This is an optimization exercise on Yosys and OpenROAD, whose aim is small area, not a production implementation. RTL that was checked went through simulation tests only; none was proved equivalent to the original. The series may have gaps, and a smaller design here may also do less where the tests do not look. Function not checked in run 2: the RTL went through the layout flow alone.

run_1/routed.png
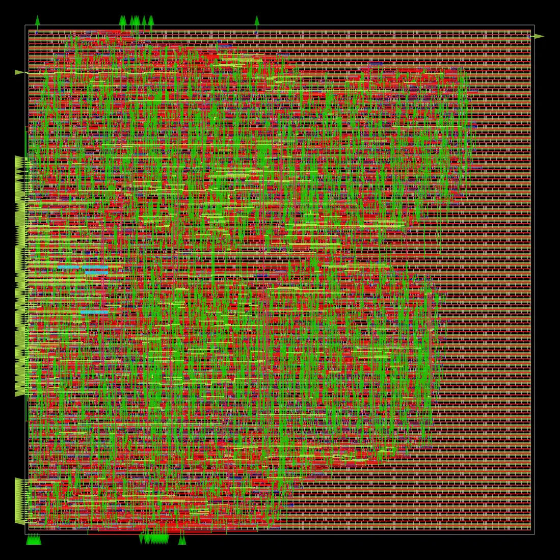
run_1/m3.png
Cells faint in the background.
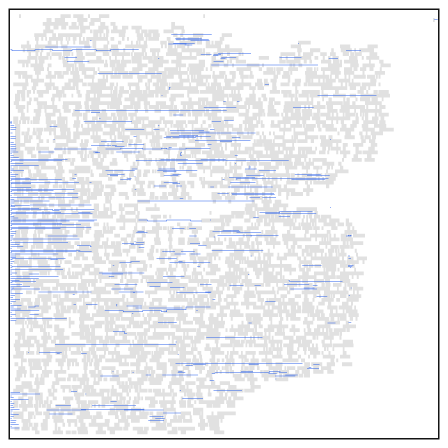
run_1/congestion_map.png
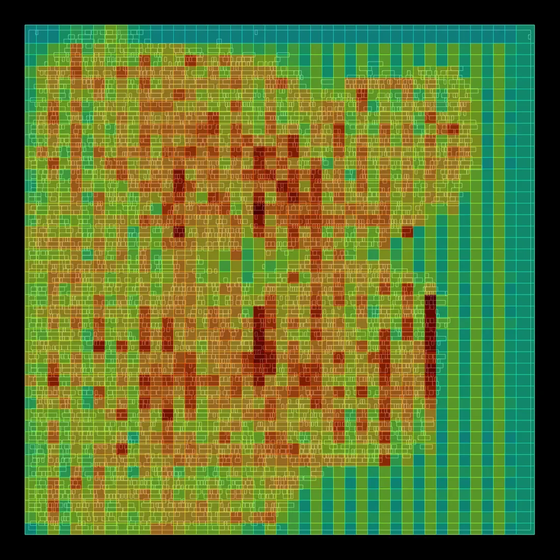
run_1/clock_wires.png
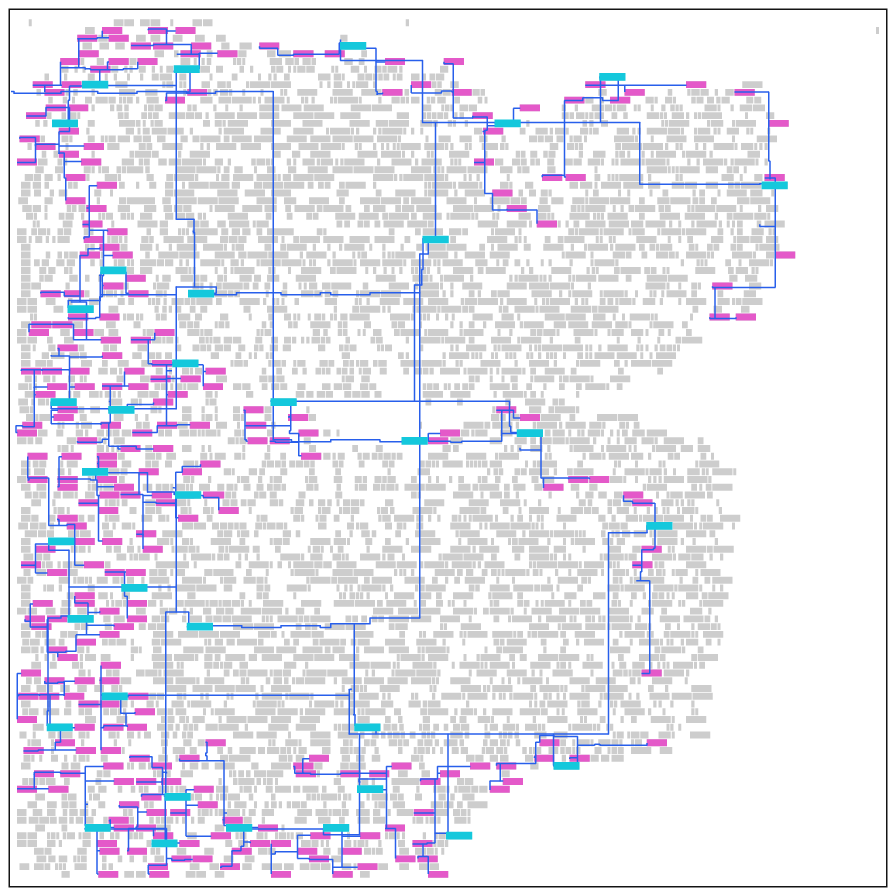
**flow/config.mk**
```make
export PLATFORM = sky130hd
export DESIGN_NAME = rms_peak_axis
export DESIGN_NICKNAME = rms_peak_axis
export VERILOG_FILES = /design/flow/design.v
export SDC_FILE = /design/flow/constraint.sdc
export NUM_CORES = 4
export LEC_CHECK = 0
export CAP_MARGIN = 20
export CORE_MARGIN = 2
export CORE_UTILIZATION = 40
export SLEW_MARGIN = 20
```
**flow/constraint.sdc**
```tcl
create_clock -name core_clock -period 12.0 [get_ports {aclk}]
set_input_delay 2.4000 -clock core_clock [delete_from_list [all_inputs] [get_ports {aclk}]]
set_output_delay 2.4000 -clock core_clock [all_outputs]
set_load 0.01 [all_outputs]
```
**flow/design.v**
```verilog
`timescale 1 ns / 1 ps
module rms_peak_core #(
    parameter integer DATA_W  = 16,
    parameter integer ALPHA_W = 16    
)(
    input  wire                 clk,
    input  wire                 rst_n,
    input  wire                 en,
    input  wire                 bypass,
    input  wire [ALPHA_W-1:0]   alpha, 
    input  wire signed [DATA_W-1:0] din,
    output reg  [DATA_W-1:0]    dout
);
    localparam signed [DATA_W-1:0] MIN_INT = {1'b1, {(DATA_W-1){1'b0}}};
    localparam signed [DATA_W-1:0] MAX_INT = {1'b0, {(DATA_W-1){1'b1}}};
    reg signed [DATA_W-1:0] abs_val;
    always @(posedge clk) begin
        if (!rst_n) begin
            abs_val <= 0;
        end else if (en) begin
            if (din == MIN_INT)
                abs_val <= MAX_INT;
            else
                abs_val <= (din < 0) ? -din : din;
        end
    end
    reg signed [DATA_W+ALPHA_W-1:0] env_acc;
    wire signed [DATA_W-1:0]       current_env;
    wire signed [DATA_W:0]         diff;
    wire signed [DATA_W+ALPHA_W:0] prod;
    wire signed [DATA_W+ALPHA_W:0] next_acc_calc;
    assign current_env = env_acc[DATA_W+ALPHA_W-1 : ALPHA_W];
    assign diff = abs_val - current_env;
    assign prod = diff * $signed({1'b0, alpha});
    assign next_acc_calc = env_acc + prod;
    always @(posedge clk) begin
        if (!rst_n) begin
            env_acc <= 0;
        end else if (en) begin
            if (next_acc_calc < 0)
                env_acc <= 0;
            else
                env_acc <= next_acc_calc[DATA_W+ALPHA_W-1:0];
        end
    end
    reg [DATA_W-1:0] abs_val_d1;
    always @(posedge clk) begin
        if (!rst_n)
            abs_val_d1 <= 0;
        else if (en)
            abs_val_d1 <= $unsigned(abs_val);
    end
    always @(posedge clk) begin
        if (!rst_n) begin
            dout <= 0;
        end else if (en) begin
            if (bypass)
                dout <= abs_val_d1;           
            else
                dout <= $unsigned(current_env);  
        end
    end
endmodule
`timescale 1 ns / 1 ps
module rms_peak_axis #(
    parameter integer C_S_AXI_DATA_WIDTH = 32,
    parameter integer C_S_AXI_ADDR_WIDTH = 4,
    parameter integer AUDIO_WIDTH        = 16,
    parameter integer ALPHA_WIDTH        = 16,
    parameter integer CORE_LATENCY       = 3 
)(
    input  wire aclk,
    input  wire aresetn,
    input  wire [31:0] s_axis_tdata,
    input  wire        s_axis_tlast,
    input  wire        s_axis_tvalid,
    output wire        s_axis_tready,
    output wire [31:0] m_axis_tdata,
    output wire        m_axis_tlast,
    output wire        m_axis_tvalid,
    input  wire        m_axis_tready,
    input  wire [C_S_AXI_ADDR_WIDTH-1:0] s_axi_awaddr,
    input  wire                          s_axi_awvalid,
    output wire                          s_axi_awready,
    input  wire [C_S_AXI_DATA_WIDTH-1:0] s_axi_wdata,
    input  wire [3:0]                    s_axi_wstrb,
    input  wire                          s_axi_wvalid,
    output wire                          s_axi_wready,
    output wire [1:0]                    s_axi_bresp,
    output wire                          s_axi_bvalid,
    input  wire                          s_axi_bready,
    input  wire [C_S_AXI_ADDR_WIDTH-1:0] s_axi_araddr,
    input  wire                          s_axi_arvalid,
    output wire                          s_axi_arready,
    output wire [C_S_AXI_DATA_WIDTH-1:0] s_axi_rdata,
    output wire [1:0]                    s_axi_rresp,
    output wire                          s_axi_rvalid,
    input  wire                          s_axi_rready
);
    reg [31:0] reg_ctrl;
    reg [31:0] reg_alpha;
    reg        axi_awready, axi_wready, axi_bvalid;
    reg        axi_arready, axi_rvalid;
    reg [31:0] axi_rdata;
    assign s_axi_awready = axi_awready;
    assign s_axi_wready  = axi_wready;
    assign s_axi_bvalid  = axi_bvalid;
    assign s_axi_bresp   = 2'b00;  
    assign s_axi_arready = axi_arready;
    assign s_axi_rvalid  = axi_rvalid;
    assign s_axi_rresp   = 2'b00;  
    assign s_axi_rdata   = axi_rdata;
    always @(posedge aclk) begin
        if (!aresetn) begin
            axi_awready <= 1'b0;
            axi_wready  <= 1'b0;
            axi_bvalid  <= 1'b0;
            reg_ctrl  <= 32'h0000_0001;  
            reg_alpha <= 32'h0000_0800;  
        end else begin
            if (!axi_awready && s_axi_awvalid && s_axi_wvalid) begin
                axi_awready <= 1'b1;
                axi_wready  <= 1'b1;
            end else begin
                axi_awready <= 1'b0;
                axi_wready  <= 1'b0;
            end
            if (axi_awready && axi_wready) begin
                case (s_axi_awaddr[3:2])
                    2'h0: reg_ctrl  <= s_axi_wdata;
                    2'h1: reg_alpha <= s_axi_wdata;
                endcase
            end
            if (axi_awready && axi_wready)
                axi_bvalid <= 1'b1;
            else if (s_axi_bready)
                axi_bvalid <= 1'b0;
        end
    end
    always @(posedge aclk) begin
        if (!aresetn) begin
            axi_arready <= 1'b0;
            axi_rvalid  <= 1'b0;
            axi_rdata   <= 32'b0;
        end else begin
            if (!axi_arready && s_axi_arvalid)
                axi_arready <= 1'b1;
            else
                axi_arready <= 1'b0;
            if (axi_arready && !axi_rvalid) begin
                axi_rvalid <= 1'b1;
                case (s_axi_araddr[3:2])
                    2'h0: axi_rdata <= reg_ctrl;
                    2'h1: axi_rdata <= reg_alpha;
                    default: axi_rdata <= 32'b0;
                endcase
            end else if (s_axi_rready) begin
                axi_rvalid <= 1'b0;
            end
        end
    end
    wire        global_en   = reg_ctrl[0];
    wire        core_bypass = reg_ctrl[1];
    wire [15:0] alpha_val  = reg_alpha[15:0];
    reg [CORE_LATENCY-1:0] valid_pipe;
    reg [CORE_LATENCY-1:0] last_pipe;
    wire core_ce = s_axis_tvalid && m_axis_tready && global_en;
    wire signed [15:0] in_l = s_axis_tdata[15:0];
    wire signed [15:0] in_r = s_axis_tdata[31:16];
    wire [15:0]        out_l, out_r;
    rms_peak_core #(
        .DATA_W (AUDIO_WIDTH),
        .ALPHA_W(ALPHA_WIDTH)
    ) u_rms_l (
        .clk    (aclk),
        .rst_n  (aresetn),
        .en     (core_ce),
        .bypass (core_bypass),
        .alpha  (alpha_val),
        .din    (in_l),
        .dout   (out_l)
    );
    rms_peak_core #(
        .DATA_W (AUDIO_WIDTH),
        .ALPHA_W(ALPHA_WIDTH)
    ) u_rms_r (
        .clk    (aclk),
        .rst_n  (aresetn),
        .en     (core_ce),
        .bypass (core_bypass),
        .alpha  (alpha_val),
        .din    (in_r),
        .dout   (out_r)
    );
    always @(posedge aclk) begin
        if (!aresetn) begin
            valid_pipe <= 0;
            last_pipe  <= 0;
        end else if (m_axis_tready) begin
            valid_pipe <= {valid_pipe[CORE_LATENCY-2:0],
                           s_axis_tvalid && global_en};
            last_pipe  <= {last_pipe[CORE_LATENCY-2:0],
                           s_axis_tlast};
        end
    end
    assign s_axis_tready = m_axis_tready;
    assign m_axis_tdata  = {out_r, out_l};
    assign m_axis_tvalid = valid_pipe[CORE_LATENCY-1];
    assign m_axis_tlast  = last_pipe[CORE_LATENCY-1];
endmodule
```
**flow/run.sh**
```bash
#!/bin/bash
# synth_recipe.tcl (not shown) runs the flow's synth.tcl, then flattens the netlist and writes it again
# the make line also repeats each setting of config.mk as NAME=value (left out here)
make -C /OpenROAD-flow-scripts/flow DESIGN_CONFIG=/design/flow/config.mk WORK_HOME=/design/flow/orfs CLKGATE_MAP_FILE= SYNTH_SCRIPT=/design/flow/synth_recipe.tcl finish
```
==> results.toml, run 1 <==
[placement]
dp_slack_ns = 2.18
dp_cells = 5342
dpl.hpwl_um = 73100

[grt]
grt_pass1_vias = 29100
grt_pass1_wl_um = 161000
grt_remaining_overflow = 0
grt_util_met2_pct = 35.8

[hold_path]
hold_class = "reg2reg"
holdPathEnd = "reg_ctrl[23]$_SDFFE_PN0P_"
hold_depth = 2
min-delay-start = "reg_ctrl[23]$_SDFFE_PN0P_"

[floorplanning]
fp-row-count = 111
start_util_pct = 40.3
io_pins = 162
core_area_um2 = 91500

[layout]
final_core_util_pct = 44.4
mostFrequentLayoutCells = "825 x inv_1, 614 x fa_1, 466 x nand2_1"
finalNonFillerCells = 5408
final_nets = 5107
nNonClkInverters = 827
layout-drive-gt1-share_pct = 4.79
area_growth_pct = 10.2
num-fill-cells = 8979
final_common_cell = "inv_1"
diodes = 3
seq-cell-share_pct = 13.1
multi_input_area_share_pct = 68.0
fin_area_um2 = 40700
dominant-cell-class = "multi-input gates"

[detailed_routing]
top_layer = "met5"
drt_iter0_drc = 1628
dr.pass1.iters = 6
drcViolationCount = 0

[logic_synthesis]
synth_top_area_share_pct = 33.3
syn-cell-area_um2 = 36900
ys_ff_latch = 266
synth-seq-area-share_pct = 14.4
yosys.area_share.simple_pct = 16.3
ys.flop_type = "dfxtp_1"
synth-adder-area-share_pct = 40.6
synth_top_family_by_area = "adder cells"
synthXorXnorAreaFrac_pct = 3.82
synth_common_cells = "825 x inv_1, 614 x fa_1, 466 x nand2_1, 266 x dfxtp_1, 236 x and2_1"
synth.distinct_cells = 79
yosysMostFrequentCell = "inv_1"
synth.area.top_cells = "fa_1 33%, dfxtp_1 14%, inv_1 8.4%"

[clock_tree]
clock_latency_ns = 0.58
ctsResizeCount = 0
cts_setup_buffers = 0
cts_tree = "yes"
cts_max_path_buffers = 3
cts_root_buffer = "clkbuf_16"

[setup_path]
crit_fanout = 32
cp.arrival_ns = 10.51
critPathBufInv = 3
critPathMaxStageDelay_ns = 0.93
reg2reg_from = "u_rms_l.env_acc[18]$_SDFFE_PN0P_"
critPathLaunch = "u_rms_l.env_acc[18]$_SDFFE_PN0P_"
end_kind = "register"
slowest_stage = "fa_1"
criticalPathCategory = "reg2reg"
r2r_slack_ns = 2.01
path_common_cell = "fa_1"
startpoint_type = "register"
crit_family = "adder cells"
crit_path_end = "u_rms_l.env_acc[14]$_SDFFE_PN0P_"

[sta]
fin_setup_tns_ns = 0
tightest_slew_ns = 1.09
grt_setup_unrepaired = "no"
fin_crit_ns = 9.99
final-max-slew-violation-count = 0
slew_headroom_pct = 26.5
hold_violations = 0
period_share_pct = 83.3

[run_status]
status = "complete, no violations"
## Picture notes: routed.png
wire per inst: 18.2 µm
met1 WL: 44300 µm
WL met2: 46600 µm

## Picture notes: m3.png
wire length on this layer	5380 µm
nets with wire on the layer	261
final wirelength: 98400 µm
M3 GR Usage: 3.79%
routed vias: 28000

## Picture notes: congestion_map.png
Most Used Layer, Global Route: met2
GRT Util Overall: 21.5%

## Picture notes: clock_wires.png
[clock-net drivers] cyan | count: 35
[clock wires] blue | length: 4810 µm
[flip-flops] magenta | count: 266
routed clock nets	36
Final Skew: 0.0189 ns

==> run 2: a larger rewrite; changed files in full <==
==> flow/design.v <==
`timescale 1 ns / 1 ps
module rms_peak_core (
    input  wire        clk,
    input  wire        rst_n,
    input  wire        en,
    input  wire        bypass,
    input  wire [15:0] alpha,
    input  wire [15:0] din,
    output reg  [14:0] dout
);
    wire        sgn = din[15];
    wire [14:0] mag = (din[14:0] ^ {15{sgn}}) + {14'b0, sgn & (|din[14:0])};
    reg  [14:0] abs_val;
    reg  [30:0] env_acc;
    reg  [14:0] abs_val_d1;
    wire [14:0] env_hi = env_acc[30:16];
    wire s1 = abs_val[0] ^ ~env_acc[16] ^ 1'b1;
    wire c2 = (abs_val[0] & ~env_acc[16]) | (1'b1 & (abs_val[0] ^ ~env_acc[16]));
    wire s3 = abs_val[1] ^ ~env_acc[17] ^ c2;
    wire c4 = (abs_val[1] & ~env_acc[17]) | (c2 & (abs_val[1] ^ ~env_acc[17]));
    wire s5 = abs_val[2] ^ ~env_acc[18] ^ c4;
    wire c6 = (abs_val[2] & ~env_acc[18]) | (c4 & (abs_val[2] ^ ~env_acc[18]));
    wire s7 = abs_val[3] ^ ~env_acc[19] ^ c6;
    wire c8 = (abs_val[3] & ~env_acc[19]) | (c6 & (abs_val[3] ^ ~env_acc[19]));
    wire s9 = abs_val[4] ^ ~env_acc[20] ^ c8;
    wire c10 = (abs_val[4] & ~env_acc[20]) | (c8 & (abs_val[4] ^ ~env_acc[20]));
    wire s11 = abs_val[5] ^ ~env_acc[21] ^ c10;
    wire c12 = (abs_val[5] & ~env_acc[21]) | (c10 & (abs_val[5] ^ ~env_acc[21]));
    wire s13 = abs_val[6] ^ ~env_acc[22] ^ c12;
    wire c14 = (abs_val[6] & ~env_acc[22]) | (c12 & (abs_val[6] ^ ~env_acc[22]));
    wire s15 = abs_val[7] ^ ~env_acc[23] ^ c14;
    wire c16 = (abs_val[7] & ~env_acc[23]) | (c14 & (abs_val[7] ^ ~env_acc[23]));
    wire s17 = abs_val[8] ^ ~env_acc[24] ^ c16;
    wire c18 = (abs_val[8] & ~env_acc[24]) | (c16 & (abs_val[8] ^ ~env_acc[24]));
    wire s19 = abs_val[9] ^ ~env_acc[25] ^ c18;
    wire c20 = (abs_val[9] & ~env_acc[25]) | (c18 & (abs_val[9] ^ ~env_acc[25]));
    wire s21 = abs_val[10] ^ ~env_acc[26] ^ c20;
    wire c22 = (abs_val[10] & ~env_acc[26]) | (c20 & (abs_val[10] ^ ~env_acc[26]));
    wire s23 = abs_val[11] ^ ~env_acc[27] ^ c22;
    wire c24 = (abs_val[11] & ~env_acc[27]) | (c22 & (abs_val[11] ^ ~env_acc[27]));
    wire s25 = abs_val[12] ^ ~env_acc[28] ^ c24;
    wire c26 = (abs_val[12] & ~env_acc[28]) | (c24 & (abs_val[12] ^ ~env_acc[28]));
    wire s27 = abs_val[13] ^ ~env_acc[29] ^ c26;
    wire c28 = (abs_val[13] & ~env_acc[29]) | (c26 & (abs_val[13] ^ ~env_acc[29]));
    wire s29 = abs_val[14] ^ ~env_acc[30] ^ c28;
    wire c30 = (abs_val[14] & ~env_acc[30]) | (c28 & (abs_val[14] ^ ~env_acc[30]));
    wire n31 = ~c30;
    wire [15:0] diff = {n31, s29, s27, s25, s23, s21, s19, s17, s15, s13, s11, s9, s7, s5, s3, s1};
    wire one32 = diff[0] ^ 1'b0;
    wire two33 = (diff[1] & ~diff[0] & ~1'b0) | (~diff[1] & diff[0] & 1'b0);
    wire pp34 = ((one32 & alpha[0])) ^ diff[1];
    wire pp35 = ((one32 & alpha[1]) | (two33 & alpha[0])) ^ diff[1];
    wire pp36 = ((one32 & alpha[2]) | (two33 & alpha[1])) ^ diff[1];
    wire pp37 = ((one32 & alpha[3]) | (two33 & alpha[2])) ^ diff[1];
    wire pp38 = ((one32 & alpha[4]) | (two33 & alpha[3])) ^ diff[1];
    wire pp39 = ((one32 & alpha[5]) | (two33 & alpha[4])) ^ diff[1];
    wire pp40 = ((one32 & alpha[6]) | (two33 & alpha[5])) ^ diff[1];
    wire pp41 = ((one32 & alpha[7]) | (two33 & alpha[6])) ^ diff[1];
    wire pp42 = ((one32 & alpha[8]) | (two33 & alpha[7])) ^ diff[1];
    wire pp43 = ((one32 & alpha[9]) | (two33 & alpha[8])) ^ diff[1];
    wire pp44 = ((one32 & alpha[10]) | (two33 & alpha[9])) ^ diff[1];
    wire pp45 = ((one32 & alpha[11]) | (two33 & alpha[10])) ^ diff[1];
    wire pp46 = ((one32 & alpha[12]) | (two33 & alpha[11])) ^ diff[1];
    wire pp47 = ((one32 & alpha[13]) | (two33 & alpha[12])) ^ diff[1];
    wire pp48 = ((one32 & alpha[14]) | (two33 & alpha[13])) ^ diff[1];
    wire pp49 = ((one32 & alpha[15]) | (two33 & alpha[14])) ^ diff[1];
    wire pp50 = ((two33 & alpha[15])) ^ diff[1];
    wire ns51 = ~diff[1];
    wire one52 = diff[2] ^ diff[1];
    wire two53 = (diff[3] & ~diff[2] & ~diff[1]) | (~diff[3] & diff[2] & diff[1]);
    wire pp54 = ((one52 & alpha[0])) ^ diff[3];
    wire pp55 = ((one52 & alpha[1]) | (two53 & alpha[0])) ^ diff[3];
    wire pp56 = ((one52 & alpha[2]) | (two53 & alpha[1])) ^ diff[3];
    wire pp57 = ((one52 & alpha[3]) | (two53 & alpha[2])) ^ diff[3];
    wire pp58 = ((one52 & alpha[4]) | (two53 & alpha[3])) ^ diff[3];
    wire pp59 = ((one52 & alpha[5]) | (two53 & alpha[4])) ^ diff[3];
    wire pp60 = ((one52 & alpha[6]) | (two53 & alpha[5])) ^ diff[3];
    wire pp61 = ((one52 & alpha[7]) | (two53 & alpha[6])) ^ diff[3];
    wire pp62 = ((one52 & alpha[8]) | (two53 & alpha[7])) ^ diff[3];
    wire pp63 = ((one52 & alpha[9]) | (two53 & alpha[8])) ^ diff[3];
    wire pp64 = ((one52 & alpha[10]) | (two53 & alpha[9])) ^ diff[3];
    wire pp65 = ((one52 & alpha[11]) | (two53 & alpha[10])) ^ diff[3];
    wire pp66 = ((one52 & alpha[12]) | (two53 & alpha[11])) ^ diff[3];
    wire pp67 = ((one52 & alpha[13]) | (two53 & alpha[12])) ^ diff[3];
    wire pp68 = ((one52 & alpha[14]) | (two53 & alpha[13])) ^ diff[3];
    wire pp69 = ((one52 & alpha[15]) | (two53 & alpha[14])) ^ diff[3];
    wire pp70 = ((two53 & alpha[15])) ^ diff[3];
    wire ns71 = ~diff[3];
    wire one72 = diff[4] ^ diff[3];
    wire two73 = (diff[5] & ~diff[4] & ~diff[3]) | (~diff[5] & diff[4] & diff[3]);
    wire pp74 = ((one72 & alpha[0])) ^ diff[5];
    wire pp75 = ((one72 & alpha[1]) | (two73 & alpha[0])) ^ diff[5];
    wire pp76 = ((one72 & alpha[2]) | (two73 & alpha[1])) ^ diff[5];
    wire pp77 = ((one72 & alpha[3]) | (two73 & alpha[2])) ^ diff[5];
    wire pp78 = ((one72 & alpha[4]) | (two73 & alpha[3])) ^ diff[5];
    wire pp79 = ((one72 & alpha[5]) | (two73 & alpha[4])) ^ diff[5];
    wire pp80 = ((one72 & alpha[6]) | (two73 & alpha[5])) ^ diff[5];
    wire pp81 = ((one72 & alpha[7]) | (two73 & alpha[6])) ^ diff[5];
    wire pp82 = ((one72 & alpha[8]) | (two73 & alpha[7])) ^ diff[5];
    wire pp83 = ((one72 & alpha[9]) | (two73 & alpha[8])) ^ diff[5];
    wire pp84 = ((one72 & alpha[10]) | (two73 & alpha[9])) ^ diff[5];
    wire pp85 = ((one72 & alpha[11]) | (two73 & alpha[10])) ^ diff[5];
    wire pp86 = ((one72 & alpha[12]) | (two73 & alpha[11])) ^ diff[5];
    wire pp87 = ((one72 & alpha[13]) | (two73 & alpha[12])) ^ diff[5];
    wire pp88 = ((one72 & alpha[14]) | (two73 & alpha[13])) ^ diff[5];
    wire pp89 = ((one72 & alpha[15]) | (two73 & alpha[14])) ^ diff[5];
    wire pp90 = ((two73 & alpha[15])) ^ diff[5];
    wire ns91 = ~diff[5];
    wire one92 = diff[6] ^ diff[5];
    wire two93 = (diff[7] & ~diff[6] & ~diff[5]) | (~diff[7] & diff[6] & diff[5]);
    wire pp94 = ((one92 & alpha[0])) ^ diff[7];
    wire pp95 = ((one92 & alpha[1]) | (two93 & alpha[0])) ^ diff[7];
    wire pp96 = ((one92 & alpha[2]) | (two93 & alpha[1])) ^ diff[7];
    wire pp97 = ((one92 & alpha[3]) | (two93 & alpha[2])) ^ diff[7];
    wire pp98 = ((one92 & alpha[4]) | (two93 & alpha[3])) ^ diff[7];
    wire pp99 = ((one92 & alpha[5]) | (two93 & alpha[4])) ^ diff[7];
    wire pp100 = ((one92 & alpha[6]) | (two93 & alpha[5])) ^ diff[7];
    wire pp101 = ((one92 & alpha[7]) | (two93 & alpha[6])) ^ diff[7];
    wire pp102 = ((one92 & alpha[8]) | (two93 & alpha[7])) ^ diff[7];
    wire pp103 = ((one92 & alpha[9]) | (two93 & alpha[8])) ^ diff[7];
    wire pp104 = ((one92 & alpha[10]) | (two93 & alpha[9])) ^ diff[7];
    wire pp105 = ((one92 & alpha[11]) | (two93 & alpha[10])) ^ diff[7];
    wire pp106 = ((one92 & alpha[12]) | (two93 & alpha[11])) ^ diff[7];
    wire pp107 = ((one92 & alpha[13]) | (two93 & alpha[12])) ^ diff[7];
    wire pp108 = ((one92 & alpha[14]) | (two93 & alpha[13])) ^ diff[7];
    wire pp109 = ((one92 & alpha[15]) | (two93 & alpha[14])) ^ diff[7];
    wire pp110 = ((two93 & alpha[15])) ^ diff[7];
    wire ns111 = ~diff[7];
    wire one112 = diff[8] ^ diff[7];
    wire two113 = (diff[9] & ~diff[8] & ~diff[7]) | (~diff[9] & diff[8] & diff[7]);
    wire pp114 = ((one112 & alpha[0])) ^ diff[9];
    wire pp115 = ((one112 & alpha[1]) | (two113 & alpha[0])) ^ diff[9];
    wire pp116 = ((one112 & alpha[2]) | (two113 & alpha[1])) ^ diff[9];
    wire pp117 = ((one112 & alpha[3]) | (two113 & alpha[2])) ^ diff[9];
    wire pp118 = ((one112 & alpha[4]) | (two113 & alpha[3])) ^ diff[9];
    wire pp119 = ((one112 & alpha[5]) | (two113 & alpha[4])) ^ diff[9];
    wire pp120 = ((one112 & alpha[6]) | (two113 & alpha[5])) ^ diff[9];
    wire pp121 = ((one112 & alpha[7]) | (two113 & alpha[6])) ^ diff[9];
    wire pp122 = ((one112 & alpha[8]) | (two113 & alpha[7])) ^ diff[9];
    wire pp123 = ((one112 & alpha[9]) | (two113 & alpha[8])) ^ diff[9];
    wire pp124 = ((one112 & alpha[10]) | (two113 & alpha[9])) ^ diff[9];
    wire pp125 = ((one112 & alpha[11]) | (two113 & alpha[10])) ^ diff[9];
    wire pp126 = ((one112 & alpha[12]) | (two113 & alpha[11])) ^ diff[9];
    wire pp127 = ((one112 & alpha[13]) | (two113 & alpha[12])) ^ diff[9];
    wire pp128 = ((one112 & alpha[14]) | (two113 & alpha[13])) ^ diff[9];
    wire pp129 = ((one112 & alpha[15]) | (two113 & alpha[14])) ^ diff[9];
    wire pp130 = ((two113 & alpha[15])) ^ diff[9];
    wire ns131 = ~diff[9];
    wire one132 = diff[10] ^ diff[9];
    wire two133 = (diff[11] & ~diff[10] & ~diff[9]) | (~diff[11] & diff[10] & diff[9]);
    wire pp134 = ((one132 & alpha[0])) ^ diff[11];
    wire pp135 = ((one132 & alpha[1]) | (two133 & alpha[0])) ^ diff[11];
    wire pp136 = ((one132 & alpha[2]) | (two133 & alpha[1])) ^ diff[11];
    wire pp137 = ((one132 & alpha[3]) | (two133 & alpha[2])) ^ diff[11];
    wire pp138 = ((one132 & alpha[4]) | (two133 & alpha[3])) ^ diff[11];
    wire pp139 = ((one132 & alpha[5]) | (two133 & alpha[4])) ^ diff[11];
    wire pp140 = ((one132 & alpha[6]) | (two133 & alpha[5])) ^ diff[11];
    wire pp141 = ((one132 & alpha[7]) | (two133 & alpha[6])) ^ diff[11];
    wire pp142 = ((one132 & alpha[8]) | (two133 & alpha[7])) ^ diff[11];
    wire pp143 = ((one132 & alpha[9]) | (two133 & alpha[8])) ^ diff[11];
    wire pp144 = ((one132 & alpha[10]) | (two133 & alpha[9])) ^ diff[11];
    wire pp145 = ((one132 & alpha[11]) | (two133 & alpha[10])) ^ diff[11];
    wire pp146 = ((one132 & alpha[12]) | (two133 & alpha[11])) ^ diff[11];
    wire pp147 = ((one132 & alpha[13]) | (two133 & alpha[12])) ^ diff[11];
    wire pp148 = ((one132 & alpha[14]) | (two133 & alpha[13])) ^ diff[11];
    wire pp149 = ((one132 & alpha[15]) | (two133 & alpha[14])) ^ diff[11];
    wire pp150 = ((two133 & alpha[15])) ^ diff[11];
    wire ns151 = ~diff[11];
    wire one152 = diff[12] ^ diff[11];
    wire two153 = (diff[13] & ~diff[12] & ~diff[11]) | (~diff[13] & diff[12] & diff[11]);
    wire pp154 = ((one152 & alpha[0])) ^ diff[13];
    wire pp155 = ((one152 & alpha[1]) | (two153 & alpha[0])) ^ diff[13];
    wire pp156 = ((one152 & alpha[2]) | (two153 & alpha[1])) ^ diff[13];
    wire pp157 = ((one152 & alpha[3]) | (two153 & alpha[2])) ^ diff[13];
    wire pp158 = ((one152 & alpha[4]) | (two153 & alpha[3])) ^ diff[13];
    wire pp159 = ((one152 & alpha[5]) | (two153 & alpha[4])) ^ diff[13];
    wire pp160 = ((one152 & alpha[6]) | (two153 & alpha[5])) ^ diff[13];
    wire pp161 = ((one152 & alpha[7]) | (two153 & alpha[6])) ^ diff[13];
    wire pp162 = ((one152 & alpha[8]) | (two153 & alpha[7])) ^ diff[13];
    wire pp163 = ((one152 & alpha[9]) | (two153 & alpha[8])) ^ diff[13];
    wire pp164 = ((one152 & alpha[10]) | (two153 & alpha[9])) ^ diff[13];
    wire pp165 = ((one152 & alpha[11]) | (two153 & alpha[10])) ^ diff[13];
    wire pp166 = ((one152 & alpha[12]) | (two153 & alpha[11])) ^ diff[13];
    wire pp167 = ((one152 & alpha[13]) | (two153 & alpha[12])) ^ diff[13];
    wire pp168 = ((one152 & alpha[14]) | (two153 & alpha[13])) ^ diff[13];
    wire pp169 = ((one152 & alpha[15]) | (two153 & alpha[14])) ^ diff[13];
    wire pp170 = ((two153 & alpha[15])) ^ diff[13];
    wire ns171 = ~diff[13];
    wire one172 = diff[14] ^ diff[13];
    wire two173 = (diff[15] & ~diff[14] & ~diff[13]) | (~diff[15] & diff[14] & diff[13]);
    wire pp174 = ((one172 & alpha[0])) ^ diff[15];
    wire pp175 = ((one172 & alpha[1]) | (two173 & alpha[0])) ^ diff[15];
    wire pp176 = ((one172 & alpha[2]) | (two173 & alpha[1])) ^ diff[15];
    wire pp177 = ((one172 & alpha[3]) | (two173 & alpha[2])) ^ diff[15];
    wire pp178 = ((one172 & alpha[4]) | (two173 & alpha[3])) ^ diff[15];
    wire pp179 = ((one172 & alpha[5]) | (two173 & alpha[4])) ^ diff[15];
    wire pp180 = ((one172 & alpha[6]) | (two173 & alpha[5])) ^ diff[15];
    wire pp181 = ((one172 & alpha[7]) | (two173 & alpha[6])) ^ diff[15];
    wire pp182 = ((one172 & alpha[8]) | (two173 & alpha[7])) ^ diff[15];
    wire pp183 = ((one172 & alpha[9]) | (two173 & alpha[8])) ^ diff[15];
    wire pp184 = ((one172 & alpha[10]) | (two173 & alpha[9])) ^ diff[15];
    wire pp185 = ((one172 & alpha[11]) | (two173 & alpha[10])) ^ diff[15];
    wire pp186 = ((one172 & alpha[12]) | (two173 & alpha[11])) ^ diff[15];
    wire pp187 = ((one172 & alpha[13]) | (two173 & alpha[12])) ^ diff[15];
    wire pp188 = ((one172 & alpha[14]) | (two173 & alpha[13])) ^ diff[15];
    wire pp189 = ((one172 & alpha[15]) | (two173 & alpha[14])) ^ diff[15];
    wire pp190 = ((two173 & alpha[15])) ^ diff[15];
    wire ns191 = ~diff[15];
    wire s192 = pp48 ^ pp66;
    wire c193 = pp48 & pp66;
    wire s194 = pp49 ^ pp67;
    wire c195 = pp49 & pp67;
    wire s196 = pp50 ^ pp68;
    wire c197 = pp50 & pp68;
    wire s198 = ns51 ^ pp69 ^ pp87;
    wire c199 = (ns51 & pp69) | (pp87 & (ns51 ^ pp69));
    wire s200 = pp70 ^ pp88;
    wire c201 = pp70 & pp88;
    wire s202 = pp42 ^ pp60;
    wire c203 = pp42 & pp60;
    wire s204 = pp43 ^ pp61;
    wire c205 = pp43 & pp61;
    wire s206 = pp44 ^ pp62 ^ pp80;
    wire c207 = (pp44 & pp62) | (pp80 & (pp44 ^ pp62));
    wire s208 = pp98 ^ pp116;
    wire c209 = pp98 & pp116;
    wire s210 = pp45 ^ pp63 ^ pp81;
    wire c211 = (pp45 & pp63) | (pp81 & (pp45 ^ pp63));
    wire s212 = pp99 ^ pp117;
    wire c213 = pp99 & pp117;
    wire s214 = pp46 ^ pp64 ^ pp82;
    wire c215 = (pp46 & pp64) | (pp82 & (pp46 ^ pp64));
    wire s216 = pp100 ^ pp118 ^ pp136;
    wire c217 = (pp100 & pp118) | (pp136 & (pp100 ^ pp118));
    wire s218 = pp154 ^ diff[13];
    wire c219 = pp154 & diff[13];
    wire s220 = pp47 ^ pp65 ^ pp83;
    wire c221 = (pp47 & pp65) | (pp83 & (pp47 ^ pp65));
    wire s222 = pp101 ^ pp119 ^ pp137;
    wire c223 = (pp101 & pp119) | (pp137 & (pp101 ^ pp119));
    wire s224 = pp155 ^ env_acc[13];
    wire c225 = pp155 & env_acc[13];
    wire s226 = s192 ^ pp84 ^ pp102;
    wire c227 = (s192 & pp84) | (pp102 & (s192 ^ pp84));
    wire s228 = pp120 ^ pp138 ^ pp156;
    wire c229 = (pp120 & pp138) | (pp156 & (pp120 ^ pp138));
    wire s230 = pp174 ^ diff[15] ^ env_acc[14];
    wire c231 = (pp174 & diff[15]) | (env_acc[14] & (pp174 ^ diff[15]));
    wire s232 = c193 ^ s194 ^ pp85;
    wire c233 = (c193 & s194) | (pp85 & (c193 ^ s194));
    wire s234 = pp103 ^ pp121 ^ pp139;
    wire c235 = (pp103 & pp121) | (pp139 & (pp103 ^ pp121));
    wire s236 = pp157 ^ pp175 ^ env_acc[15];
    wire c237 = (pp157 & pp175) | (env_acc[15] & (pp157 ^ pp175));
    wire s238 = c195 ^ s196 ^ pp86;
    wire c239 = (c195 & s196) | (pp86 & (c195 ^ s196));
    wire s240 = pp104 ^ pp122 ^ pp140;
    wire c241 = (pp104 & pp122) | (pp140 & (pp104 ^ pp122));
    wire s242 = pp158 ^ pp176 ^ env_acc[16];
    wire c243 = (pp158 & pp176) | (env_acc[16] & (pp158 ^ pp176));
    wire s244 = c197 ^ s198 ^ pp105;
    wire c245 = (c197 & s198) | (pp105 & (c197 ^ s198));
    wire s246 = pp123 ^ pp141 ^ pp159;
    wire c247 = (pp123 & pp141) | (pp159 & (pp123 ^ pp141));
    wire s248 = pp177 ^ 1'b1 ^ env_acc[17];
    wire c249 = (pp177 & 1'b1) | (env_acc[17] & (pp177 ^ 1'b1));
    wire s250 = c199 ^ s200 ^ pp106;
    wire c251 = (c199 & s200) | (pp106 & (c199 ^ s200));
    wire s252 = pp124 ^ pp142 ^ pp160;
    wire c253 = (pp124 & pp142) | (pp160 & (pp124 ^ pp142));
    wire s254 = pp178 ^ 1'b1 ^ env_acc[18];
    wire c255 = (pp178 & 1'b1) | (env_acc[18] & (pp178 ^ 1'b1));
    wire s256 = c201 ^ ns71 ^ pp89;
    wire c257 = (c201 & ns71) | (pp89 & (c201 ^ ns71));
    wire s258 = pp107 ^ pp125 ^ pp143;
    wire c259 = (pp107 & pp125) | (pp143 & (pp107 ^ pp125));
    wire s260 = pp161 ^ pp179 ^ env_acc[19];
    wire c261 = (pp161 & pp179) | (env_acc[19] & (pp161 ^ pp179));
    wire s262 = pp90 ^ pp108 ^ pp126;
    wire c263 = (pp90 & pp108) | (pp126 & (pp90 ^ pp108));
    wire s264 = pp144 ^ pp162 ^ pp180;
    wire c265 = (pp144 & pp162) | (pp180 & (pp144 ^ pp162));
    wire s266 = 1'b1 ^ env_acc[20];
    wire c267 = 1'b1 & env_acc[20];
    wire s268 = ns91 ^ pp109 ^ pp127;
    wire c269 = (ns91 & pp109) | (pp127 & (ns91 ^ pp109));
    wire s270 = pp145 ^ pp163 ^ pp181;
    wire c271 = (pp145 & pp163) | (pp181 & (pp145 ^ pp163));
    wire s272 = pp110 ^ pp128 ^ pp146;
    wire c273 = (pp110 & pp128) | (pp146 & (pp110 ^ pp128));
    wire s274 = pp164 ^ pp182;
    wire c275 = pp164 & pp182;
    wire s276 = ns111 ^ pp129 ^ pp147;
    wire c277 = (ns111 & pp129) | (pp147 & (ns111 ^ pp129));
    wire s278 = pp130 ^ pp148;
    wire c279 = pp130 & pp148;
    wire s280 = pp38 ^ pp56;
    wire c281 = pp38 & pp56;
    wire s282 = pp39 ^ pp57;
    wire c283 = pp39 & pp57;
    wire s284 = pp40 ^ pp58 ^ pp76;
    wire c285 = (pp40 & pp58) | (pp76 & (pp40 ^ pp58));
    wire s286 = pp94 ^ diff[7];
    wire c287 = pp94 & diff[7];
    wire s288 = pp41 ^ pp59 ^ pp77;
    wire c289 = (pp41 & pp59) | (pp77 & (pp41 ^ pp59));
    wire s290 = pp95 ^ env_acc[7];
    wire c291 = pp95 & env_acc[7];
    wire s292 = s202 ^ pp78 ^ pp96;
    wire c293 = (s202 & pp78) | (pp96 & (s202 ^ pp78));
    wire s294 = pp114 ^ diff[9] ^ env_acc[8];
    wire c295 = (pp114 & diff[9]) | (env_acc[8] & (pp114 ^ diff[9]));
    wire s296 = c203 ^ s204 ^ pp79;
    wire c297 = (c203 & s204) | (pp79 & (c203 ^ s204));
    wire s298 = pp97 ^ pp115 ^ env_acc[9];
    wire c299 = (pp97 & pp115) | (env_acc[9] & (pp97 ^ pp115));
    wire s300 = c205 ^ s206 ^ s208;
    wire c301 = (c205 & s206) | (s208 & (c205 ^ s206));
    wire s302 = pp134 ^ diff[11] ^ env_acc[10];
    wire c303 = (pp134 & diff[11]) | (env_acc[10] & (pp134 ^ diff[11]));
    wire s304 = c207 ^ c209 ^ s210;
    wire c305 = (c207 & c209) | (s210 & (c207 ^ c209));
    wire s306 = s212 ^ pp135 ^ env_acc[11];
    wire c307 = (s212 & pp135) | (env_acc[11] & (s212 ^ pp135));
    wire s308 = c211 ^ c213 ^ s214;
    wire c309 = (c211 & c213) | (s214 & (c211 ^ c213));
    wire s310 = s216 ^ s218 ^ env_acc[12];
    wire c311 = (s216 & s218) | (env_acc[12] & (s216 ^ s218));
    wire s312 = c215 ^ c217 ^ c219;
    wire c313 = (c215 & c217) | (c219 & (c215 ^ c217));
    wire s314 = s220 ^ s222 ^ s224;
    wire c315 = (s220 & s222) | (s224 & (s220 ^ s222));
    wire s316 = c221 ^ c223 ^ c225;
    wire c317 = (c221 & c223) | (c225 & (c221 ^ c223));
    wire s318 = s226 ^ s228 ^ s230;
    wire c319 = (s226 & s228) | (s230 & (s226 ^ s228));
    wire s320 = c227 ^ c229 ^ c231;
    wire c321 = (c227 & c229) | (c231 & (c227 ^ c229));
    wire s322 = s232 ^ s234 ^ s236;
    wire c323 = (s232 & s234) | (s236 & (s232 ^ s234));
    wire s324 = c233 ^ c235 ^ c237;
    wire c325 = (c233 & c235) | (c237 & (c233 ^ c235));
    wire s326 = s238 ^ s240 ^ s242;
    wire c327 = (s238 & s240) | (s242 & (s238 ^ s240));
    wire s328 = c239 ^ c241 ^ c243;
    wire c329 = (c239 & c241) | (c243 & (c239 ^ c241));
    wire s330 = s244 ^ s246 ^ s248;
    wire c331 = (s244 & s246) | (s248 & (s244 ^ s246));
    wire s332 = c245 ^ c247 ^ c249;
    wire c333 = (c245 & c247) | (c249 & (c245 ^ c247));
    wire s334 = s250 ^ s252 ^ s254;
    wire c335 = (s250 & s252) | (s254 & (s250 ^ s252));
    wire s336 = c251 ^ c253 ^ c255;
    wire c337 = (c251 & c253) | (c255 & (c251 ^ c253));
    wire s338 = s256 ^ s258 ^ s260;
    wire c339 = (s256 & s258) | (s260 & (s256 ^ s258));
    wire s340 = c257 ^ c259 ^ c261;
    wire c341 = (c257 & c259) | (c261 & (c257 ^ c259));
    wire s342 = s262 ^ s264 ^ s266;
    wire c343 = (s262 & s264) | (s266 & (s262 ^ s264));
    wire s344 = c263 ^ c265 ^ c267;
    wire c345 = (c263 & c265) | (c267 & (c263 ^ c265));
    wire s346 = s268 ^ s270 ^ env_acc[21];
    wire c347 = (s268 & s270) | (env_acc[21] & (s268 ^ s270));
    wire s348 = c269 ^ c271 ^ s272;
    wire c349 = (c269 & c271) | (s272 & (c269 ^ c271));
    wire s350 = s274 ^ 1'b1 ^ env_acc[22];
    wire c351 = (s274 & 1'b1) | (env_acc[22] & (s274 ^ 1'b1));
    wire s352 = c273 ^ c275 ^ s276;
    wire c353 = (c273 & c275) | (s276 & (c273 ^ c275));
    wire s354 = pp165 ^ pp183 ^ env_acc[23];
    wire c355 = (pp165 & pp183) | (env_acc[23] & (pp165 ^ pp183));
    wire s356 = c277 ^ s278 ^ pp166;
    wire c357 = (c277 & s278) | (pp166 & (c277 ^ s278));
    wire s358 = pp184 ^ 1'b1 ^ env_acc[24];
    wire c359 = (pp184 & 1'b1) | (env_acc[24] & (pp184 ^ 1'b1));
    wire s360 = c279 ^ ns131 ^ pp149;
    wire c361 = (c279 & ns131) | (pp149 & (c279 ^ ns131));
    wire s362 = pp167 ^ pp185 ^ env_acc[25];
    wire c363 = (pp167 & pp185) | (env_acc[25] & (pp167 ^ pp185));
    wire s364 = pp150 ^ pp168 ^ pp186;
    wire c365 = (pp150 & pp168) | (pp186 & (pp150 ^ pp168));
    wire s366 = 1'b1 ^ env_acc[26];
    wire c367 = 1'b1 & env_acc[26];
    wire s368 = ns151 ^ pp169 ^ pp187;
    wire c369 = (ns151 & pp169) | (pp187 & (ns151 ^ pp169));
    wire s370 = pp170 ^ pp188;
    wire c371 = pp170 & pp188;
    wire s372 = pp36 ^ pp54;
    wire c373 = pp36 & pp54;
    wire s374 = pp37 ^ pp55;
    wire c375 = pp37 & pp55;
    wire s376 = s280 ^ pp74 ^ diff[5];
    wire c377 = (s280 & pp74) | (diff[5] & (s280 ^ pp74));
    wire s378 = c281 ^ s282 ^ pp75;
    wire c379 = (c281 & s282) | (pp75 & (c281 ^ s282));
    wire s380 = c283 ^ s284 ^ s286;
    wire c381 = (c283 & s284) | (s286 & (c283 ^ s284));
    wire s382 = c285 ^ c287 ^ s288;
    wire c383 = (c285 & c287) | (s288 & (c285 ^ c287));
    wire s384 = c289 ^ c291 ^ s292;
    wire c385 = (c289 & c291) | (s292 & (c289 ^ c291));
    wire s386 = c293 ^ c295 ^ s296;
    wire c387 = (c293 & c295) | (s296 & (c293 ^ c295));
    wire s388 = c297 ^ c299 ^ s300;
    wire c389 = (c297 & c299) | (s300 & (c297 ^ c299));
    wire s390 = c301 ^ c303 ^ s304;
    wire c391 = (c301 & c303) | (s304 & (c301 ^ c303));
    wire s392 = c305 ^ c307 ^ s308;
    wire c393 = (c305 & c307) | (s308 & (c305 ^ c307));
    wire s394 = c309 ^ c311 ^ s312;
    wire c395 = (c309 & c311) | (s312 & (c309 ^ c311));
    wire s396 = c313 ^ c315 ^ s316;
    wire c397 = (c313 & c315) | (s316 & (c313 ^ c315));
    wire s398 = c317 ^ c319 ^ s320;
    wire c399 = (c317 & c319) | (s320 & (c317 ^ c319));
    wire s400 = c321 ^ c323 ^ s324;
    wire c401 = (c321 & c323) | (s324 & (c321 ^ c323));
    wire s402 = c325 ^ c327 ^ s328;
    wire c403 = (c325 & c327) | (s328 & (c325 ^ c327));
    wire s404 = c329 ^ c331 ^ s332;
    wire c405 = (c329 & c331) | (s332 & (c329 ^ c331));
    wire s406 = c333 ^ c335 ^ s336;
    wire c407 = (c333 & c335) | (s336 & (c333 ^ c335));
    wire s408 = c337 ^ c339 ^ s340;
    wire c409 = (c337 & c339) | (s340 & (c337 ^ c339));
    wire s410 = c341 ^ c343 ^ s344;
    wire c411 = (c341 & c343) | (s344 & (c341 ^ c343));
    wire s412 = c345 ^ c347 ^ s348;
    wire c413 = (c345 & c347) | (s348 & (c345 ^ c347));
    wire s414 = c349 ^ c351 ^ s352;
    wire c415 = (c349 & c351) | (s352 & (c349 ^ c351));
    wire s416 = c353 ^ c355 ^ s356;
    wire c417 = (c353 & c355) | (s356 & (c353 ^ c355));
    wire s418 = c357 ^ c359 ^ s360;
    wire c419 = (c357 & c359) | (s360 & (c357 ^ c359));
    wire s420 = c361 ^ c363 ^ s364;
    wire c421 = (c361 & c363) | (s364 & (c361 ^ c363));
    wire s422 = c365 ^ c367 ^ s368;
    wire c423 = (c365 & c367) | (s368 & (c365 ^ c367));
    wire s424 = c369 ^ s370 ^ 1'b1;
    wire c425 = (c369 & s370) | (1'b1 & (c369 ^ s370));
    wire s426 = c371 ^ ns171 ^ pp189;
    wire c427 = (c371 & ns171) | (pp189 & (c371 ^ ns171));
    wire s428 = pp190 ^ 1'b1;
    wire c429 = pp190 & 1'b1;
    wire s430 = pp34 ^ diff[1];
    wire c431 = pp34 & diff[1];
    wire s432 = pp35 ^ env_acc[1];
    wire c433 = pp35 & env_acc[1];
    wire s434 = s372 ^ diff[3] ^ env_acc[2];
    wire c435 = (s372 & diff[3]) | (env_acc[2] & (s372 ^ diff[3]));
    wire s436 = c373 ^ s374 ^ env_acc[3];
    wire c437 = (c373 & s374) | (env_acc[3] & (c373 ^ s374));
    wire s438 = c375 ^ s376 ^ env_acc[4];
    wire c439 = (c375 & s376) | (env_acc[4] & (c375 ^ s376));
    wire s440 = c377 ^ s378 ^ env_acc[5];
    wire c441 = (c377 & s378) | (env_acc[5] & (c377 ^ s378));
    wire s442 = c379 ^ s380 ^ env_acc[6];
    wire c443 = (c379 & s380) | (env_acc[6] & (c379 ^ s380));
    wire s444 = c381 ^ s382 ^ s290;
    wire c445 = (c381 & s382) | (s290 & (c381 ^ s382));
    wire s446 = c383 ^ s384 ^ s294;
    wire c447 = (c383 & s384) | (s294 & (c383 ^ s384));
    wire s448 = c385 ^ s386 ^ s298;
    wire c449 = (c385 & s386) | (s298 & (c385 ^ s386));
    wire s450 = c387 ^ s388 ^ s302;
    wire c451 = (c387 & s388) | (s302 & (c387 ^ s388));
    wire s452 = c389 ^ s390 ^ s306;
    wire c453 = (c389 & s390) | (s306 & (c389 ^ s390));
    wire s454 = c391 ^ s392 ^ s310;
    wire c455 = (c391 & s392) | (s310 & (c391 ^ s392));
    wire s456 = c393 ^ s394 ^ s314;
    wire c457 = (c393 & s394) | (s314 & (c393 ^ s394));
    wire s458 = c395 ^ s396 ^ s318;
    wire c459 = (c395 & s396) | (s318 & (c395 ^ s396));
    wire s460 = c397 ^ s398 ^ s322;
    wire c461 = (c397 & s398) | (s322 & (c397 ^ s398));
    wire s462 = c399 ^ s400 ^ s326;
    wire c463 = (c399 & s400) | (s326 & (c399 ^ s400));
    wire s464 = c401 ^ s402 ^ s330;
    wire c465 = (c401 & s402) | (s330 & (c401 ^ s402));
    wire s466 = c403 ^ s404 ^ s334;
    wire c467 = (c403 & s404) | (s334 & (c403 ^ s404));
    wire s468 = c405 ^ s406 ^ s338;
    wire c469 = (c405 & s406) | (s338 & (c405 ^ s406));
    wire s470 = c407 ^ s408 ^ s342;
    wire c471 = (c407 & s408) | (s342 & (c407 ^ s408));
    wire s472 = c409 ^ s410 ^ s346;
    wire c473 = (c409 & s410) | (s346 & (c409 ^ s410));
    wire s474 = c411 ^ s412 ^ s350;
    wire c475 = (c411 & s412) | (s350 & (c411 ^ s412));
    wire s476 = c413 ^ s414 ^ s354;
    wire c477 = (c413 & s414) | (s354 & (c413 ^ s414));
    wire s478 = c415 ^ s416 ^ s358;
    wire c479 = (c415 & s416) | (s358 & (c415 ^ s416));
    wire s480 = c417 ^ s418 ^ s362;
    wire c481 = (c417 & s418) | (s362 & (c417 ^ s418));
    wire s482 = c419 ^ s420 ^ s366;
    wire c483 = (c419 & s420) | (s366 & (c419 ^ s420));
    wire s484 = c421 ^ s422 ^ env_acc[27];
    wire c485 = (c421 & s422) | (env_acc[27] & (c421 ^ s422));
    wire s486 = c423 ^ s424 ^ env_acc[28];
    wire c487 = (c423 & s424) | (env_acc[28] & (c423 ^ s424));
    wire s488 = c425 ^ s426 ^ env_acc[29];
    wire c489 = (c425 & s426) | (env_acc[29] & (c425 ^ s426));
    wire s490 = c427 ^ s428 ^ env_acc[30];
    wire c491 = (c427 & s428) | (env_acc[30] & (c427 ^ s428));
    wire [30:0] ra = {c489, c487, c485, c483, c481, c479, c477, c475, c473, c471, c469, c467, c465, c463, c461, c459, c457, c455, c453, c451, c449, c447, c445, c443, c441, c439, c437, c435, c433, c431, s430};
    wire [30:0] rb = {s490, s488, s486, s484, s482, s480, s478, s476, s474, s472, s470, s468, s466, s464, s462, s460, s458, s456, s454, s452, s450, s448, s446, s444, s442, s440, s438, s436, s434, s432, env_acc[0]};
    wire [30:0] nxt = ra + rb;
    always @(posedge clk) begin
        if (!rst_n) begin
            abs_val    <= 15'd0;
            env_acc    <= 31'd0;
            abs_val_d1 <= 15'd0;
            dout       <= 15'd0;
        end else if (en) begin
            abs_val    <= mag;
            env_acc    <= nxt;
            abs_val_d1 <= abs_val;
            dout       <= bypass ? abs_val_d1 : env_hi;
        end
    end
endmodule
`timescale 1 ns / 1 ps
module rms_peak_axis #(
    parameter integer C_S_AXI_DATA_WIDTH = 32,
    parameter integer C_S_AXI_ADDR_WIDTH = 4,
    parameter integer AUDIO_WIDTH        = 16,
    parameter integer ALPHA_WIDTH        = 16,
    parameter integer CORE_LATENCY       = 3
)(
    input  wire aclk,
    input  wire aresetn,
    input  wire [31:0] s_axis_tdata,
    input  wire        s_axis_tlast,
    input  wire        s_axis_tvalid,
    output wire        s_axis_tready,
    output wire [31:0] m_axis_tdata,
    output wire        m_axis_tlast,
    output wire        m_axis_tvalid,
    input  wire        m_axis_tready,
    input  wire [C_S_AXI_ADDR_WIDTH-1:0] s_axi_awaddr,
    input  wire                          s_axi_awvalid,
    output wire                          s_axi_awready,
    input  wire [C_S_AXI_DATA_WIDTH-1:0] s_axi_wdata,
    input  wire [3:0]                    s_axi_wstrb,
    input  wire                          s_axi_wvalid,
    output wire                          s_axi_wready,
    output wire [1:0]                    s_axi_bresp,
    output wire                          s_axi_bvalid,
    input  wire                          s_axi_bready,
    input  wire [C_S_AXI_ADDR_WIDTH-1:0] s_axi_araddr,
    input  wire                          s_axi_arvalid,
    output wire                          s_axi_arready,
    output wire [C_S_AXI_DATA_WIDTH-1:0] s_axi_rdata,
    output wire [1:0]                    s_axi_rresp,
    output wire                          s_axi_rvalid,
    input  wire                          s_axi_rready
);
    reg [31:0] reg_ctrl;
    reg [31:0] reg_alpha;
    reg        axi_awready, axi_bvalid;
    reg        axi_arready, axi_rvalid;
    reg [31:0] axi_rdata;
    assign s_axi_awready = axi_awready;
    assign s_axi_wready  = axi_awready;
    assign s_axi_bvalid  = axi_bvalid;
    assign s_axi_bresp   = 2'b00;
    assign s_axi_arready = axi_arready;
    assign s_axi_rvalid  = axi_rvalid;
    assign s_axi_rresp   = 2'b00;
    assign s_axi_rdata   = axi_rdata;
    always @(posedge aclk) begin
        if (!aresetn) begin
            axi_awready <= 1'b0;
            axi_bvalid  <= 1'b0;
            reg_ctrl    <= 32'h0000_0001;
            reg_alpha   <= 32'h0000_0800;
        end else begin
            axi_awready <= !axi_awready && s_axi_awvalid && s_axi_wvalid;
            if (axi_awready && s_axi_awaddr[3:2] == 2'h0) reg_ctrl  <= s_axi_wdata;
            if (axi_awready && s_axi_awaddr[3:2] == 2'h1) reg_alpha <= s_axi_wdata;
            if (axi_awready)
                axi_bvalid <= 1'b1;
            else if (s_axi_bready)
                axi_bvalid <= 1'b0;
        end
    end
    always @(posedge aclk) begin
        if (!aresetn) begin
            axi_arready <= 1'b0;
            axi_rvalid  <= 1'b0;
            axi_rdata   <= 32'b0;
        end else begin
            axi_arready <= !axi_arready && s_axi_arvalid;
            if (axi_arready && !axi_rvalid) begin
                axi_rvalid <= 1'b1;
                case (s_axi_araddr[3:2])
                    2'h0:    axi_rdata <= reg_ctrl;
                    2'h1:    axi_rdata <= reg_alpha;
                    default: axi_rdata <= 32'b0;
                endcase
            end else if (s_axi_rready) begin
                axi_rvalid <= 1'b0;
            end
        end
    end
    wire global_en = reg_ctrl[0];
    wire core_ce   = s_axis_tvalid && m_axis_tready && global_en;
    reg [2:0] valid_pipe;
    reg [2:0] last_pipe;
    wire [14:0] out_l, out_r;
    rms_peak_core u_rms_l (
        .clk(aclk), .rst_n(aresetn), .en(core_ce), .bypass(reg_ctrl[1]),
        .alpha(reg_alpha[15:0]), .din(s_axis_tdata[15:0]), .dout(out_l)
    );
    rms_peak_core u_rms_r (
        .clk(aclk), .rst_n(aresetn), .en(core_ce), .bypass(reg_ctrl[1]),
        .alpha(reg_alpha[15:0]), .din(s_axis_tdata[31:16]), .dout(out_r)
    );
    always @(posedge aclk) begin
        if (!aresetn) begin
            valid_pipe <= 3'b0;
            last_pipe  <= 3'b0;
        end else if (m_axis_tready) begin
            valid_pipe <= {valid_pipe[1:0], s_axis_tvalid && global_en};
            last_pipe  <= {last_pipe[1:0], s_axis_tlast};
        end
    end
    assign s_axis_tready = m_axis_tready;
    assign m_axis_tdata  = {1'b0, out_r, 1'b0, out_l};
    assign m_axis_tvalid = valid_pipe[2];
    assign m_axis_tlast  = last_pipe[2];
endmodule
run_2/routed.png
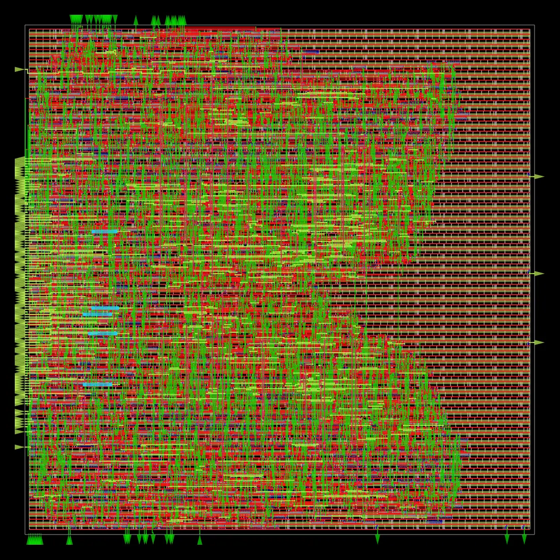
top sig layer: met5
wire per inst: 18.1 µm

run_2/congestion_map.png
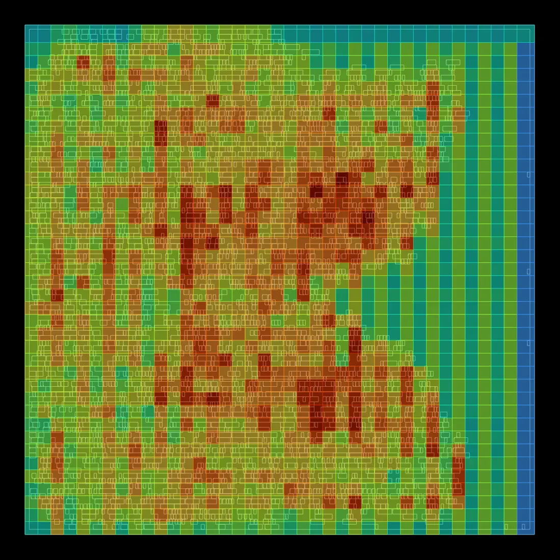
Final Core Density: 44.6%
GRT Util Overall: 23.5%
met2 usage in global routing: 37.0%
M3 GR Usage: 3.82%
met1 global-route usage: 33.4%

run_2/m3.png
Cells faint in the background.
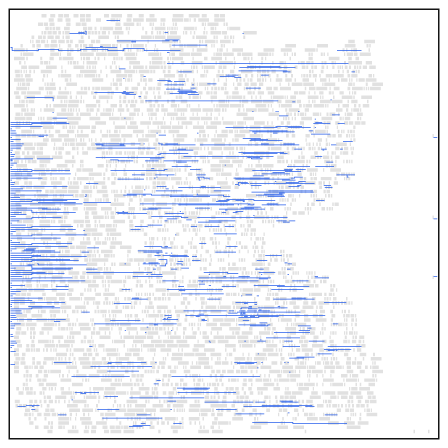
nets with wire on the layer	338
longest straight run	115 µm
wire length on this layer	6370 µm
share of all routed wire	7.3%
final wirelength: 87600 µm
routed vias: 27000

==> run 2 against run 1 <==
Net effect:
- first-iteration DRC count grew 42%
- hold slack lost 0.028 ns
- final area shrank 22%
- setup slack lost 1.5 ns
- global-route usage grew 2.0 points
- critical path depth grew 7
- sequential share of layout area grew 3.2 points
- largest cell class unchanged
- synthesized area shrank 22%
- fmax shrank 13%
- cell count shrank 11%
==> results.toml, run 2 <==
[logic_synthesis]
synthXorXnorAreaFrac_pct = 3.15
ys_ff_latch = 258
synth.area.top_cells = "fa_1 18%, dfxtp_1 18%, nand2_1 10%"
synth_edf_count = 0
synthArstFlopShare_pct = 0
syn_inst = 3966
yosysMostFrequentCell = "nand2_1"
synth.distinct_cells = 83
postSynthAreaPerCell_um2 = 7.22
ys.flop_type = "dfxtp_1"
synthMuxAreaShare_pct = 2.91
yosys.area_share.simple_pct = 19.1
synth_common_cells = "795 x nand2_1, 439 x a21oi_1, 358 x inv_1, 315 x clkbuf_1, 303 x nor2_1"
syn-cell-area_um2 = 28600
synth_compound_area_share_pct = 23.7
synth_top_area_share_pct = 18.2
synth-adder-area-share_pct = 23.3
synth-seq-area-share_pct = 18.0
synth_top_family_by_area = "compound AO/OA/AOI/OAI gates"

[grt]
grt_remaining_overflow = 0
grt_max_degree = 100
grt_pass1_wl_um = 142000
grt_pass1_vias = 25300
grt_busiest_layer = "met2"

[sta]
period_share_pct = 95.4
hold_violations = 0
final-max-slew-violation-count = 0
tightest_slew_ns = 1.05
finalClockSkew_ns = 0.0177
fin_setup_tns_ns = 0
fin_ws_ns = 0.554
fin_crit_ns = 11.45
slew_headroom_pct = 29.8
hold_ws_ns = 0.431
grt_setup_unrepaired = "no"
setup_viol_count_final = 0

[detailed_routing]
viasPerCell = 5.58
drt_iter0_drc = 2316
wl_met2_um = 39500
dr.pass1.iters = 6
drcViolationCount = 0
wl_met1_um = 39500

[setup_path]
r2r_slack_ns = 0.55
critPathBufInv = 4
cp.arrival_ns = 11.89
criticalPathCategory = "reg2reg"
crit_path_end = "u_rms_l.env_acc[30]$_SDFFE_PN0P_"
crit_fanout = 13
end_kind = "register"
reg2reg_from = "u_rms_l.abs_val[0]$_SDFFE_PN0P_"
reg2reg_to = "u_rms_l.env_acc[30]$_SDFFE_PN0P_"
startpoint_type = "register"
slowest_stage = "fa_1"
crit_cells = 35
path_common_cell = "fa_1"
critPathMaxStageDelay_ns = 0.71
critPathLaunch = "u_rms_l.abs_val[0]$_SDFFE_PN0P_"
crit_family = "adder cells"

[layout]
finalNonFillerCells = 4836
final_common_cell = "nand2_1"
dominant-cell-class = "multi-input gates"
num-fill-cells = 7329
area_growth_pct = 10.9
diodes = 0
nNonClkInverters = 358
final_nets = 4328
n_all_buffers = 239
clock_area_share_pct = 3.29
multi_input_area_share_pct = 65.6
seq-cell-share_pct = 16.3
layout-drive-gt1-share_pct = 6.30
reg.largest.list = "axi_rdata: 32 flops, reg_alpha: 32 flops, reg_ctrl: 32 flops"
multi_input_cells = 2978
fin_area_um2 = 31800
mostFrequentLayoutCells = "795 x nand2_1, 438 x a21oi_1, 357 x inv_1"

[hold_path]
holdPathEnd = "axi_arready$_SDFF_PN0_"
hold_class = "reg2reg"
hold_depth = 1
min-delay-start = "axi_arready$_SDFF_PN0_"

[floorplanning]
fp-row-count = 98
die-area_um2 = 73700
start_util_pct = 40.3
core_area_um2 = 71100
io_pins = 162
well_tap_count = 950

[flow_run]
max_cap_violations = 0

[clock_tree]
clock_latency_ns = 0.58
cts_max_path_buffers = 3
ctsResizeCount = 0
htreeDepth = 1
cts_root_buffer = "clkbuf_16"
cts_hold_buf = 0
cts_setup_buffers = 0
cts_tree = "yes"

[placement]
place_area_um2 = 30600
dp_slack_ns = 0.255
dp_cells = 4782
place_congestion = 0.885
dpl.hpwl_um = 62200

[run_status]
status = "complete, no violations"
## Run 3: large edit since run 2, in outline
flow/design.v: 636 -> 786 lines; modules unchanged: 0
  rms_peak_core: edited, 524 -> 658 lines
  rms_peak_axis: edited, 110 -> 126 lines
==> module rms_peak_axis as of run 3 <==
module rms_peak_axis #(
    parameter integer C_S_AXI_DATA_WIDTH = 32,
    parameter integer C_S_AXI_ADDR_WIDTH = 4,
    parameter integer AUDIO_WIDTH        = 16,
    parameter integer ALPHA_WIDTH        = 16,
    parameter integer CORE_LATENCY       = 3
)(
    input  wire aclk,
    input  wire aresetn,
    input  wire [31:0] s_axis_tdata,
    input  wire        s_axis_tlast,
    input  wire        s_axis_tvalid,
    output wire        s_axis_tready,
    output wire [31:0] m_axis_tdata,
    output wire        m_axis_tlast,
    output wire        m_axis_tvalid,
    input  wire        m_axis_tready,
    input  wire [C_S_AXI_ADDR_WIDTH-1:0] s_axi_awaddr,
    input  wire                          s_axi_awvalid,
    output wire                          s_axi_awready,
    input  wire [C_S_AXI_DATA_WIDTH-1:0] s_axi_wdata,
    input  wire [3:0]                    s_axi_wstrb,
    input  wire                          s_axi_wvalid,
    output wire                          s_axi_wready,
    output wire [1:0]                    s_axi_bresp,
    output wire                          s_axi_bvalid,
    input  wire                          s_axi_bready,
    input  wire [C_S_AXI_ADDR_WIDTH-1:0] s_axi_araddr,
    input  wire                          s_axi_arvalid,
    output wire                          s_axi_arready,
    output wire [C_S_AXI_DATA_WIDTH-1:0] s_axi_rdata,
    output wire [1:0]                    s_axi_rresp,
    output wire                          s_axi_rvalid,
    input  wire                          s_axi_rready
);
    reg [31:0] reg_ctrl;
    reg [31:0] reg_alpha;
    reg        axi_awready, axi_bvalid;
    reg        axi_arready, axi_rvalid;
    reg [31:0] axi_rdata;
    assign s_axi_awready = axi_awready;
    assign s_axi_wready  = axi_awready;
    assign s_axi_bvalid  = axi_bvalid;
    assign s_axi_bresp   = 2'b00;
    assign s_axi_arready = axi_arready;
    assign s_axi_rvalid  = axi_rvalid;
    assign s_axi_rresp   = 2'b00;
    assign s_axi_rdata   = axi_rdata;
    always @(posedge aclk) begin
        if (!aresetn) begin
            axi_awready <= 1'b0;
            axi_bvalid  <= 1'b0;
            reg_ctrl    <= 32'h0000_0001;
            reg_alpha   <= 32'h0000_0800;
        end else begin
            axi_awready <= !axi_awready && s_axi_awvalid && s_axi_wvalid;
            if (axi_awready && s_axi_awaddr[3:2] == 2'h0) reg_ctrl  <= s_axi_wdata;
            if (axi_awready && s_axi_awaddr[3:2] == 2'h1) reg_alpha <= s_axi_wdata;
            if (axi_awready)
                axi_bvalid <= 1'b1;
            else if (s_axi_bready)
                axi_bvalid <= 1'b0;
        end
    end
    always @(posedge aclk) begin
        if (!aresetn) begin
            axi_arready <= 1'b0;
            axi_rvalid  <= 1'b0;
            axi_rdata   <= 32'b0;
        end else begin
            axi_arready <= !axi_arready && s_axi_arvalid;
            if (axi_arready && !axi_rvalid) begin
                axi_rvalid <= 1'b1;
                case (s_axi_araddr[3:2])
                    2'h0:    axi_rdata <= reg_ctrl;
                    2'h1:    axi_rdata <= reg_alpha;
                    default: axi_rdata <= 32'b0;
                endcase
            end else if (s_axi_rready) begin
                axi_rvalid <= 1'b0;
            end
        end
    end
    wire global_en = reg_ctrl[0];
    wire core_ce   = s_axis_tvalid && m_axis_tready && global_en;
    reg [2:0] valid_pipe;
    reg [2:0] last_pipe;
    wire [14:0] out_l, out_r;
    wire [16:0] a_ext = {reg_alpha[15:0], 1'b0};
    wire [7:0]  bone, btwo, bneg;
    genvar k;
    generate
        for (k = 0; k < 8; k = k + 1) begin : g_booth
            wire x2 = (2*k+2 <= 16) ? a_ext[2*k+2] : 1'b0;
            wire x1 = a_ext[2*k+1];
            wire x0 = a_ext[2*k];
            assign bone[k] = (x1 ^ x0) & core_ce;
            assign btwo[k] = ((x2 & ~x1 & ~x0) | (~x2 & x1 & x0)) & core_ce;
            assign bneg[k] = x2 & ~(x1 & x0) & core_ce;
        end
    endgenerate
    wire a15 = reg_alpha[15] & core_ce;
    rms_peak_core u_rms_l (
        .clk(aclk), .rst_n(aresetn), .en(core_ce), .bypass(reg_ctrl[1]),
        .bone(bone), .btwo(btwo), .bneg(bneg), .a15(a15),
        .din(s_axis_tdata[15:0]), .dout(out_l)
    );
    rms_peak_core u_rms_r (
        .clk(aclk), .rst_n(aresetn), .en(core_ce), .bypass(reg_ctrl[1]),
        .bone(bone), .btwo(btwo), .bneg(bneg), .a15(a15),
        .din(s_axis_tdata[31:16]), .dout(out_r)
    );
    always @(posedge aclk) begin
        if (!aresetn) begin
            valid_pipe <= 3'b0;
            last_pipe  <= 3'b0;
        end else if (m_axis_tready) begin
            valid_pipe <= {valid_pipe[1:0], s_axis_tvalid && global_en};
            last_pipe  <= {last_pipe[1:0], s_axis_tlast};
        end
    end
    assign s_axis_tready = m_axis_tready;
    assign m_axis_tdata  = {1'b0, out_r, 1'b0, out_l};
    assign m_axis_tvalid = valid_pipe[2];
    assign m_axis_tlast  = last_pipe[2];
endmodule
--- a/flow/config.mk
+++ b/flow/config.mk
@@ -6,6 +6,8 @@
 export NUM_CORES = 4
 export LEC_CHECK = 0
+export ABC_AREA = 1
 export CAP_MARGIN = 20
 export CORE_MARGIN = 2
-export CORE_UTILIZATION = 40
+export CORE_UTILIZATION = 60
+export CTS_BUF_LIST = sky130_fd_sc_hd__clkbuf_4
 export SLEW_MARGIN = 20
run_3/util_map.png
The bar under the picture is 50 µm long. The die is cut into 21 by 21 equal tiles; dark blue is low, red is high, 0 to 100% covered.
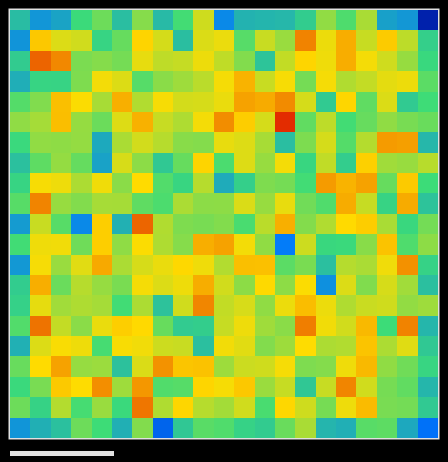
fullest tile	95%
tiles over 75% full	17%
mean over tiles	62%
Initial Utilization: 60.6%
Final Core Density: 67.0%
Core ar.: 40600 µm²

run_3/m3.png
Cells faint in the background.
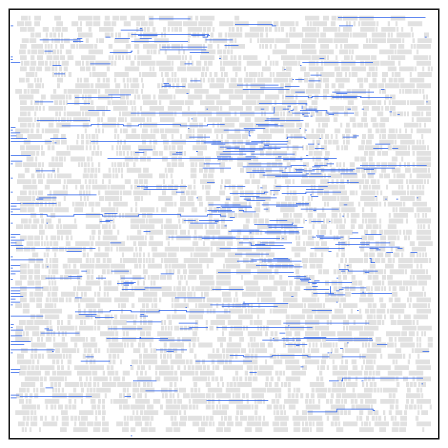
final wirelength: 64500 µm
M3 GR Usage: 5.84%
routed vias: 20500

run_3/ff_map.png
The bar under the picture is 50 µm long. Other sequential cells in the stronger grey, the rest of the logic in the fainter grey.
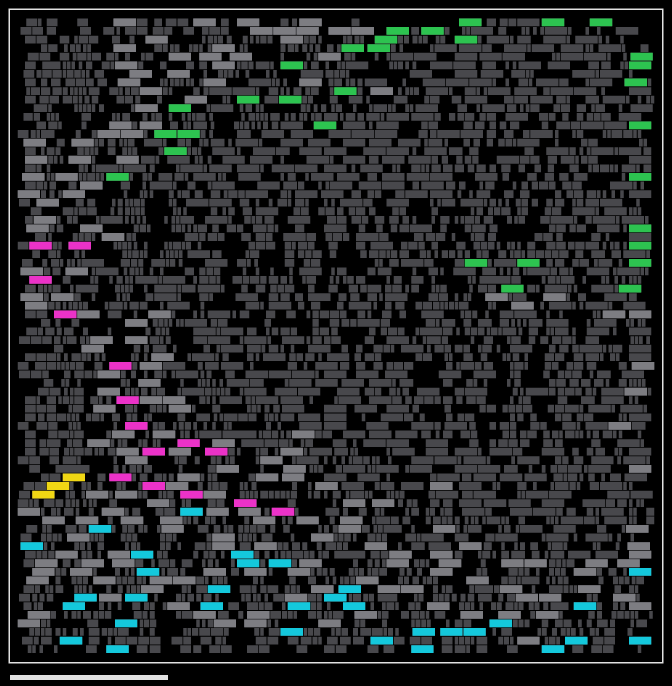
name in the netlist	colour	placed flops
`u_rms_r.abs_val_d1`	magenta	15
`axi_rdata`	cyan	32
`u_rms_l.env_acc`	green	31
`valid_pipe`	yellow	3
not coloured	177
sequential cell area share: 19.0%
Storage cell area: 5160 µm²

==> run 3 against run 2 <==
Net effect:
- clock skew grew 0.053 ns
- hold slack gained 0.021 ns
- fmax grew 8.5%
- global-route usage grew 7.9 points
- synthesized cell count shrank 25%
- clock-buffer cell count grew 61
- utilization grew 22 points
- cell count shrank 25%
- critical endpoint is now u_rms_r.env_acc[27]$_SDFF_PN0_
==> results.toml, run 3 <==
[clock_tree]
cts_hold_buf = 0
cts_tree = "yes"
clock_latency_ns = 0.83
ctsResizeCount = 0
cts_root_buffer = "clkbuf_4"
clk_pin_slew_worst_paths_ns = 0.07
cts_setup_buffers = 0
cts_max_path_buffers = 3
htreeDepth = 3

[run_status]
status = "complete, no violations"

[grt]
grt_busiest_layer = "met2"
grt_max_degree = 102
grt_remaining_overflow = 0
grt_usage_pct = 31.4
grt_pass1_vias = 20600
use_met1_pct = 41.9
grt_pass1_wl_um = 105000
grt_util_met2_pct = 50.1

[layout]
multi_input_cells = 1919
finalNonFillerCells = 3615
nNonClkInverters = 585
area_growth_pct = 10.7
dominant-cell-class = "multi-input gates"
reg.largest.list = "axi_rdata: 32 flops, reg_alpha: 32 flops, reg_ctrl: 32 flops"
multi_input_area_share_pct = 60.3
n_all_buffers = 192
fin_area_um2 = 27200
clock_area_share_pct = 3.44
mostFrequentLayoutCells = "572 x inv_1, 320 x fa_1, 297 x nand2_1"
num-fill-cells = 3547
diodes = 2
layout-drive-gt1-share_pct = 6.23
final_common_cell = "inv_1"
final_nets = 3524

[detailed_routing]
drcViolationCount = 0
wl_met1_um = 27900
wl_met2_um = 29600
drt_iter0_drc = 1520
top_layer = "met5"
viasPerCell = 5.67
wl_met3_um = 4190
wire_per_inst_um = 17.9
dr.pass1.iters = 6

[sta]
final-max-slew-violation-count = 0
grt_setup_unrepaired = "no"
fin_setup_tns_ns = 0
slew_headroom_pct = 27.9
hold_violations = 0
fin_crit_ns = 10.54
tightest_slew_ns = 1.08
period_share_pct = 87.9
hold_ws_ns = 0.453
finalClockSkew_ns = 0.0706
setup_viol_count_final = 0
fin_ws_ns = 1.46

[floorplanning]
io_pins = 162
fp-row-count = 74
well_tap_count = 532
die-area_um2 = 42700

[logic_synthesis]
yosysMostFrequentCell = "inv_1"
syn_inst = 2955
synth_common_cells = "573 x inv_1, 320 x fa_1, 299 x nand2_1, 275 x xor2_1, 270 x o22ai_1"
synth.distinct_cells = 43
synth_edf_count = 0
ys.flop_type = "dfxtp_1"
postSynthAreaPerCell_um2 = 8.33
synthMuxAreaShare_pct = 0.244
synth_top_area_share_pct = 26.0
ys_ff_latch = 258
synthXorXnorAreaFrac_pct = 11.3
yosys.area_share.simple_pct = 8.44
synth-seq-area-share_pct = 21.0
synth.area.top_cells = "fa_1 26%, dfxtp_1 21%, xor2_1 9.8%"
synth-adder-area-share_pct = 30.5
synth_top_family_by_area = "adder cells"
synthArstFlopShare_pct = 0
synth_compound_area_share_pct = 16.0
syn-cell-area_um2 = 24600

[hold_path]
min-delay-start = "reg_alpha[23]$_SDFFE_PN0P_"
hold_depth = 2
holdPathEnd = "reg_alpha[23]$_SDFFE_PN0P_"
hold_class = "reg2reg"

[placement]
place_area_um2 = 26200
dp_slack_ns = 0.698
dp_cells = 3484
dpl.hpwl_um = 46600
place_congestion = 0.908

[setup_path]
crit_cells = 34
critPathBufInv = 6
slowest_stage = "clkdlybuf4s50_1"
crit_family = "adder cells"
reg2reg_from = "u_rms_r.env_acc[16]$_SDFF_PN0_"
critPathMaxStageDelay_ns = 0.82
criticalPathCategory = "in2reg"
critPathLaunch = "m_axis_tready"
r2r_slack_ns = 1.87
startpoint_type = "primary input"
crit_path_end = "u_rms_r.env_acc[27]$_SDFF_PN0_"
path_common_cell = "fa_1"
crit_fanout = 20
end_kind = "register"

[flow_run]
max_cap_violations = 0
==> inputs of run 4 (changes only) <==
--- a/flow/config.mk
+++ b/flow/config.mk
@@ -8,6 +8,5 @@
 export ABC_AREA = 1
 export CAP_MARGIN = 20
 export CORE_MARGIN = 2
-export CORE_UTILIZATION = 60
-export CTS_BUF_LIST = sky130_fd_sc_hd__clkbuf_4
+export CORE_UTILIZATION = 40
 export SLEW_MARGIN = 20
==> run 4 against run 3 <==
Net effect:
- clock-buffer cell count decreased by 58
- still clean on timing, DRC and antenna
- largest cell class unchanged
- hold slack got worse by 0.0011 ns
- highest routed layer is now met4
- first-iteration DRC count decreased by 10%
==> results.toml, run 4 <==
[run_status]
status = "complete, no violations"

[floorplanning]
die-area_um2 = 63500
die_w_um = 252
die_y_um = 252
io_pins = 162
well_tap_count = 782
fp-row-count = 90
start_util_pct = 40.6
core_area_um2 = 60600

[layout]
buffer_area_share_pct = 6.72
layout-drive-gt1-share_pct = 4.67
finalNonFillerCells = 3799
final_nets = 3489
multi_input_area_share_pct = 59.4
final_core_util_pct = 45.6
n_all_buffers = 199
area_growth_pct = 12.3
nClkBuffers = 41
clock_area_share_pct = 3.68
diodes = 0
design.seq.count = 258
final_common_cell = "inv_1"
reg.largest.list = "axi_rdata: 32 flops, reg_alpha: 32 flops, reg_ctrl: 32 flops"
dominant-cell-class = "multi-input gates"
seq-cell-share_pct = 18.7
layout.area.seq_um2 = 5160
multiInputGateArea_um2 = 16400
num-fill-cells = 5968
mostFrequentLayoutCells = "573 x inv_1, 320 x fa_1, 297 x nand2_1"
multi_input_cells = 1919
fin_area_um2 = 27700
nNonClkInverters = 585

[placement]
io_buffer_count = 147
dp_slack_ns = 0.642
place_area_um2 = 26600
dp_cells = 3743
place_congestion = 0.880
dpl.hpwl_um = 50000

[logic_synthesis]
ys_warn_count = 2
yosysMostFrequentCell = "inv_1"
ys_ff_latch = 258
synth.distinct_cells = 43
synth_edf_count = 0
synthXorXnorAreaFrac_pct = 11.3
syn_inst = 2955
synth_top_family_by_area = "adder cells"
ys.flop_type = "dfxtp_1"
postSynthAreaPerCell_um2 = 8.33
synth_common_cells = "573 x inv_1, 320 x fa_1, 299 x nand2_1, 275 x xor2_1, 270 x o22ai_1"
synth-adder-area-share_pct = 30.5
synthArstFlopShare_pct = 0
synthMuxAreaShare_pct = 0.244
synth_compound_area_share_pct = 16.0
yosys.area_share.simple_pct = 8.44
synth-seq-area-share_pct = 21.0
syn-cell-area_um2 = 24600
synth.area.top_cells = "fa_1 26%, dfxtp_1 21%, xor2_1 9.8%"
synth_top_area_share_pct = 26.0
yosysTopAreaCell = "fa_1"

[grt]
grt_busiest_layer = "met2"
grt_pass1_wl_um = 110000
use_met1_pct = 27.9
grt_pass1_vias = 20800
grt_remaining_overflow = 0
grt_max_degree = 114
antenna_found_initial = 1

[clock_tree]
cts_setup_buffers = 0
htreeDepth = 1
cts_tree = "yes"
clock-sinks = 258
numCtsBuffers = 31
clk_pin_slew_worst_paths_ns = 0.06
cts_max_path_buffers = 3
cts_hold_buf = 0
ctsResizeCount = 0
cts_root_buffer = "clkbuf_16"

[hold_path]
holdPathEnd = "reg_ctrl[14]$_SDFFE_PN0P_"
hold_depth = 2
min-delay-start = "reg_ctrl[14]$_SDFFE_PN0P_"
hold_class = "reg2reg"

[setup_path]
reg2reg_from = "u_rms_r.env_acc[16]$_SDFF_PN0_"
crit_path_end = "u_rms_l.env_acc[27]$_SDFF_PN0_"
critPathLaunch = "m_axis_tready"
criticalPathCategory = "in2reg"
critPathBufInv = 6
cp.arrival_ns = 11.17
path_common_cell = "fa_1"
startpoint_type = "primary input"
reg2reg_depth = 34
crit_fanout = 28
critPathMaxStageDelay_ns = 0.72
r2r_slack_ns = 1.78
cp.required_ns = 12.45
reg2reg_to = "u_rms_r.env_acc[27]$_SDFF_PN0_"
crit_family = "adder cells"
slowest_stage = "clkdlybuf4s50_1"
end_kind = "register"
crit_cells = 35

[detailed_routing]
wl_met1_um = 28700
drcViolationCount = 0
wire_per_inst_um = 17.9
drt_iter0_drc = 1365
wl_met2_um = 32100
viasPerCell = 5.29
ant_nets = 0
top_layer = "met4"
wl_met3_um = 5080
dr.pass1.iters = 6

[sta]
fmax_ghz = 0.0933
hold_ws_ns = 0.451
period_share_pct = 89.4
hold_violations = 0
grt_setup_unrepaired = "no"
final-max-slew-violation-count = 0
slew_headroom_pct = 19.3
fin_setup_tns_ns = 0
fin_crit_ns = 10.72
tightest_slew_ns = 1.21
setup_viol_count_final = 0
fin_ws_ns = 1.28

[flow_run]
max_cap_violations = 0
run_4/m3.png
Cells faint in the background.
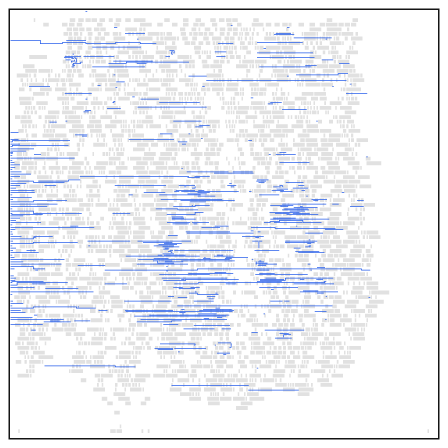
final wirelength: 67900 µm
M3 GR Usage: 4.34%
routed vias: 20100

run_4/clock_wires.png
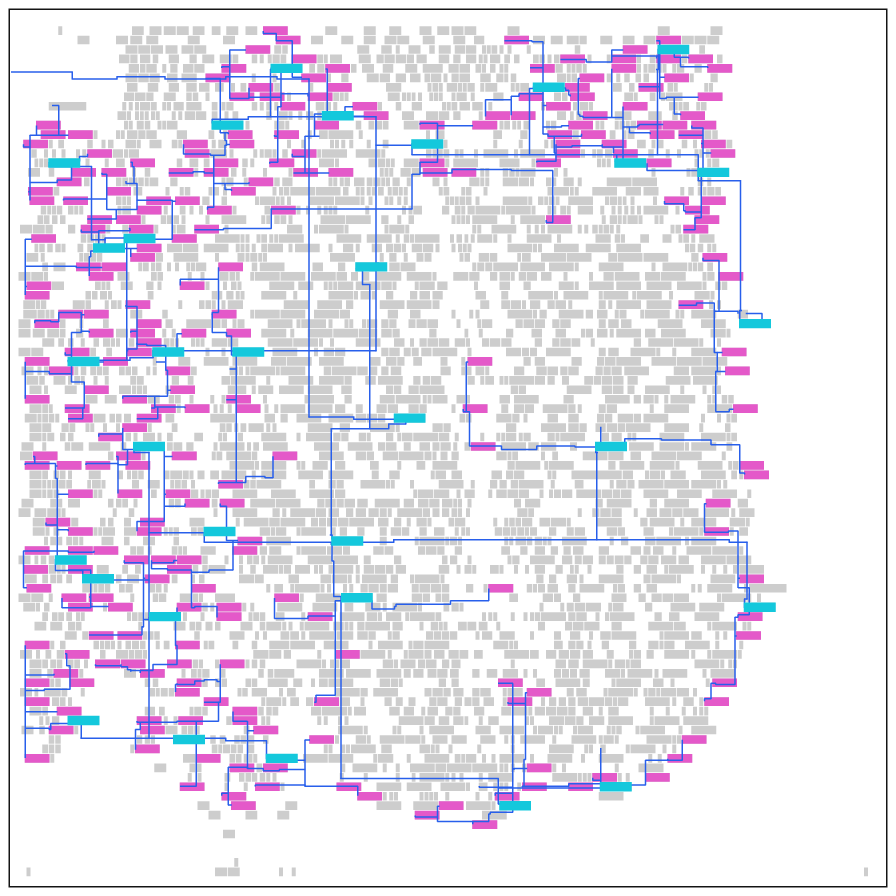
[flip-flops] magenta | count: 258
[clock-net drivers] cyan | count: 31
[clock wires] blue | length: 4130 µm
flops lie	widely spread
worst skew pair latency: 0.59 ns
Final Skew: 0.0150 ns

run_4/congestion_map.png
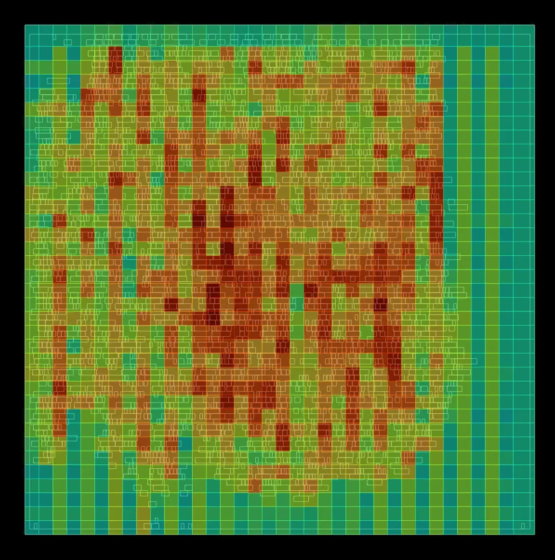
met2 usage in global routing: 36.1%
GRT Util Overall: 21.5%

==> inputs of run 5 (changes only) <==
==> flow/flow/run.sh (new file) <==
#!/bin/bash
# Standard ORFS layout (standard.sh, standard synthesis unchanged) with
# three changes: port buffers are the smallest buffer (buf_1) instead of the
# delay cell buffer_ports picks by default, CTS uses sky130_fd_sc_hd__clkbuf_8 and inserts no dummy
# clock loads. Each make step logs to orfs/logs/...; make's own output goes to
# flow_make.log.
set -euo pipefail
bash standard.sh \
  'BUFFER_PORTS_ARGS=-buffer_cell sky130_fd_sc_hd__buf_1' \
  'CTS_ARGS=-sink_clustering_enable -repair_clock_nets -dont_use_dummy_load -buf_list sky130_fd_sc_hd__clkbuf_8' \
  finish > flow_make.log 2>&1
==> flow/standard.sh (new file) <==
#!/bin/bash
# synth_recipe.tcl (not shown) runs the flow's synth.tcl, then flattens the netlist and writes it again
# the make line also repeats each setting of config.mk as NAME=value (left out here)
make -C /OpenROAD-flow-scripts/flow DESIGN_CONFIG=/design/flow/config.mk WORK_HOME=/design/flow/orfs CLKGATE_MAP_FILE= SYNTH_SCRIPT=/design/flow/synth_recipe.tcl "${@:-finish}"
--- a/flow/config.mk
+++ b/flow/config.mk
@@ -8,5 +8,5 @@
 export ABC_AREA = 1
 export CAP_MARGIN = 20
 export CORE_MARGIN = 2
-export CORE_UTILIZATION = 40
+export CORE_UTILIZATION = 60
 export SLEW_MARGIN = 20
removed: flow/run.sh
run_5/ff_map.png
The bar under the picture is 50 µm long. Other sequential cells in the stronger grey, the rest of the logic in the fainter grey.
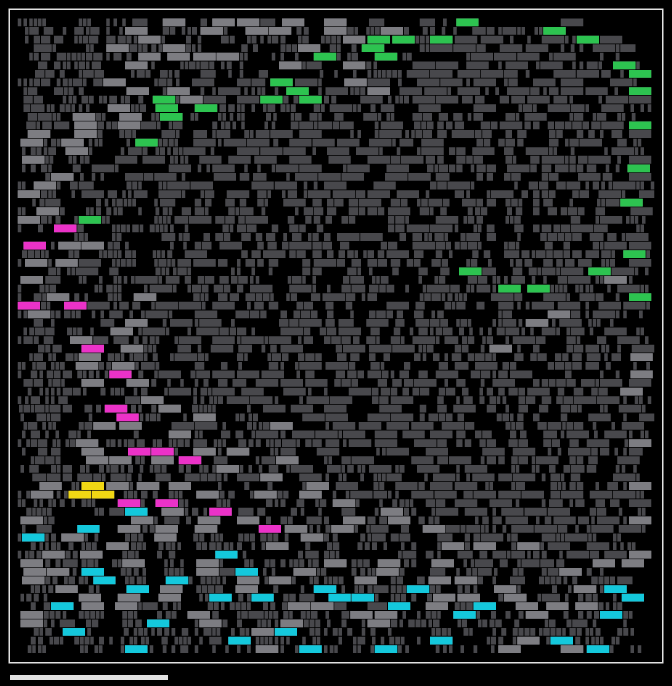
name in the netlist	colour	placed flops
`u_rms_r.abs_val_d1`	magenta	15
`valid_pipe`	yellow	3
`axi_rdata`	cyan	32
`u_rms_l.env_acc`	green	31
sequential cell area share: 19.9%
Final Core Density: 63.9%

run_5/util_map.png
The bar under the picture is 50 µm long. The die is cut into 21 by 21 equal tiles; dark blue is low, red is high, 0 to 100% covered.
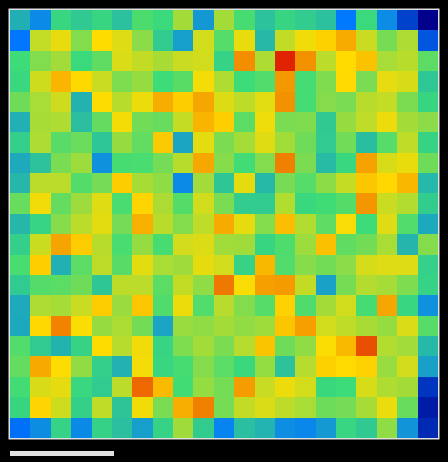
mean over tiles	59%
tiles over 75% full	14%
fullest tile	96%
nearly empty tiles	0.20%

==> run 5 against run 4 <==
Net effect:
- flip-flop and latch count is the same
- die area shrank 33%
- register-to-register slack gained 0.14 ns
- global-route usage grew 9.5 points
- fmax grew 0.89%
- clock-buffer cell count grew 5
- wire length shrank 6.7%
- critical path type unchanged
- critical endpoint unchanged
- highest routed layer unchanged
==> results.toml, run 5 <==
[run_status]
status = "complete, no violations"

[logic_synthesis]
yosysMostFrequentCell = "inv_1"
ys.flop_type = "dfxtp_1"
synth.distinct_cells = 43
synthXorXnorAreaFrac_pct = 11.3
synth_top_family_by_area = "adder cells"
ys_ff_latch = 258
postSynthAreaPerCell_um2 = 8.33
synth-adder-area-share_pct = 30.5
syn_inst = 2955
synth_common_cells = "573 x inv_1, 320 x fa_1, 299 x nand2_1, 275 x xor2_1, 270 x o22ai_1"
synth-seq-area-share_pct = 21.0
synthMuxAreaShare_pct = 0.244
yosys.area_share.simple_pct = 8.44
yosysTopAreaCell = "fa_1"
synth.area.top_cells = "fa_1 26%, dfxtp_1 21%, xor2_1 9.8%"
synthArstFlopShare_pct = 0
synth_top_area_share_pct = 26.0
syn-cell-area_um2 = 24600
synth_edf_count = 0
synth_compound_area_share_pct = 16.0
ys_warn_count = 2

[layout]
num-fill-cells = 3637
diodes = 0
final_common_cell = "inv_1"
final_nets = 3494
reg.largest.list = "axi_rdata: 32 flops, reg_alpha: 32 flops, reg_ctrl: 32 flops"
layout.area.seq_um2 = 5160
fin_area_um2 = 26000
clock_area_share_pct = 2.44
buffer_area_share_pct = 3.35
area_growth_pct = 5.47
multi_input_cells = 1919
multiInputGateArea_um2 = 16400
nNonClkInverters = 585
finalNonFillerCells = 3529
dominant-cell-class = "multi-input gates"
nClkBuffers = 46
multi_input_area_share_pct = 63.3
n_all_buffers = 189
design.seq.count = 258
mostFrequentLayoutCells = "573 x inv_1, 320 x fa_1, 297 x nand2_1"
layout-drive-gt1-share_pct = 4.20

[setup_path]
reg2reg_depth = 35
cp.arrival_ns = 11.08
criticalPathCategory = "in2reg"
critPathMaxStageDelay_ns = 0.71
r2r_slack_ns = 1.92
crit_path_end = "u_rms_l.env_acc[27]$_SDFF_PN0_"
crit_fanout = 12
path_common_cell = "fa_1"
crit_family = "adder cells"
startpoint_type = "primary input"
reg2reg_to = "u_rms_l.env_acc[27]$_SDFF_PN0_"
reg2reg_from = "u_rms_l.env_acc[16]$_SDFF_PN0_"
slowest_stage = "fa_1"
end_kind = "register"
crit_cells = 31
critPathLaunch = "m_axis_tready"
cp.required_ns = 12.45
critPathBufInv = 5

[sta]
slew_headroom_pct = 21.9
period_share_pct = 88.6
grt_setup_unrepaired = "no"
final-max-slew-violation-count = 0
hold_violations = 0
tightest_slew_ns = 1.17
fmax_ghz = 0.0941
fin_crit_ns = 10.63
setup_viol_count_final = 0
fin_ws_ns = 1.37
fin_setup_tns_ns = 0
hold_ws_ns = 0.452

[grt]
use_met1_pct = 42.3
grt_remaining_overflow = 0
grt_pass1_wl_um = 105000
grt_pass1_vias = 20200
grt_max_degree = 102
grt_util_met2_pct = 50.2
grt_usage_pct = 31.0
antenna_found_initial = 0
use_met3_pct = 4.79
grt_busiest_layer = "met2"

[clock_tree]
clock_latency_ns = 0.64
cts_hold_buf = 0
ctsResizeCount = 0
cts_tree = "yes"
htreeDepth = 2
clock-sinks = 258
cts_max_path_buffers = 3
numCtsBuffers = 46
cts_root_buffer = "clkbuf_8"
cts_setup_buffers = 0
clk_pin_slew_worst_paths_ns = 0.05

[hold_path]
min-delay-start = "reg_ctrl[13]$_SDFFE_PN0P_"
hold_depth = 2
hold_class = "reg2reg"
holdPathEnd = "reg_ctrl[13]$_SDFFE_PN0P_"

[placement]
io_buffer_count = 147
place_congestion = 0.882
place_area_um2 = 25300
dpl.hpwl_um = 46000
dp_cells = 3483
dp_slack_ns = 0.814

[flow_run]
max_cap_violations = 0

[floorplanning]
die_y_um = 207
core_area_um2 = 40600
die_w_um = 207
well_tap_count = 532
start_util_pct = 60.6
die-area_um2 = 42700
io_pins = 162
fp-row-count = 74

[detailed_routing]
wire_per_inst_um = 17.9
drt_iter0_drc = 1419
dr_total_vias = 20100
viasPerCell = 5.71
ant_nets = 0
top_layer = "met4"
wl_met3_um = 4350
drcViolationCount = 0
dr.pass1.iters = 8
routed_wl_um = 63300
wl_met1_um = 27300
wl_met2_um = 29700
run_5/clock_wires.png
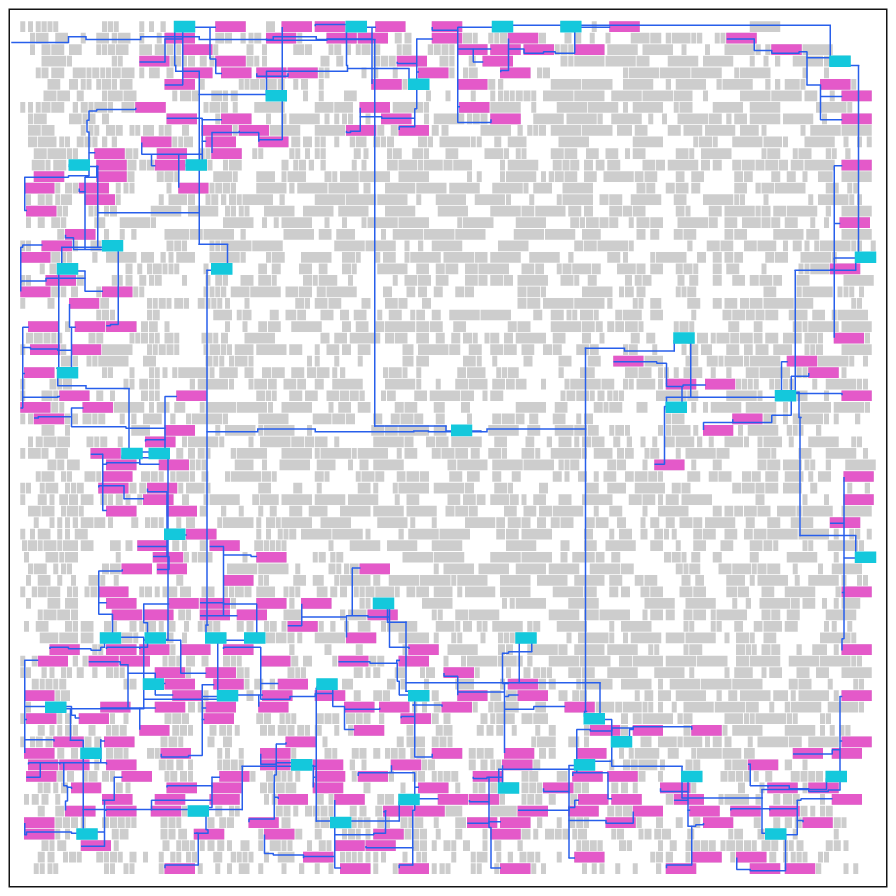
[clock wires] blue | length: 3860 µm
[flip-flops] magenta | count: 258
[clock-net drivers] cyan | count: 46
flops lie	widely spread
routed clock nets	47
Final Skew: 0.0870 ns

==> inputs of run 6 (changes only) <==
==> flow/flow/run.sh (replaced) <==
#!/bin/bash
# Standard ORFS layout (standard.sh, standard synthesis unchanged) with
# three changes: port buffers are the smallest buffer (buf_1) instead of the
# delay cell buffer_ports picks by default, CTS uses clkbuf_4 in leaf clusters of at most 8 sinks and inserts no dummy
# clock loads. Each make step logs to orfs/logs/...; make's own output goes to
# flow_make.log.
set -euo pipefail
bash standard.sh \
  'BUFFER_PORTS_ARGS=-buffer_cell sky130_fd_sc_hd__buf_1' \
  'CTS_ARGS=-sink_clustering_enable -repair_clock_nets -dont_use_dummy_load -buf_list sky130_fd_sc_hd__clkbuf_4 -sink_clustering_size 8 -sink_clustering_max_diameter 50' \
  finish > flow_make.log 2>&1
==> run 6 against run 5 <==
Net effect:
- hold slack better by 0.0035 ns
- final area shrank 1.2%
- non-clock buffer count is the same
- critical endpoint unchanged
- critical path depth unchanged
- largest cell class unchanged
- global-route usage shrank 0.082 points
- synthesized area did not move
- register-to-register slack lost 0.06 ns
- setup slack gained 0.18 ns
==> results.toml, run 6 <==
[logic_synthesis]
synthMuxAreaShare_pct = 0.244
ys.flop_type = "dfxtp_1"
synth-adder-area-share_pct = 30.5
postSynthAreaPerCell_um2 = 8.33
syn-cell-area_um2 = 24600
syn_inst = 2955
synth_top_area_share_pct = 26.0
yosys.area_share.simple_pct = 8.44
synth_top_family_by_area = "adder cells"
synth.area.top_cells = "fa_1 26%, dfxtp_1 21%, xor2_1 9.8%"
ys_warn_count = 2
synth_compound_area_share_pct = 16.0
yosysTopAreaCell = "fa_1"
ys_ff_latch = 258
yosysMostFrequentCell = "inv_1"
synthArstFlopShare_pct = 0
synth_common_cells = "573 x inv_1, 320 x fa_1, 299 x nand2_1, 275 x xor2_1, 270 x o22ai_1"
synth.distinct_cells = 43

[grt]
grt_busiest_layer = "met2"
use_met3_pct = 4.32
grt_pass1_wl_um = 104000
grt_util_met2_pct = 50.1
grt_pass1_vias = 20100
use_met1_pct = 42.4
grt_remaining_overflow = 0

[layout]
buffer_area_share_pct = 3.40
multi_input_area_share_pct = 64.1
layout.area.seq_um2 = 5160
clock_area_share_pct = 1.20
num-fill-cells = 3662
dominant-cell-class = "multi-input gates"
final_nets = 3489
nNonClkInverters = 585
final_common_cell = "inv_1"
diodes = 1
nClkBuffers = 41
design.seq.count = 258
multi_input_cells = 1919
finalNonFillerCells = 3525
fin_area_um2 = 25600
reg.largest.list = "axi_rdata: 32 flops, reg_alpha: 32 flops, reg_ctrl: 32 flops"
n_all_buffers = 189
mostFrequentLayoutCells = "573 x inv_1, 320 x fa_1, 297 x nand2_1"

[detailed_routing]
drcViolationCount = 0
viasPerCell = 5.68
ant_nets = 0
drt_iter0_drc = 1531
wl_met1_um = 27400
top_layer = "met4"
dr.pass1.iters = 6

[clock_tree]
cts_hold_buf = 0
clock_latency_ns = 0.75
numCtsBuffers = 41
cts_max_path_buffers = 3
ctsResizeCount = 0
clk_pin_slew_worst_paths_ns = 0.09
htreeDepth = 2
cts_root_buffer = "clkbuf_4"
clock-sinks = 258

[setup_path]
crit_cells = 31
reg2reg_depth = 35
startpoint_type = "primary input"
crit_fanout = 12
critPathBufInv = 5
critPathMaxStageDelay_ns = 0.71
reg2reg_from = "u_rms_l.env_acc[16]$_SDFF_PN0_"
r2r_slack_ns = 1.86
critPathLaunch = "m_axis_tready"
crit_path_end = "u_rms_l.env_acc[27]$_SDFF_PN0_"
path_common_cell = "fa_1"
criticalPathCategory = "in2reg"
reg2reg_to = "u_rms_l.env_acc[27]$_SDFF_PN0_"
end_kind = "register"
cp.arrival_ns = 11.04

[run_status]
status = "complete, no violations"

[sta]
fin_ws_ns = 1.55
setup_viol_count_final = 0
fin_crit_ns = 10.45
grt_setup_unrepaired = "no"
finalClockSkew_ns = 0.0515
tightest_slew_ns = 1.17
hold_ws_ns = 0.456
fmax_ghz = 0.0957
hold_violations = 0
period_share_pct = 87.1
fin_setup_tns_ns = 0
slew_headroom_pct = 22.0
final-max-slew-violation-count = 0

[floorplanning]
fp-row-count = 74
die_w_um = 207
well_tap_count = 532
core_area_um2 = 40600
start_util_pct = 60.6
io_pins = 162
die_y_um = 207

[flow_run]
max_cap_violations = 0

[placement]
place_congestion = 0.882
dp_cells = 3483
dpl.hpwl_um = 46000
dp_slack_ns = 0.814
place_area_um2 = 25300

[hold_path]
hold_depth = 2
hold_class = "reg2reg"
min-delay-start = "reg_ctrl[26]$_SDFFE_PN0P_"
run_6/routed.png
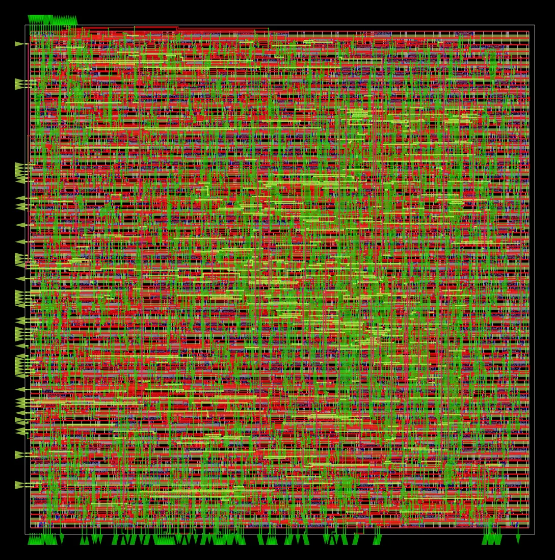
wire per inst: 17.9 µm
Met3 Wirelength: 4040 µm
final wirelength: 63000 µm
WL met2: 29500 µm
GRT Util Overall: 30.9%

run_6/ff_map.png
The bar under the picture is 50 µm long. Other sequential cells in the stronger grey, the rest of the logic in the fainter grey.
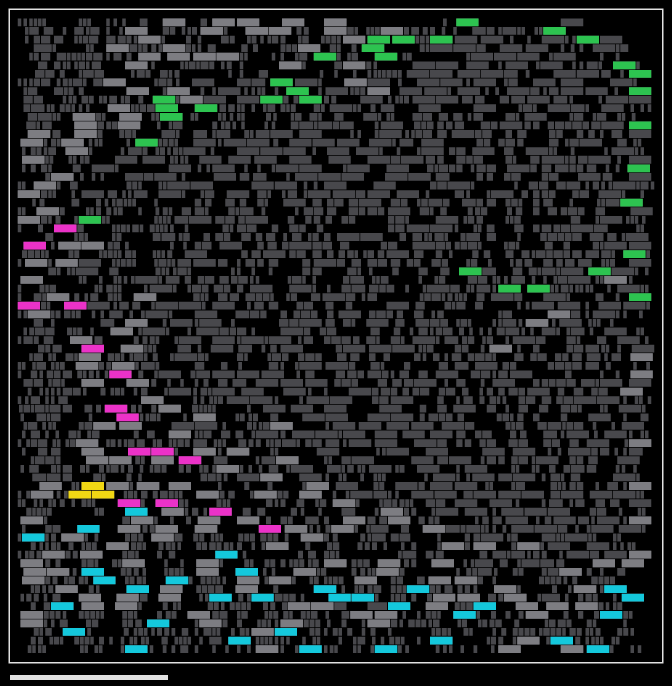
name in the netlist	colour	placed flops
`u_rms_l.env_acc`	green	31
`axi_rdata`	cyan	32
`valid_pipe`	yellow	3
`u_rms_r.abs_val_d1`	magenta	15
sequential cell area share: 20.1%
Final Core Density: 63.1%

run_6/util_map.png
The bar under the picture is 50 µm long. The die is cut into 21 by 21 equal tiles; dark blue is low, red is high, 0 to 100% covered.
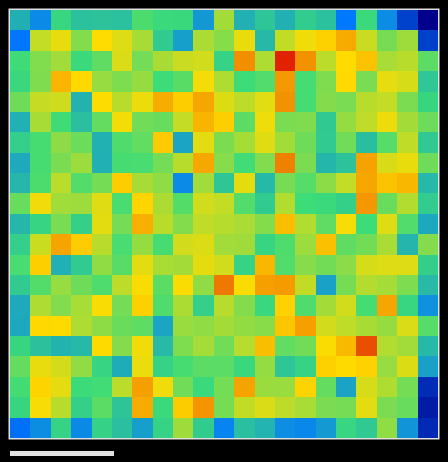

==> inputs of run 7 (changes only) <==
==> flow/flow/run.sh (replaced) <==
#!/bin/bash
# Standard ORFS layout (standard.sh, standard synthesis unchanged) with
# three changes: port buffers are the smallest buffer (buf_1) instead of the
# delay cell buffer_ports picks by default, CTS uses sky130_fd_sc_hd__clkbuf_4 and inserts no dummy
# clock loads. Each make step logs to orfs/logs/...; make's own output goes to
# flow_make.log.
set -euo pipefail
bash standard.sh \
  'BUFFER_PORTS_ARGS=-buffer_cell sky130_fd_sc_hd__buf_1' \
  'CTS_ARGS=-sink_clustering_enable -repair_clock_nets -dont_use_dummy_load -buf_list sky130_fd_sc_hd__clkbuf_4' \
  finish > flow_make.log 2>&1
==> run 7 against run 6 <==
Net effect:
- flip-flop and latch count stayed put
- clock skew is 0.024 ns higher
- final area is 0.93% higher
- critical path depth stayed put
- non-clock buffer count stayed put
- critical endpoint unchanged
- sequential share of layout area is 0.19 points lower
- wire length is 0.70% higher
- via count is 1.0% higher
- first-iteration DRC count stayed put
- utilization is 0.58 points higher
==> results.toml, run 7 <==
[logic_synthesis]
synth_compound_area_share_pct = 16.0
synth-adder-area-share_pct = 30.5
syn_inst = 2955
ys_ff_latch = 258
yosysMostFrequentCell = "inv_1"
synth_top_area_share_pct = 26.0
syn-cell-area_um2 = 24600
yosys.area_share.simple_pct = 8.44
ys.flop_type = "dfxtp_1"
synth_common_cells = "573 x inv_1, 320 x fa_1, 299 x nand2_1, 275 x xor2_1, 270 x o22ai_1"
synth.distinct_cells = 43
synth-seq-area-share_pct = 21.0
synthMuxAreaShare_pct = 0.244
synthXorXnorAreaFrac_pct = 11.3
synth.area.top_cells = "fa_1 26%, dfxtp_1 21%, xor2_1 9.8%"
synth_edf_count = 0
yosysTopAreaCell = "fa_1"

[layout]
n_all_buffers = 189
final_nets = 3520
dominant-cell-class = "multi-input gates"
layout.area.seq_um2 = 5160
buffer_area_share_pct = 3.36
diodes = 3
mostFrequentLayoutCells = "573 x inv_1, 320 x fa_1, 297 x nand2_1"
design.seq.count = 258
nNonClkInverters = 585
multiInputGateArea_um2 = 16400
finalNonFillerCells = 3558
multi_input_area_share_pct = 63.5
fin_area_um2 = 25900
seq-cell-share_pct = 20.0
final_common_cell = "inv_1"
reg.largest.list = "axi_rdata: 32 flops, reg_alpha: 32 flops, reg_ctrl: 32 flops"

[setup_path]
critPathMaxStageDelay_ns = 0.71
cp.arrival_ns = 11.07
r2r_slack_ns = 1.90
reg2reg_depth = 35
reg2reg_from = "u_rms_l.env_acc[16]$_SDFF_PN0_"
path_common_cell = "fa_1"
slowest_stage = "fa_1"
crit_cells = 31
crit_fanout = 12
criticalPathCategory = "in2reg"
critPathLaunch = "m_axis_tready"
reg2reg_to = "u_rms_l.env_acc[27]$_SDFF_PN0_"
crit_family = "adder cells"
cp.required_ns = 12.61

[sta]
period_share_pct = 87.1
hold_ws_ns = 0.452
final-max-slew-violation-count = 0
hold_violations = 0
fmax_ghz = 0.0956
setup_viol_count_final = 0
slew_headroom_pct = 22.1
fin_crit_ns = 10.45
tightest_slew_ns = 1.17

[detailed_routing]
wl_met1_um = 27700
routed_wl_um = 63400
drcViolationCount = 0
viasPerCell = 5.69
dr_total_vias = 20200
wl_met3_um = 4100
ant_nets = 0
wl_met2_um = 29500

[hold_path]
holdPathEnd = "reg_ctrl[26]$_SDFFE_PN0P_"
min-delay-start = "reg_ctrl[26]$_SDFFE_PN0P_"
hold_depth = 2

[clock_tree]
cts_max_path_buffers = 3
numCtsBuffers = 72
htreeDepth = 3
cts_tree = "yes"
ctsResizeCount = 0
clock_latency_ns = 0.78
cts_setup_buffers = 0

[placement]
place_area_um2 = 25300
dpl.hpwl_um = 46000
place_congestion = 0.882
dp_slack_ns = 0.814

[run_status]
status = "complete, no violations"

[floorplanning]
die-area_um2 = 42700
well_tap_count = 532
fp-row-count = 74

[grt]
grt_usage_pct = 31.2
grt_pass1_vias = 20500
grt_busiest_layer = "met2"
grt_remaining_overflow = 0
grt_max_degree = 102
grt_pass1_wl_um = 105000

[flow_run]
max_cap_violations = 0
run_7/clock_wires.png
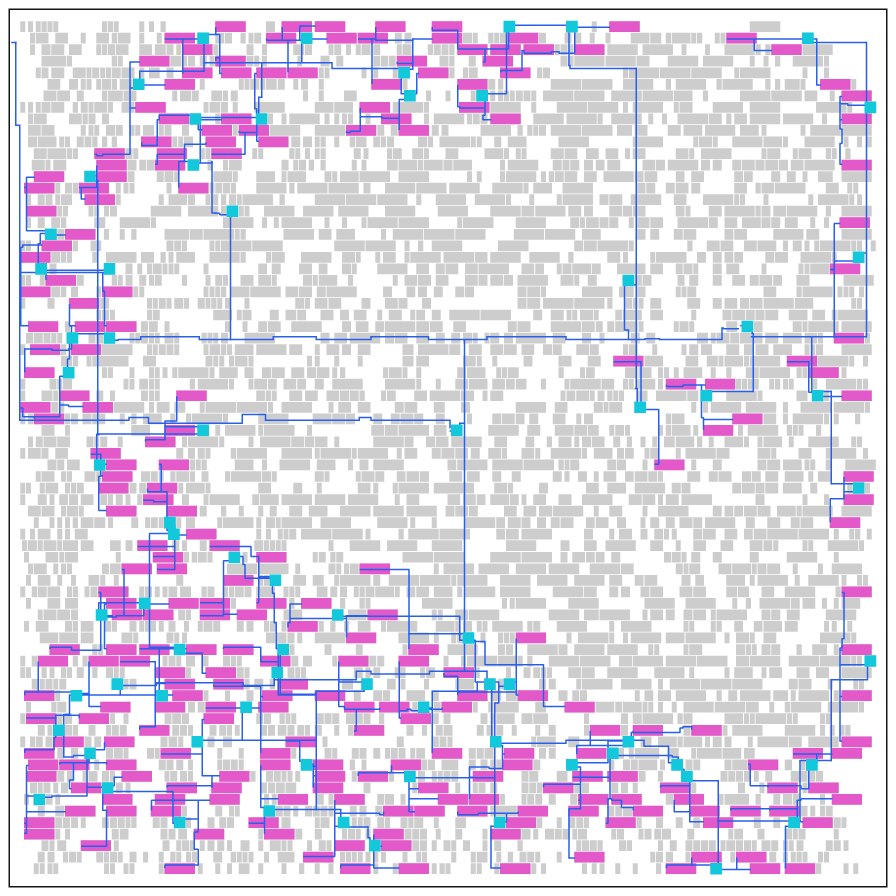
Final Skew: 0.0755 ns

run_7/congestion_map.png
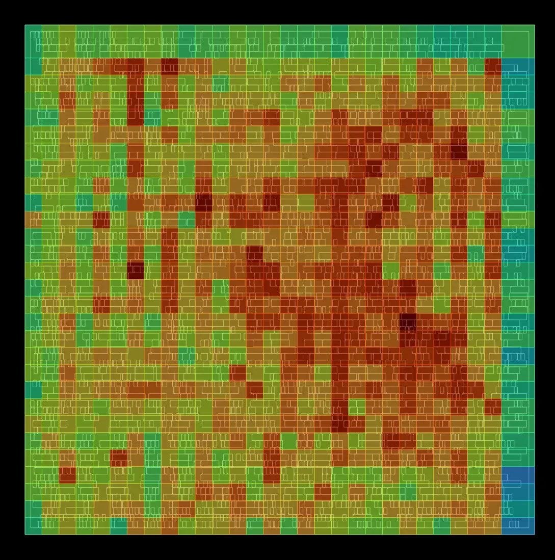
met1 global-route usage: 42.0%
met2 usage in global routing: 50.1%
M3 GR Usage: 6.06%
wire per inst: 17.8 µm
Final Core Density: 63.7%

run_7/util_map.png
The bar under the picture is 50 µm long. The die is cut into 21 by 21 equal tiles; dark blue is low, red is high, 0 to 100% covered.
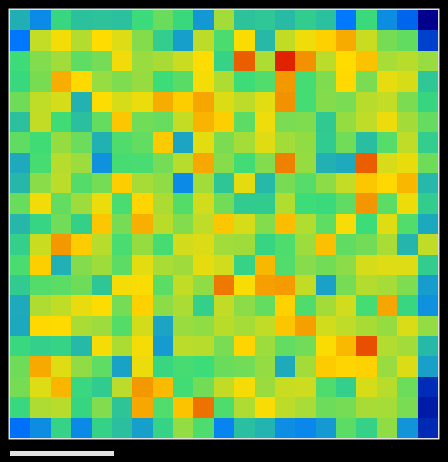
mean over tiles	59%
tiles over 75% full	14%
nearly empty tiles	0.20%
fullest tile	96%

run_7/routed.png
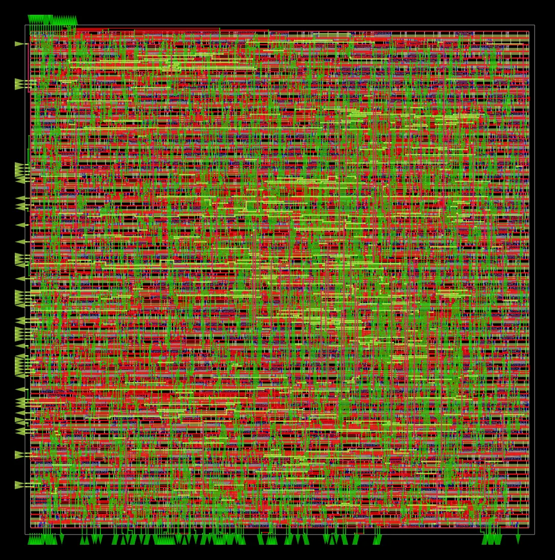

## Run 8: large edit since run 7, in outline
flow/design.v: 786 -> 1002 lines; modules unchanged: 0
  rms_peak_core: edited, 658 -> 830 lines
  rms_fa: new, 10 lines
  rms_pp: new, 10 lines
  rms_pp3: new, 11 lines
  rms_ha: new, 9 lines
  rms_peak_axis: edited, 126 -> 130 lines
==> module rms_fa as of run 8 <==
module rms_fa (
    input  wire a,
    input  wire b,
    input  wire c,
    output wire s,
    output wire co
);
    assign s  = ~(~a ^ ~b ^ ~c);
    assign co = ~((~a & ~b) | (~a & ~c) | (~b & ~c));
endmodule
==> module rms_pp as of run 8 <==
module rms_pp (
    input  wire one,
    input  wire two,
    input  wire neg,
    input  wire a,
    input  wire b,
    output wire p
);
    assign p = ((one & a) | (two & b)) ^ neg;
endmodule
==> module rms_ha as of run 8 <==
module rms_ha (
    input  wire a,
    input  wire b,
    output wire s,
    output wire co
);
    assign s  = a ^ b;
    assign co = a & b;
endmodule
==> module rms_pp3 as of run 8 <==
module rms_pp3 (
    input  wire s1,
    input  wire s2,
    input  wire s3,
    input  wire a,
    input  wire b,
    input  wire c,
    output wire p
);
    assign p = ~((s1 & a) | (s2 & b) | (s3 & c));
endmodule
==> flow/flow/run.sh (replaced) <==
#!/bin/bash
# Standard ORFS layout through standard.sh (standard synthesis
# unchanged) with two changes: port buffers are the smallest buffer (buf_1)
# instead of the delay cell buffer_ports picks by default, and CTS builds
# smaller leaf clusters of clkbuf cells without dummy clock loads.
# Each ORFS step logs to orfs/logs/...; make's own output goes to flow_make.log.
set -euo pipefail
bash standard.sh \
  'BUFFER_PORTS_ARGS=-buffer_cell sky130_fd_sc_hd__buf_1' \
  'CTS_ARGS=-sink_clustering_enable -repair_clock_nets -dont_use_dummy_load -buf_list sky130_fd_sc_hd__clkbuf_4 -sink_clustering_size 8 -sink_clustering_max_diameter 50' \
  finish > flow_make.log 2>&1
--- a/flow/config.mk
+++ b/flow/config.mk
@@ -6,7 +6,8 @@
 export NUM_CORES = 4
 export LEC_CHECK = 0
-export ABC_AREA = 1
+export ABC_AREA = 0
 export CAP_MARGIN = 20
 export CORE_MARGIN = 2
-export CORE_UTILIZATION = 60
+export CORE_UTILIZATION = 50
 export SLEW_MARGIN = 20
+export SYNTH_HIERARCHICAL = 1
run_8/routed.png
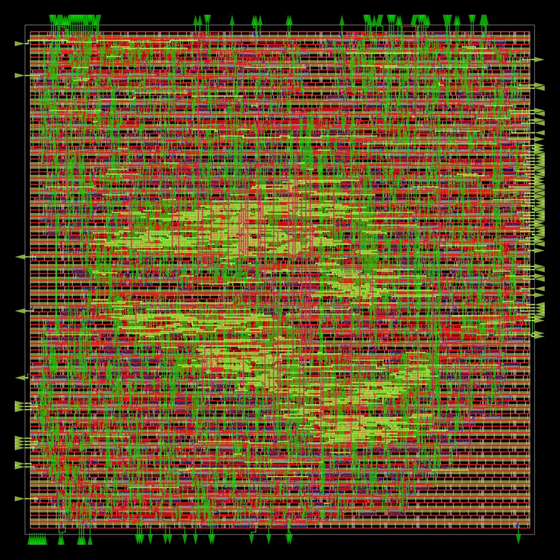
met1 WL: 26100 µm
Met3 Wirelength: 6090 µm
WL met2: 28700 µm
wire per inst: 21.7 µm
top sig layer: met4

run_8/ff_map.png
The bar under the picture is 50 µm long. Other sequential cells in the stronger grey, the rest of the logic in the fainter grey.
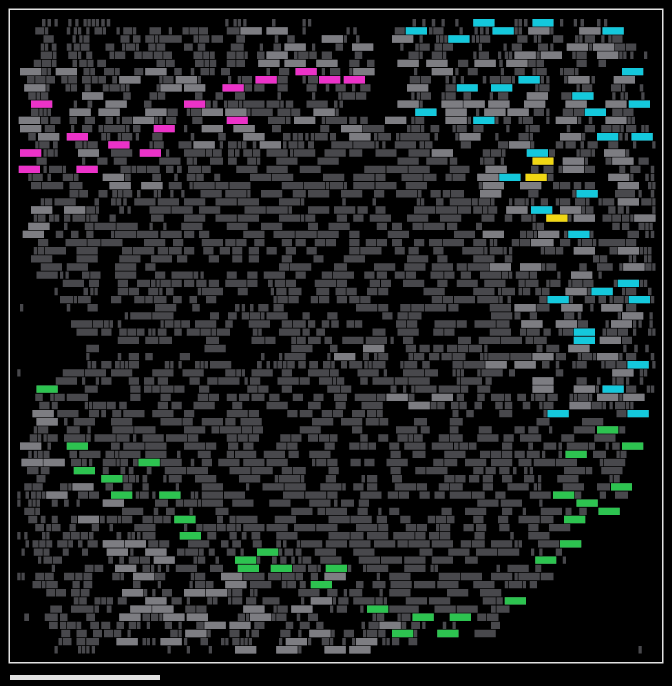
name in the netlist	colour	placed flops
`valid_pipe`	yellow	3
`axi_rdata`	cyan	32
`u_rms_r.abs_val_d1`	magenta	15
`u_rms_l.env_acc`	green	31
not coloured	177
sequential cell area share: 20.9%
Storage cell area: 5170 µm²
Final Core Density: 54.7%

==> run 8 against run 7 <==
Net effect:
- highest routed layer unchanged
- global-route usage shrank 4.3 points
- via count shrank 5.9%
- largest cell class unchanged
- still clean on timing, DRC and antenna
- critical path type is now reg2reg
- setup slack lost 0.53 ns
- wire length shrank 0.72%
==> results.toml, run 8 <==
[layout]
area_growth_pct = 8.43
layout-drive-gt1-share_pct = 7.57
buffer_area_share_pct = 4.70
final_nets = 2827
final_common_cell = "fa_1"
nNonClkInverters = 169
fin_area_um2 = 24800
n_all_buffers = 228
num-fill-cells = 4153
reg.largest.list = "axi_rdata: 32 flops, reg_alpha: 32 flops, reg_ctrl: 32 flops"
multiInputGateArea_um2 = 16700
design.seq.count = 258
nClkBuffers = 45
multi_input_cells = 1599
mostFrequentLayoutCells = "326 x fa_1, 288 x a222oi_1, 257 x dfxtp_1"
dominant-cell-class = "multi-input gates"
finalNonFillerCells = 2900
multi_input_area_share_pct = 67.5
diodes = 1
clock_area_share_pct = 1.36

[clock_tree]
cts_hold_buf = 0
cts_root_buffer = "clkbuf_4"
clk_pin_slew_worst_paths_ns = 0.09
htreeDepth = 2
cts_setup_buffers = 0
numCtsBuffers = 45
ctsResizeCount = 0
clock-sinks = 258
cts_tree = "yes"
clock_latency_ns = 0.78
cts_max_path_buffers = 3

[placement]
io_buffer_count = 147
dpl.hpwl_um = 44700
place_area_um2 = 24400
place_congestion = 0.893
dp_slack_ns = 1.00
dp_cells = 2854

[grt]
grt_pass1_vias = 19200
grt_busiest_layer = "met2"
grt_remaining_overflow = 0
grt_max_degree = 76
grt_pass1_wl_um = 102000
grt_usage_pct = 26.9
antenna_found_initial = 2
use_met3_pct = 5.05

[hold_path]
hold_depth = 2
holdPathEnd = "axi_rdata[20]$_DFF_P_"
min-delay-start = "reg_alpha[20]$_SDFFE_PN0P_"
hold_class = "reg2reg"

[sta]
grt_setup_unrepaired = "no"
fin_ws_ns = 1.02
finalClockSkew_ns = 0.118
fin_setup_tns_ns = 0
final-max-slew-violation-count = 0
hold_violations = 0
hold_ws_ns = 0.396
tightest_slew_ns = 0.985
fin_crit_ns = 10.98
fmax_ghz = 0.0911
slew_headroom_pct = 33.8
period_share_pct = 91.5
setup_viol_count_final = 0

[setup_path]
reg2reg_to = "u_rms_l.env_acc[30]$_SDFF_PN0_"
reg2reg_depth = 31
path_common_cell = "fa_1"
critPathBufInv = 2
crit_cells = 31
cp.arrival_ns = 11.61
end_kind = "register"
crit_path_end = "u_rms_l.env_acc[30]$_SDFF_PN0_"
cp.required_ns = 12.63
critPathLaunch = "u_rms_l.abs_val[3]$_SDFFE_PN0P_"
reg2reg_from = "u_rms_l.abs_val[3]$_SDFFE_PN0P_"
criticalPathCategory = "reg2reg"
slowest_stage = "fa_1"
crit_family = "adder cells"
crit_fanout = 9
startpoint_type = "register"
r2r_slack_ns = 1.02
critPathMaxStageDelay_ns = 0.56

[floorplanning]
io_pins = 162
die_y_um = 218
core_area_um2 = 45300
die_w_um = 218
well_tap_count = 600
die-area_um2 = 47400
fp-row-count = 78
start_util_pct = 50.5

[flow_run]
max_cap_violations = 0

[run_status]
status = "complete, no violations"

[logic_synthesis]
synthXorXnorAreaFrac_pct = 3.22
ys_warn_count = 8
synthArstFlopShare_pct = 0
synth_compound_area_share_pct = 18.2
synth-adder-area-share_pct = 34.8
ys_ff_latch = 258
synth_edf_count = 0
yosys.area_share.simple_pct = 10.1
synthMuxAreaShare_pct = 6.26
synth.area.top_cells = "fa_1 29%, dfxtp_1 23%, a222oi_1 13%"
yosysTopAreaCell = "fa_1"
synth.distinct_cells = 73
syn-cell-area_um2 = 22800
syn_inst = 2103
synth_common_cells = "326 x fa_1, 288 x a222oi_1, 258 x dfxtp_1, 167 x inv_1, 155 x nor2_1"
synth_top_family_by_area = "adder cells"
synth-seq-area-share_pct = 22.6
synth_top_area_share_pct = 28.6
postSynthAreaPerCell_um2 = 10.9
yosysMostFrequentCell = "fa_1"
ys.flop_type = "dfxtp_1"

[detailed_routing]
drt_iter0_drc = 3579
routed_wl_um = 63000
dr.pass1.iters = 22
viasPerCell = 6.57
dr_total_vias = 19000
drcViolationCount = 0
ant_nets = 0
run_8/congestion_map.png
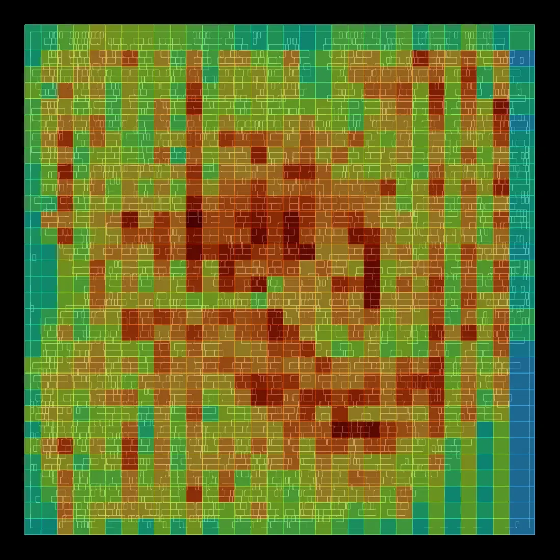
met1 global-route usage: 37.2%
met2 usage in global routing: 42.4%


## Gallery

Clock network drawn from the DEF.
picture 1
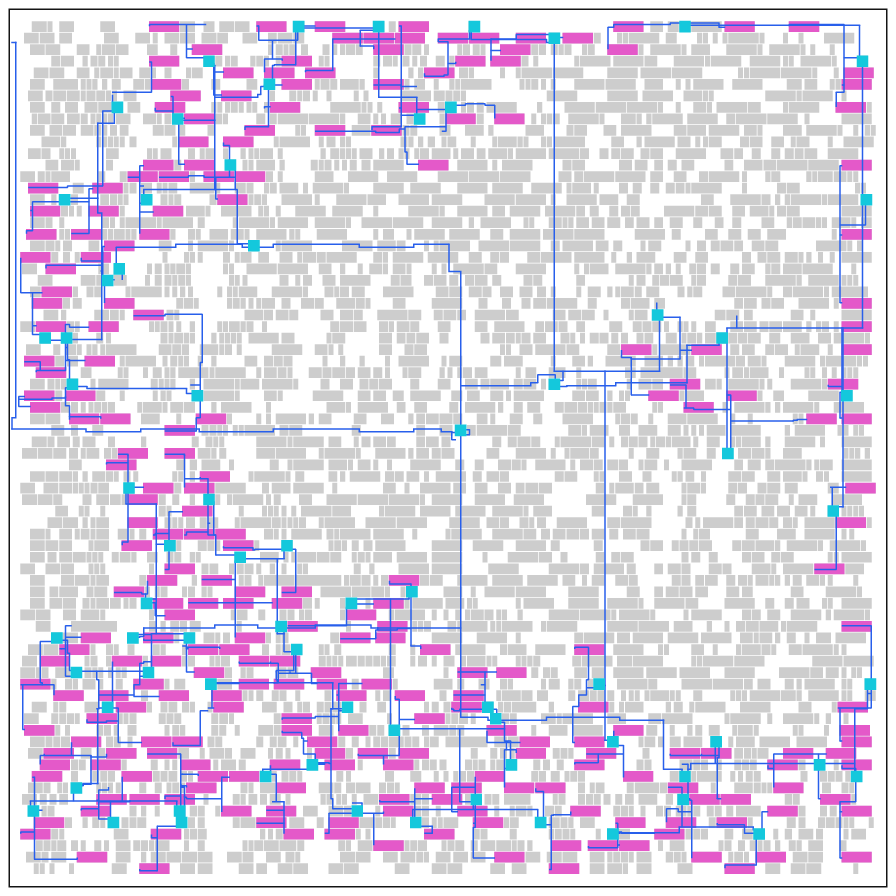
picture 2
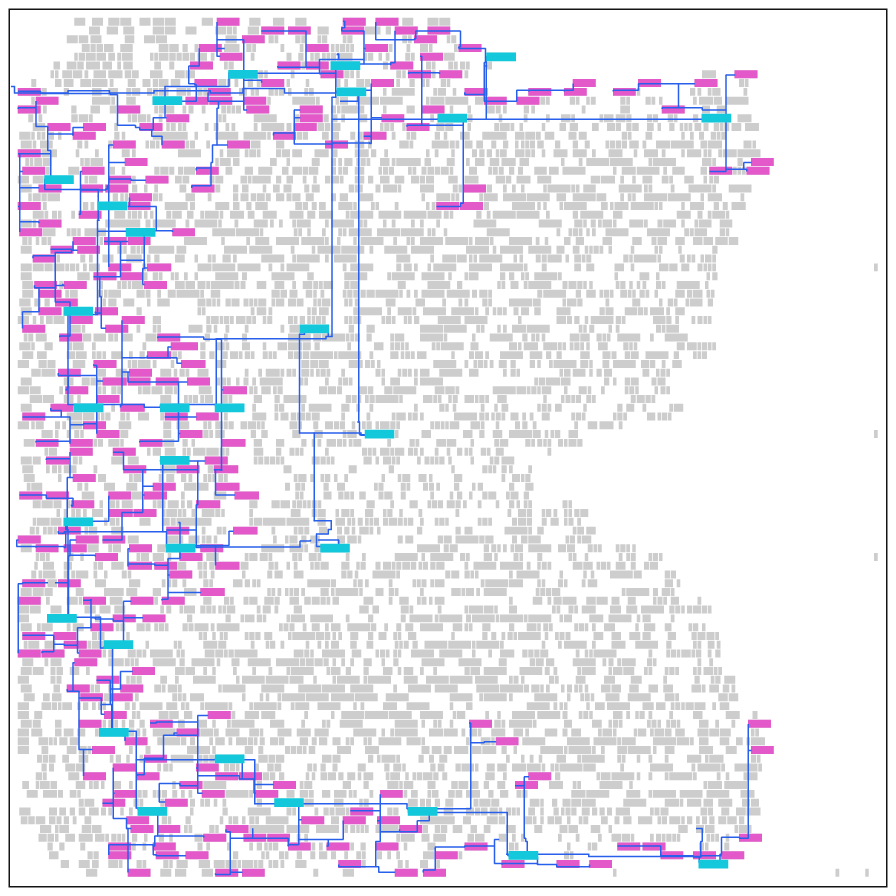
picture 3
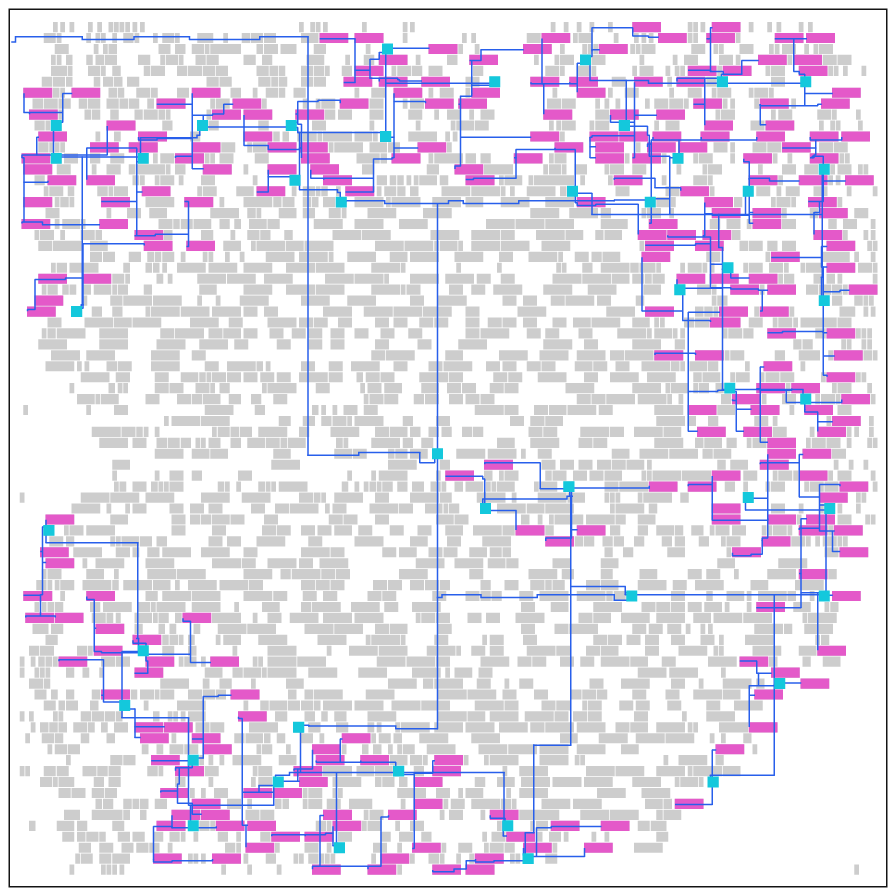
picture 2: run 2
picture 1: run 3
picture 3: run 8

Key to picture 1:
[clock-net drivers] cyan | count: 73
[clock wires] blue | length: 4210 µm
[flip-flops] magenta | count: 258
routed clock nets	74
flops lie	widely spread


==> gallery <==
Metal 3.
Cells faint in the background.
(a)
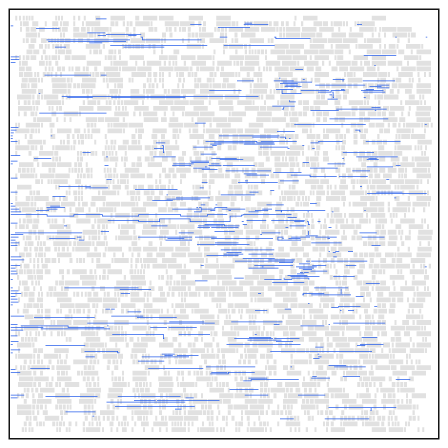
(b)
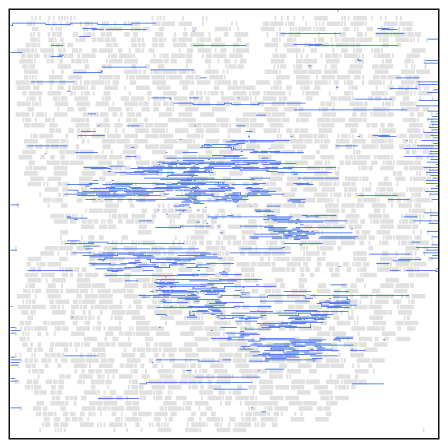
Run 8 is (b).
Run 6 is (a).

Key to (b):
wire length on this layer	6090 µm
share of all routed wire	9.7%
nets with wire on the layer	296
longest straight run	59.6 µm
main direction	horizontal

afterwards: timing with drivers on the ports:
The results above use ideal ports. As a check the final layouts listed here were re-extracted and re-timed, cells and wires unchanged. Step 1, drivers: a clkbuf_16 drives aclk and a buf_2 each remaining input, both assumed. Step 2 adds t to the input delays and takes it off the output delays; t is the mean of the earliest and latest rising clock arrival at the registers after step 1. Input paths then give back, and output paths get back, about the clock's delay inside the block. a / b / c = ideal ports / drivers / drivers and shift; a / b = the first two.
run	shift t [ns]	setup slack, ns	latest minus earliest clock arrival (ns)	worst register clock-pin slew, ns	worst data-port slew with drivers (ns)
run 1	0.633	2.007 / 2.007 / 2.007	0.021 / 0.021	0.06 / 0.06	0.09
run 2	0.633	0.554 / 0.554 / 0.554	0.019 / 0.019	0.07 / 0.07	0.07
run 3	0.843	1.455 / 1.481 / 0.638	0.073 / 0.072	0.07 / 0.07	0.05
run 4	0.647	1.278 / 1.315 / 0.668	0.016 / 0.016	0.07 / 0.07	0.06
run 5	0.651	1.372 / 1.405 / 0.754	0.091 / 0.091	0.06 / 0.06	0.05
run 6	0.779	1.549 / 1.576 / 0.797	0.052 / 0.052	0.09 / 0.09	0.05
run 7	0.798	1.545 / 1.575 / 0.776	0.087 / 0.087	0.07 / 0.07	0.05
run 8	0.777	1.019 / 1.019 / 1.019	0.118 / 0.119	0.10 / 0.10	0.06
After both steps every run listed still meets setup and hold. The setup slack of run 3, which loses most, moves by +0.026 ns with the drivers and by -0.817 ns with both steps.
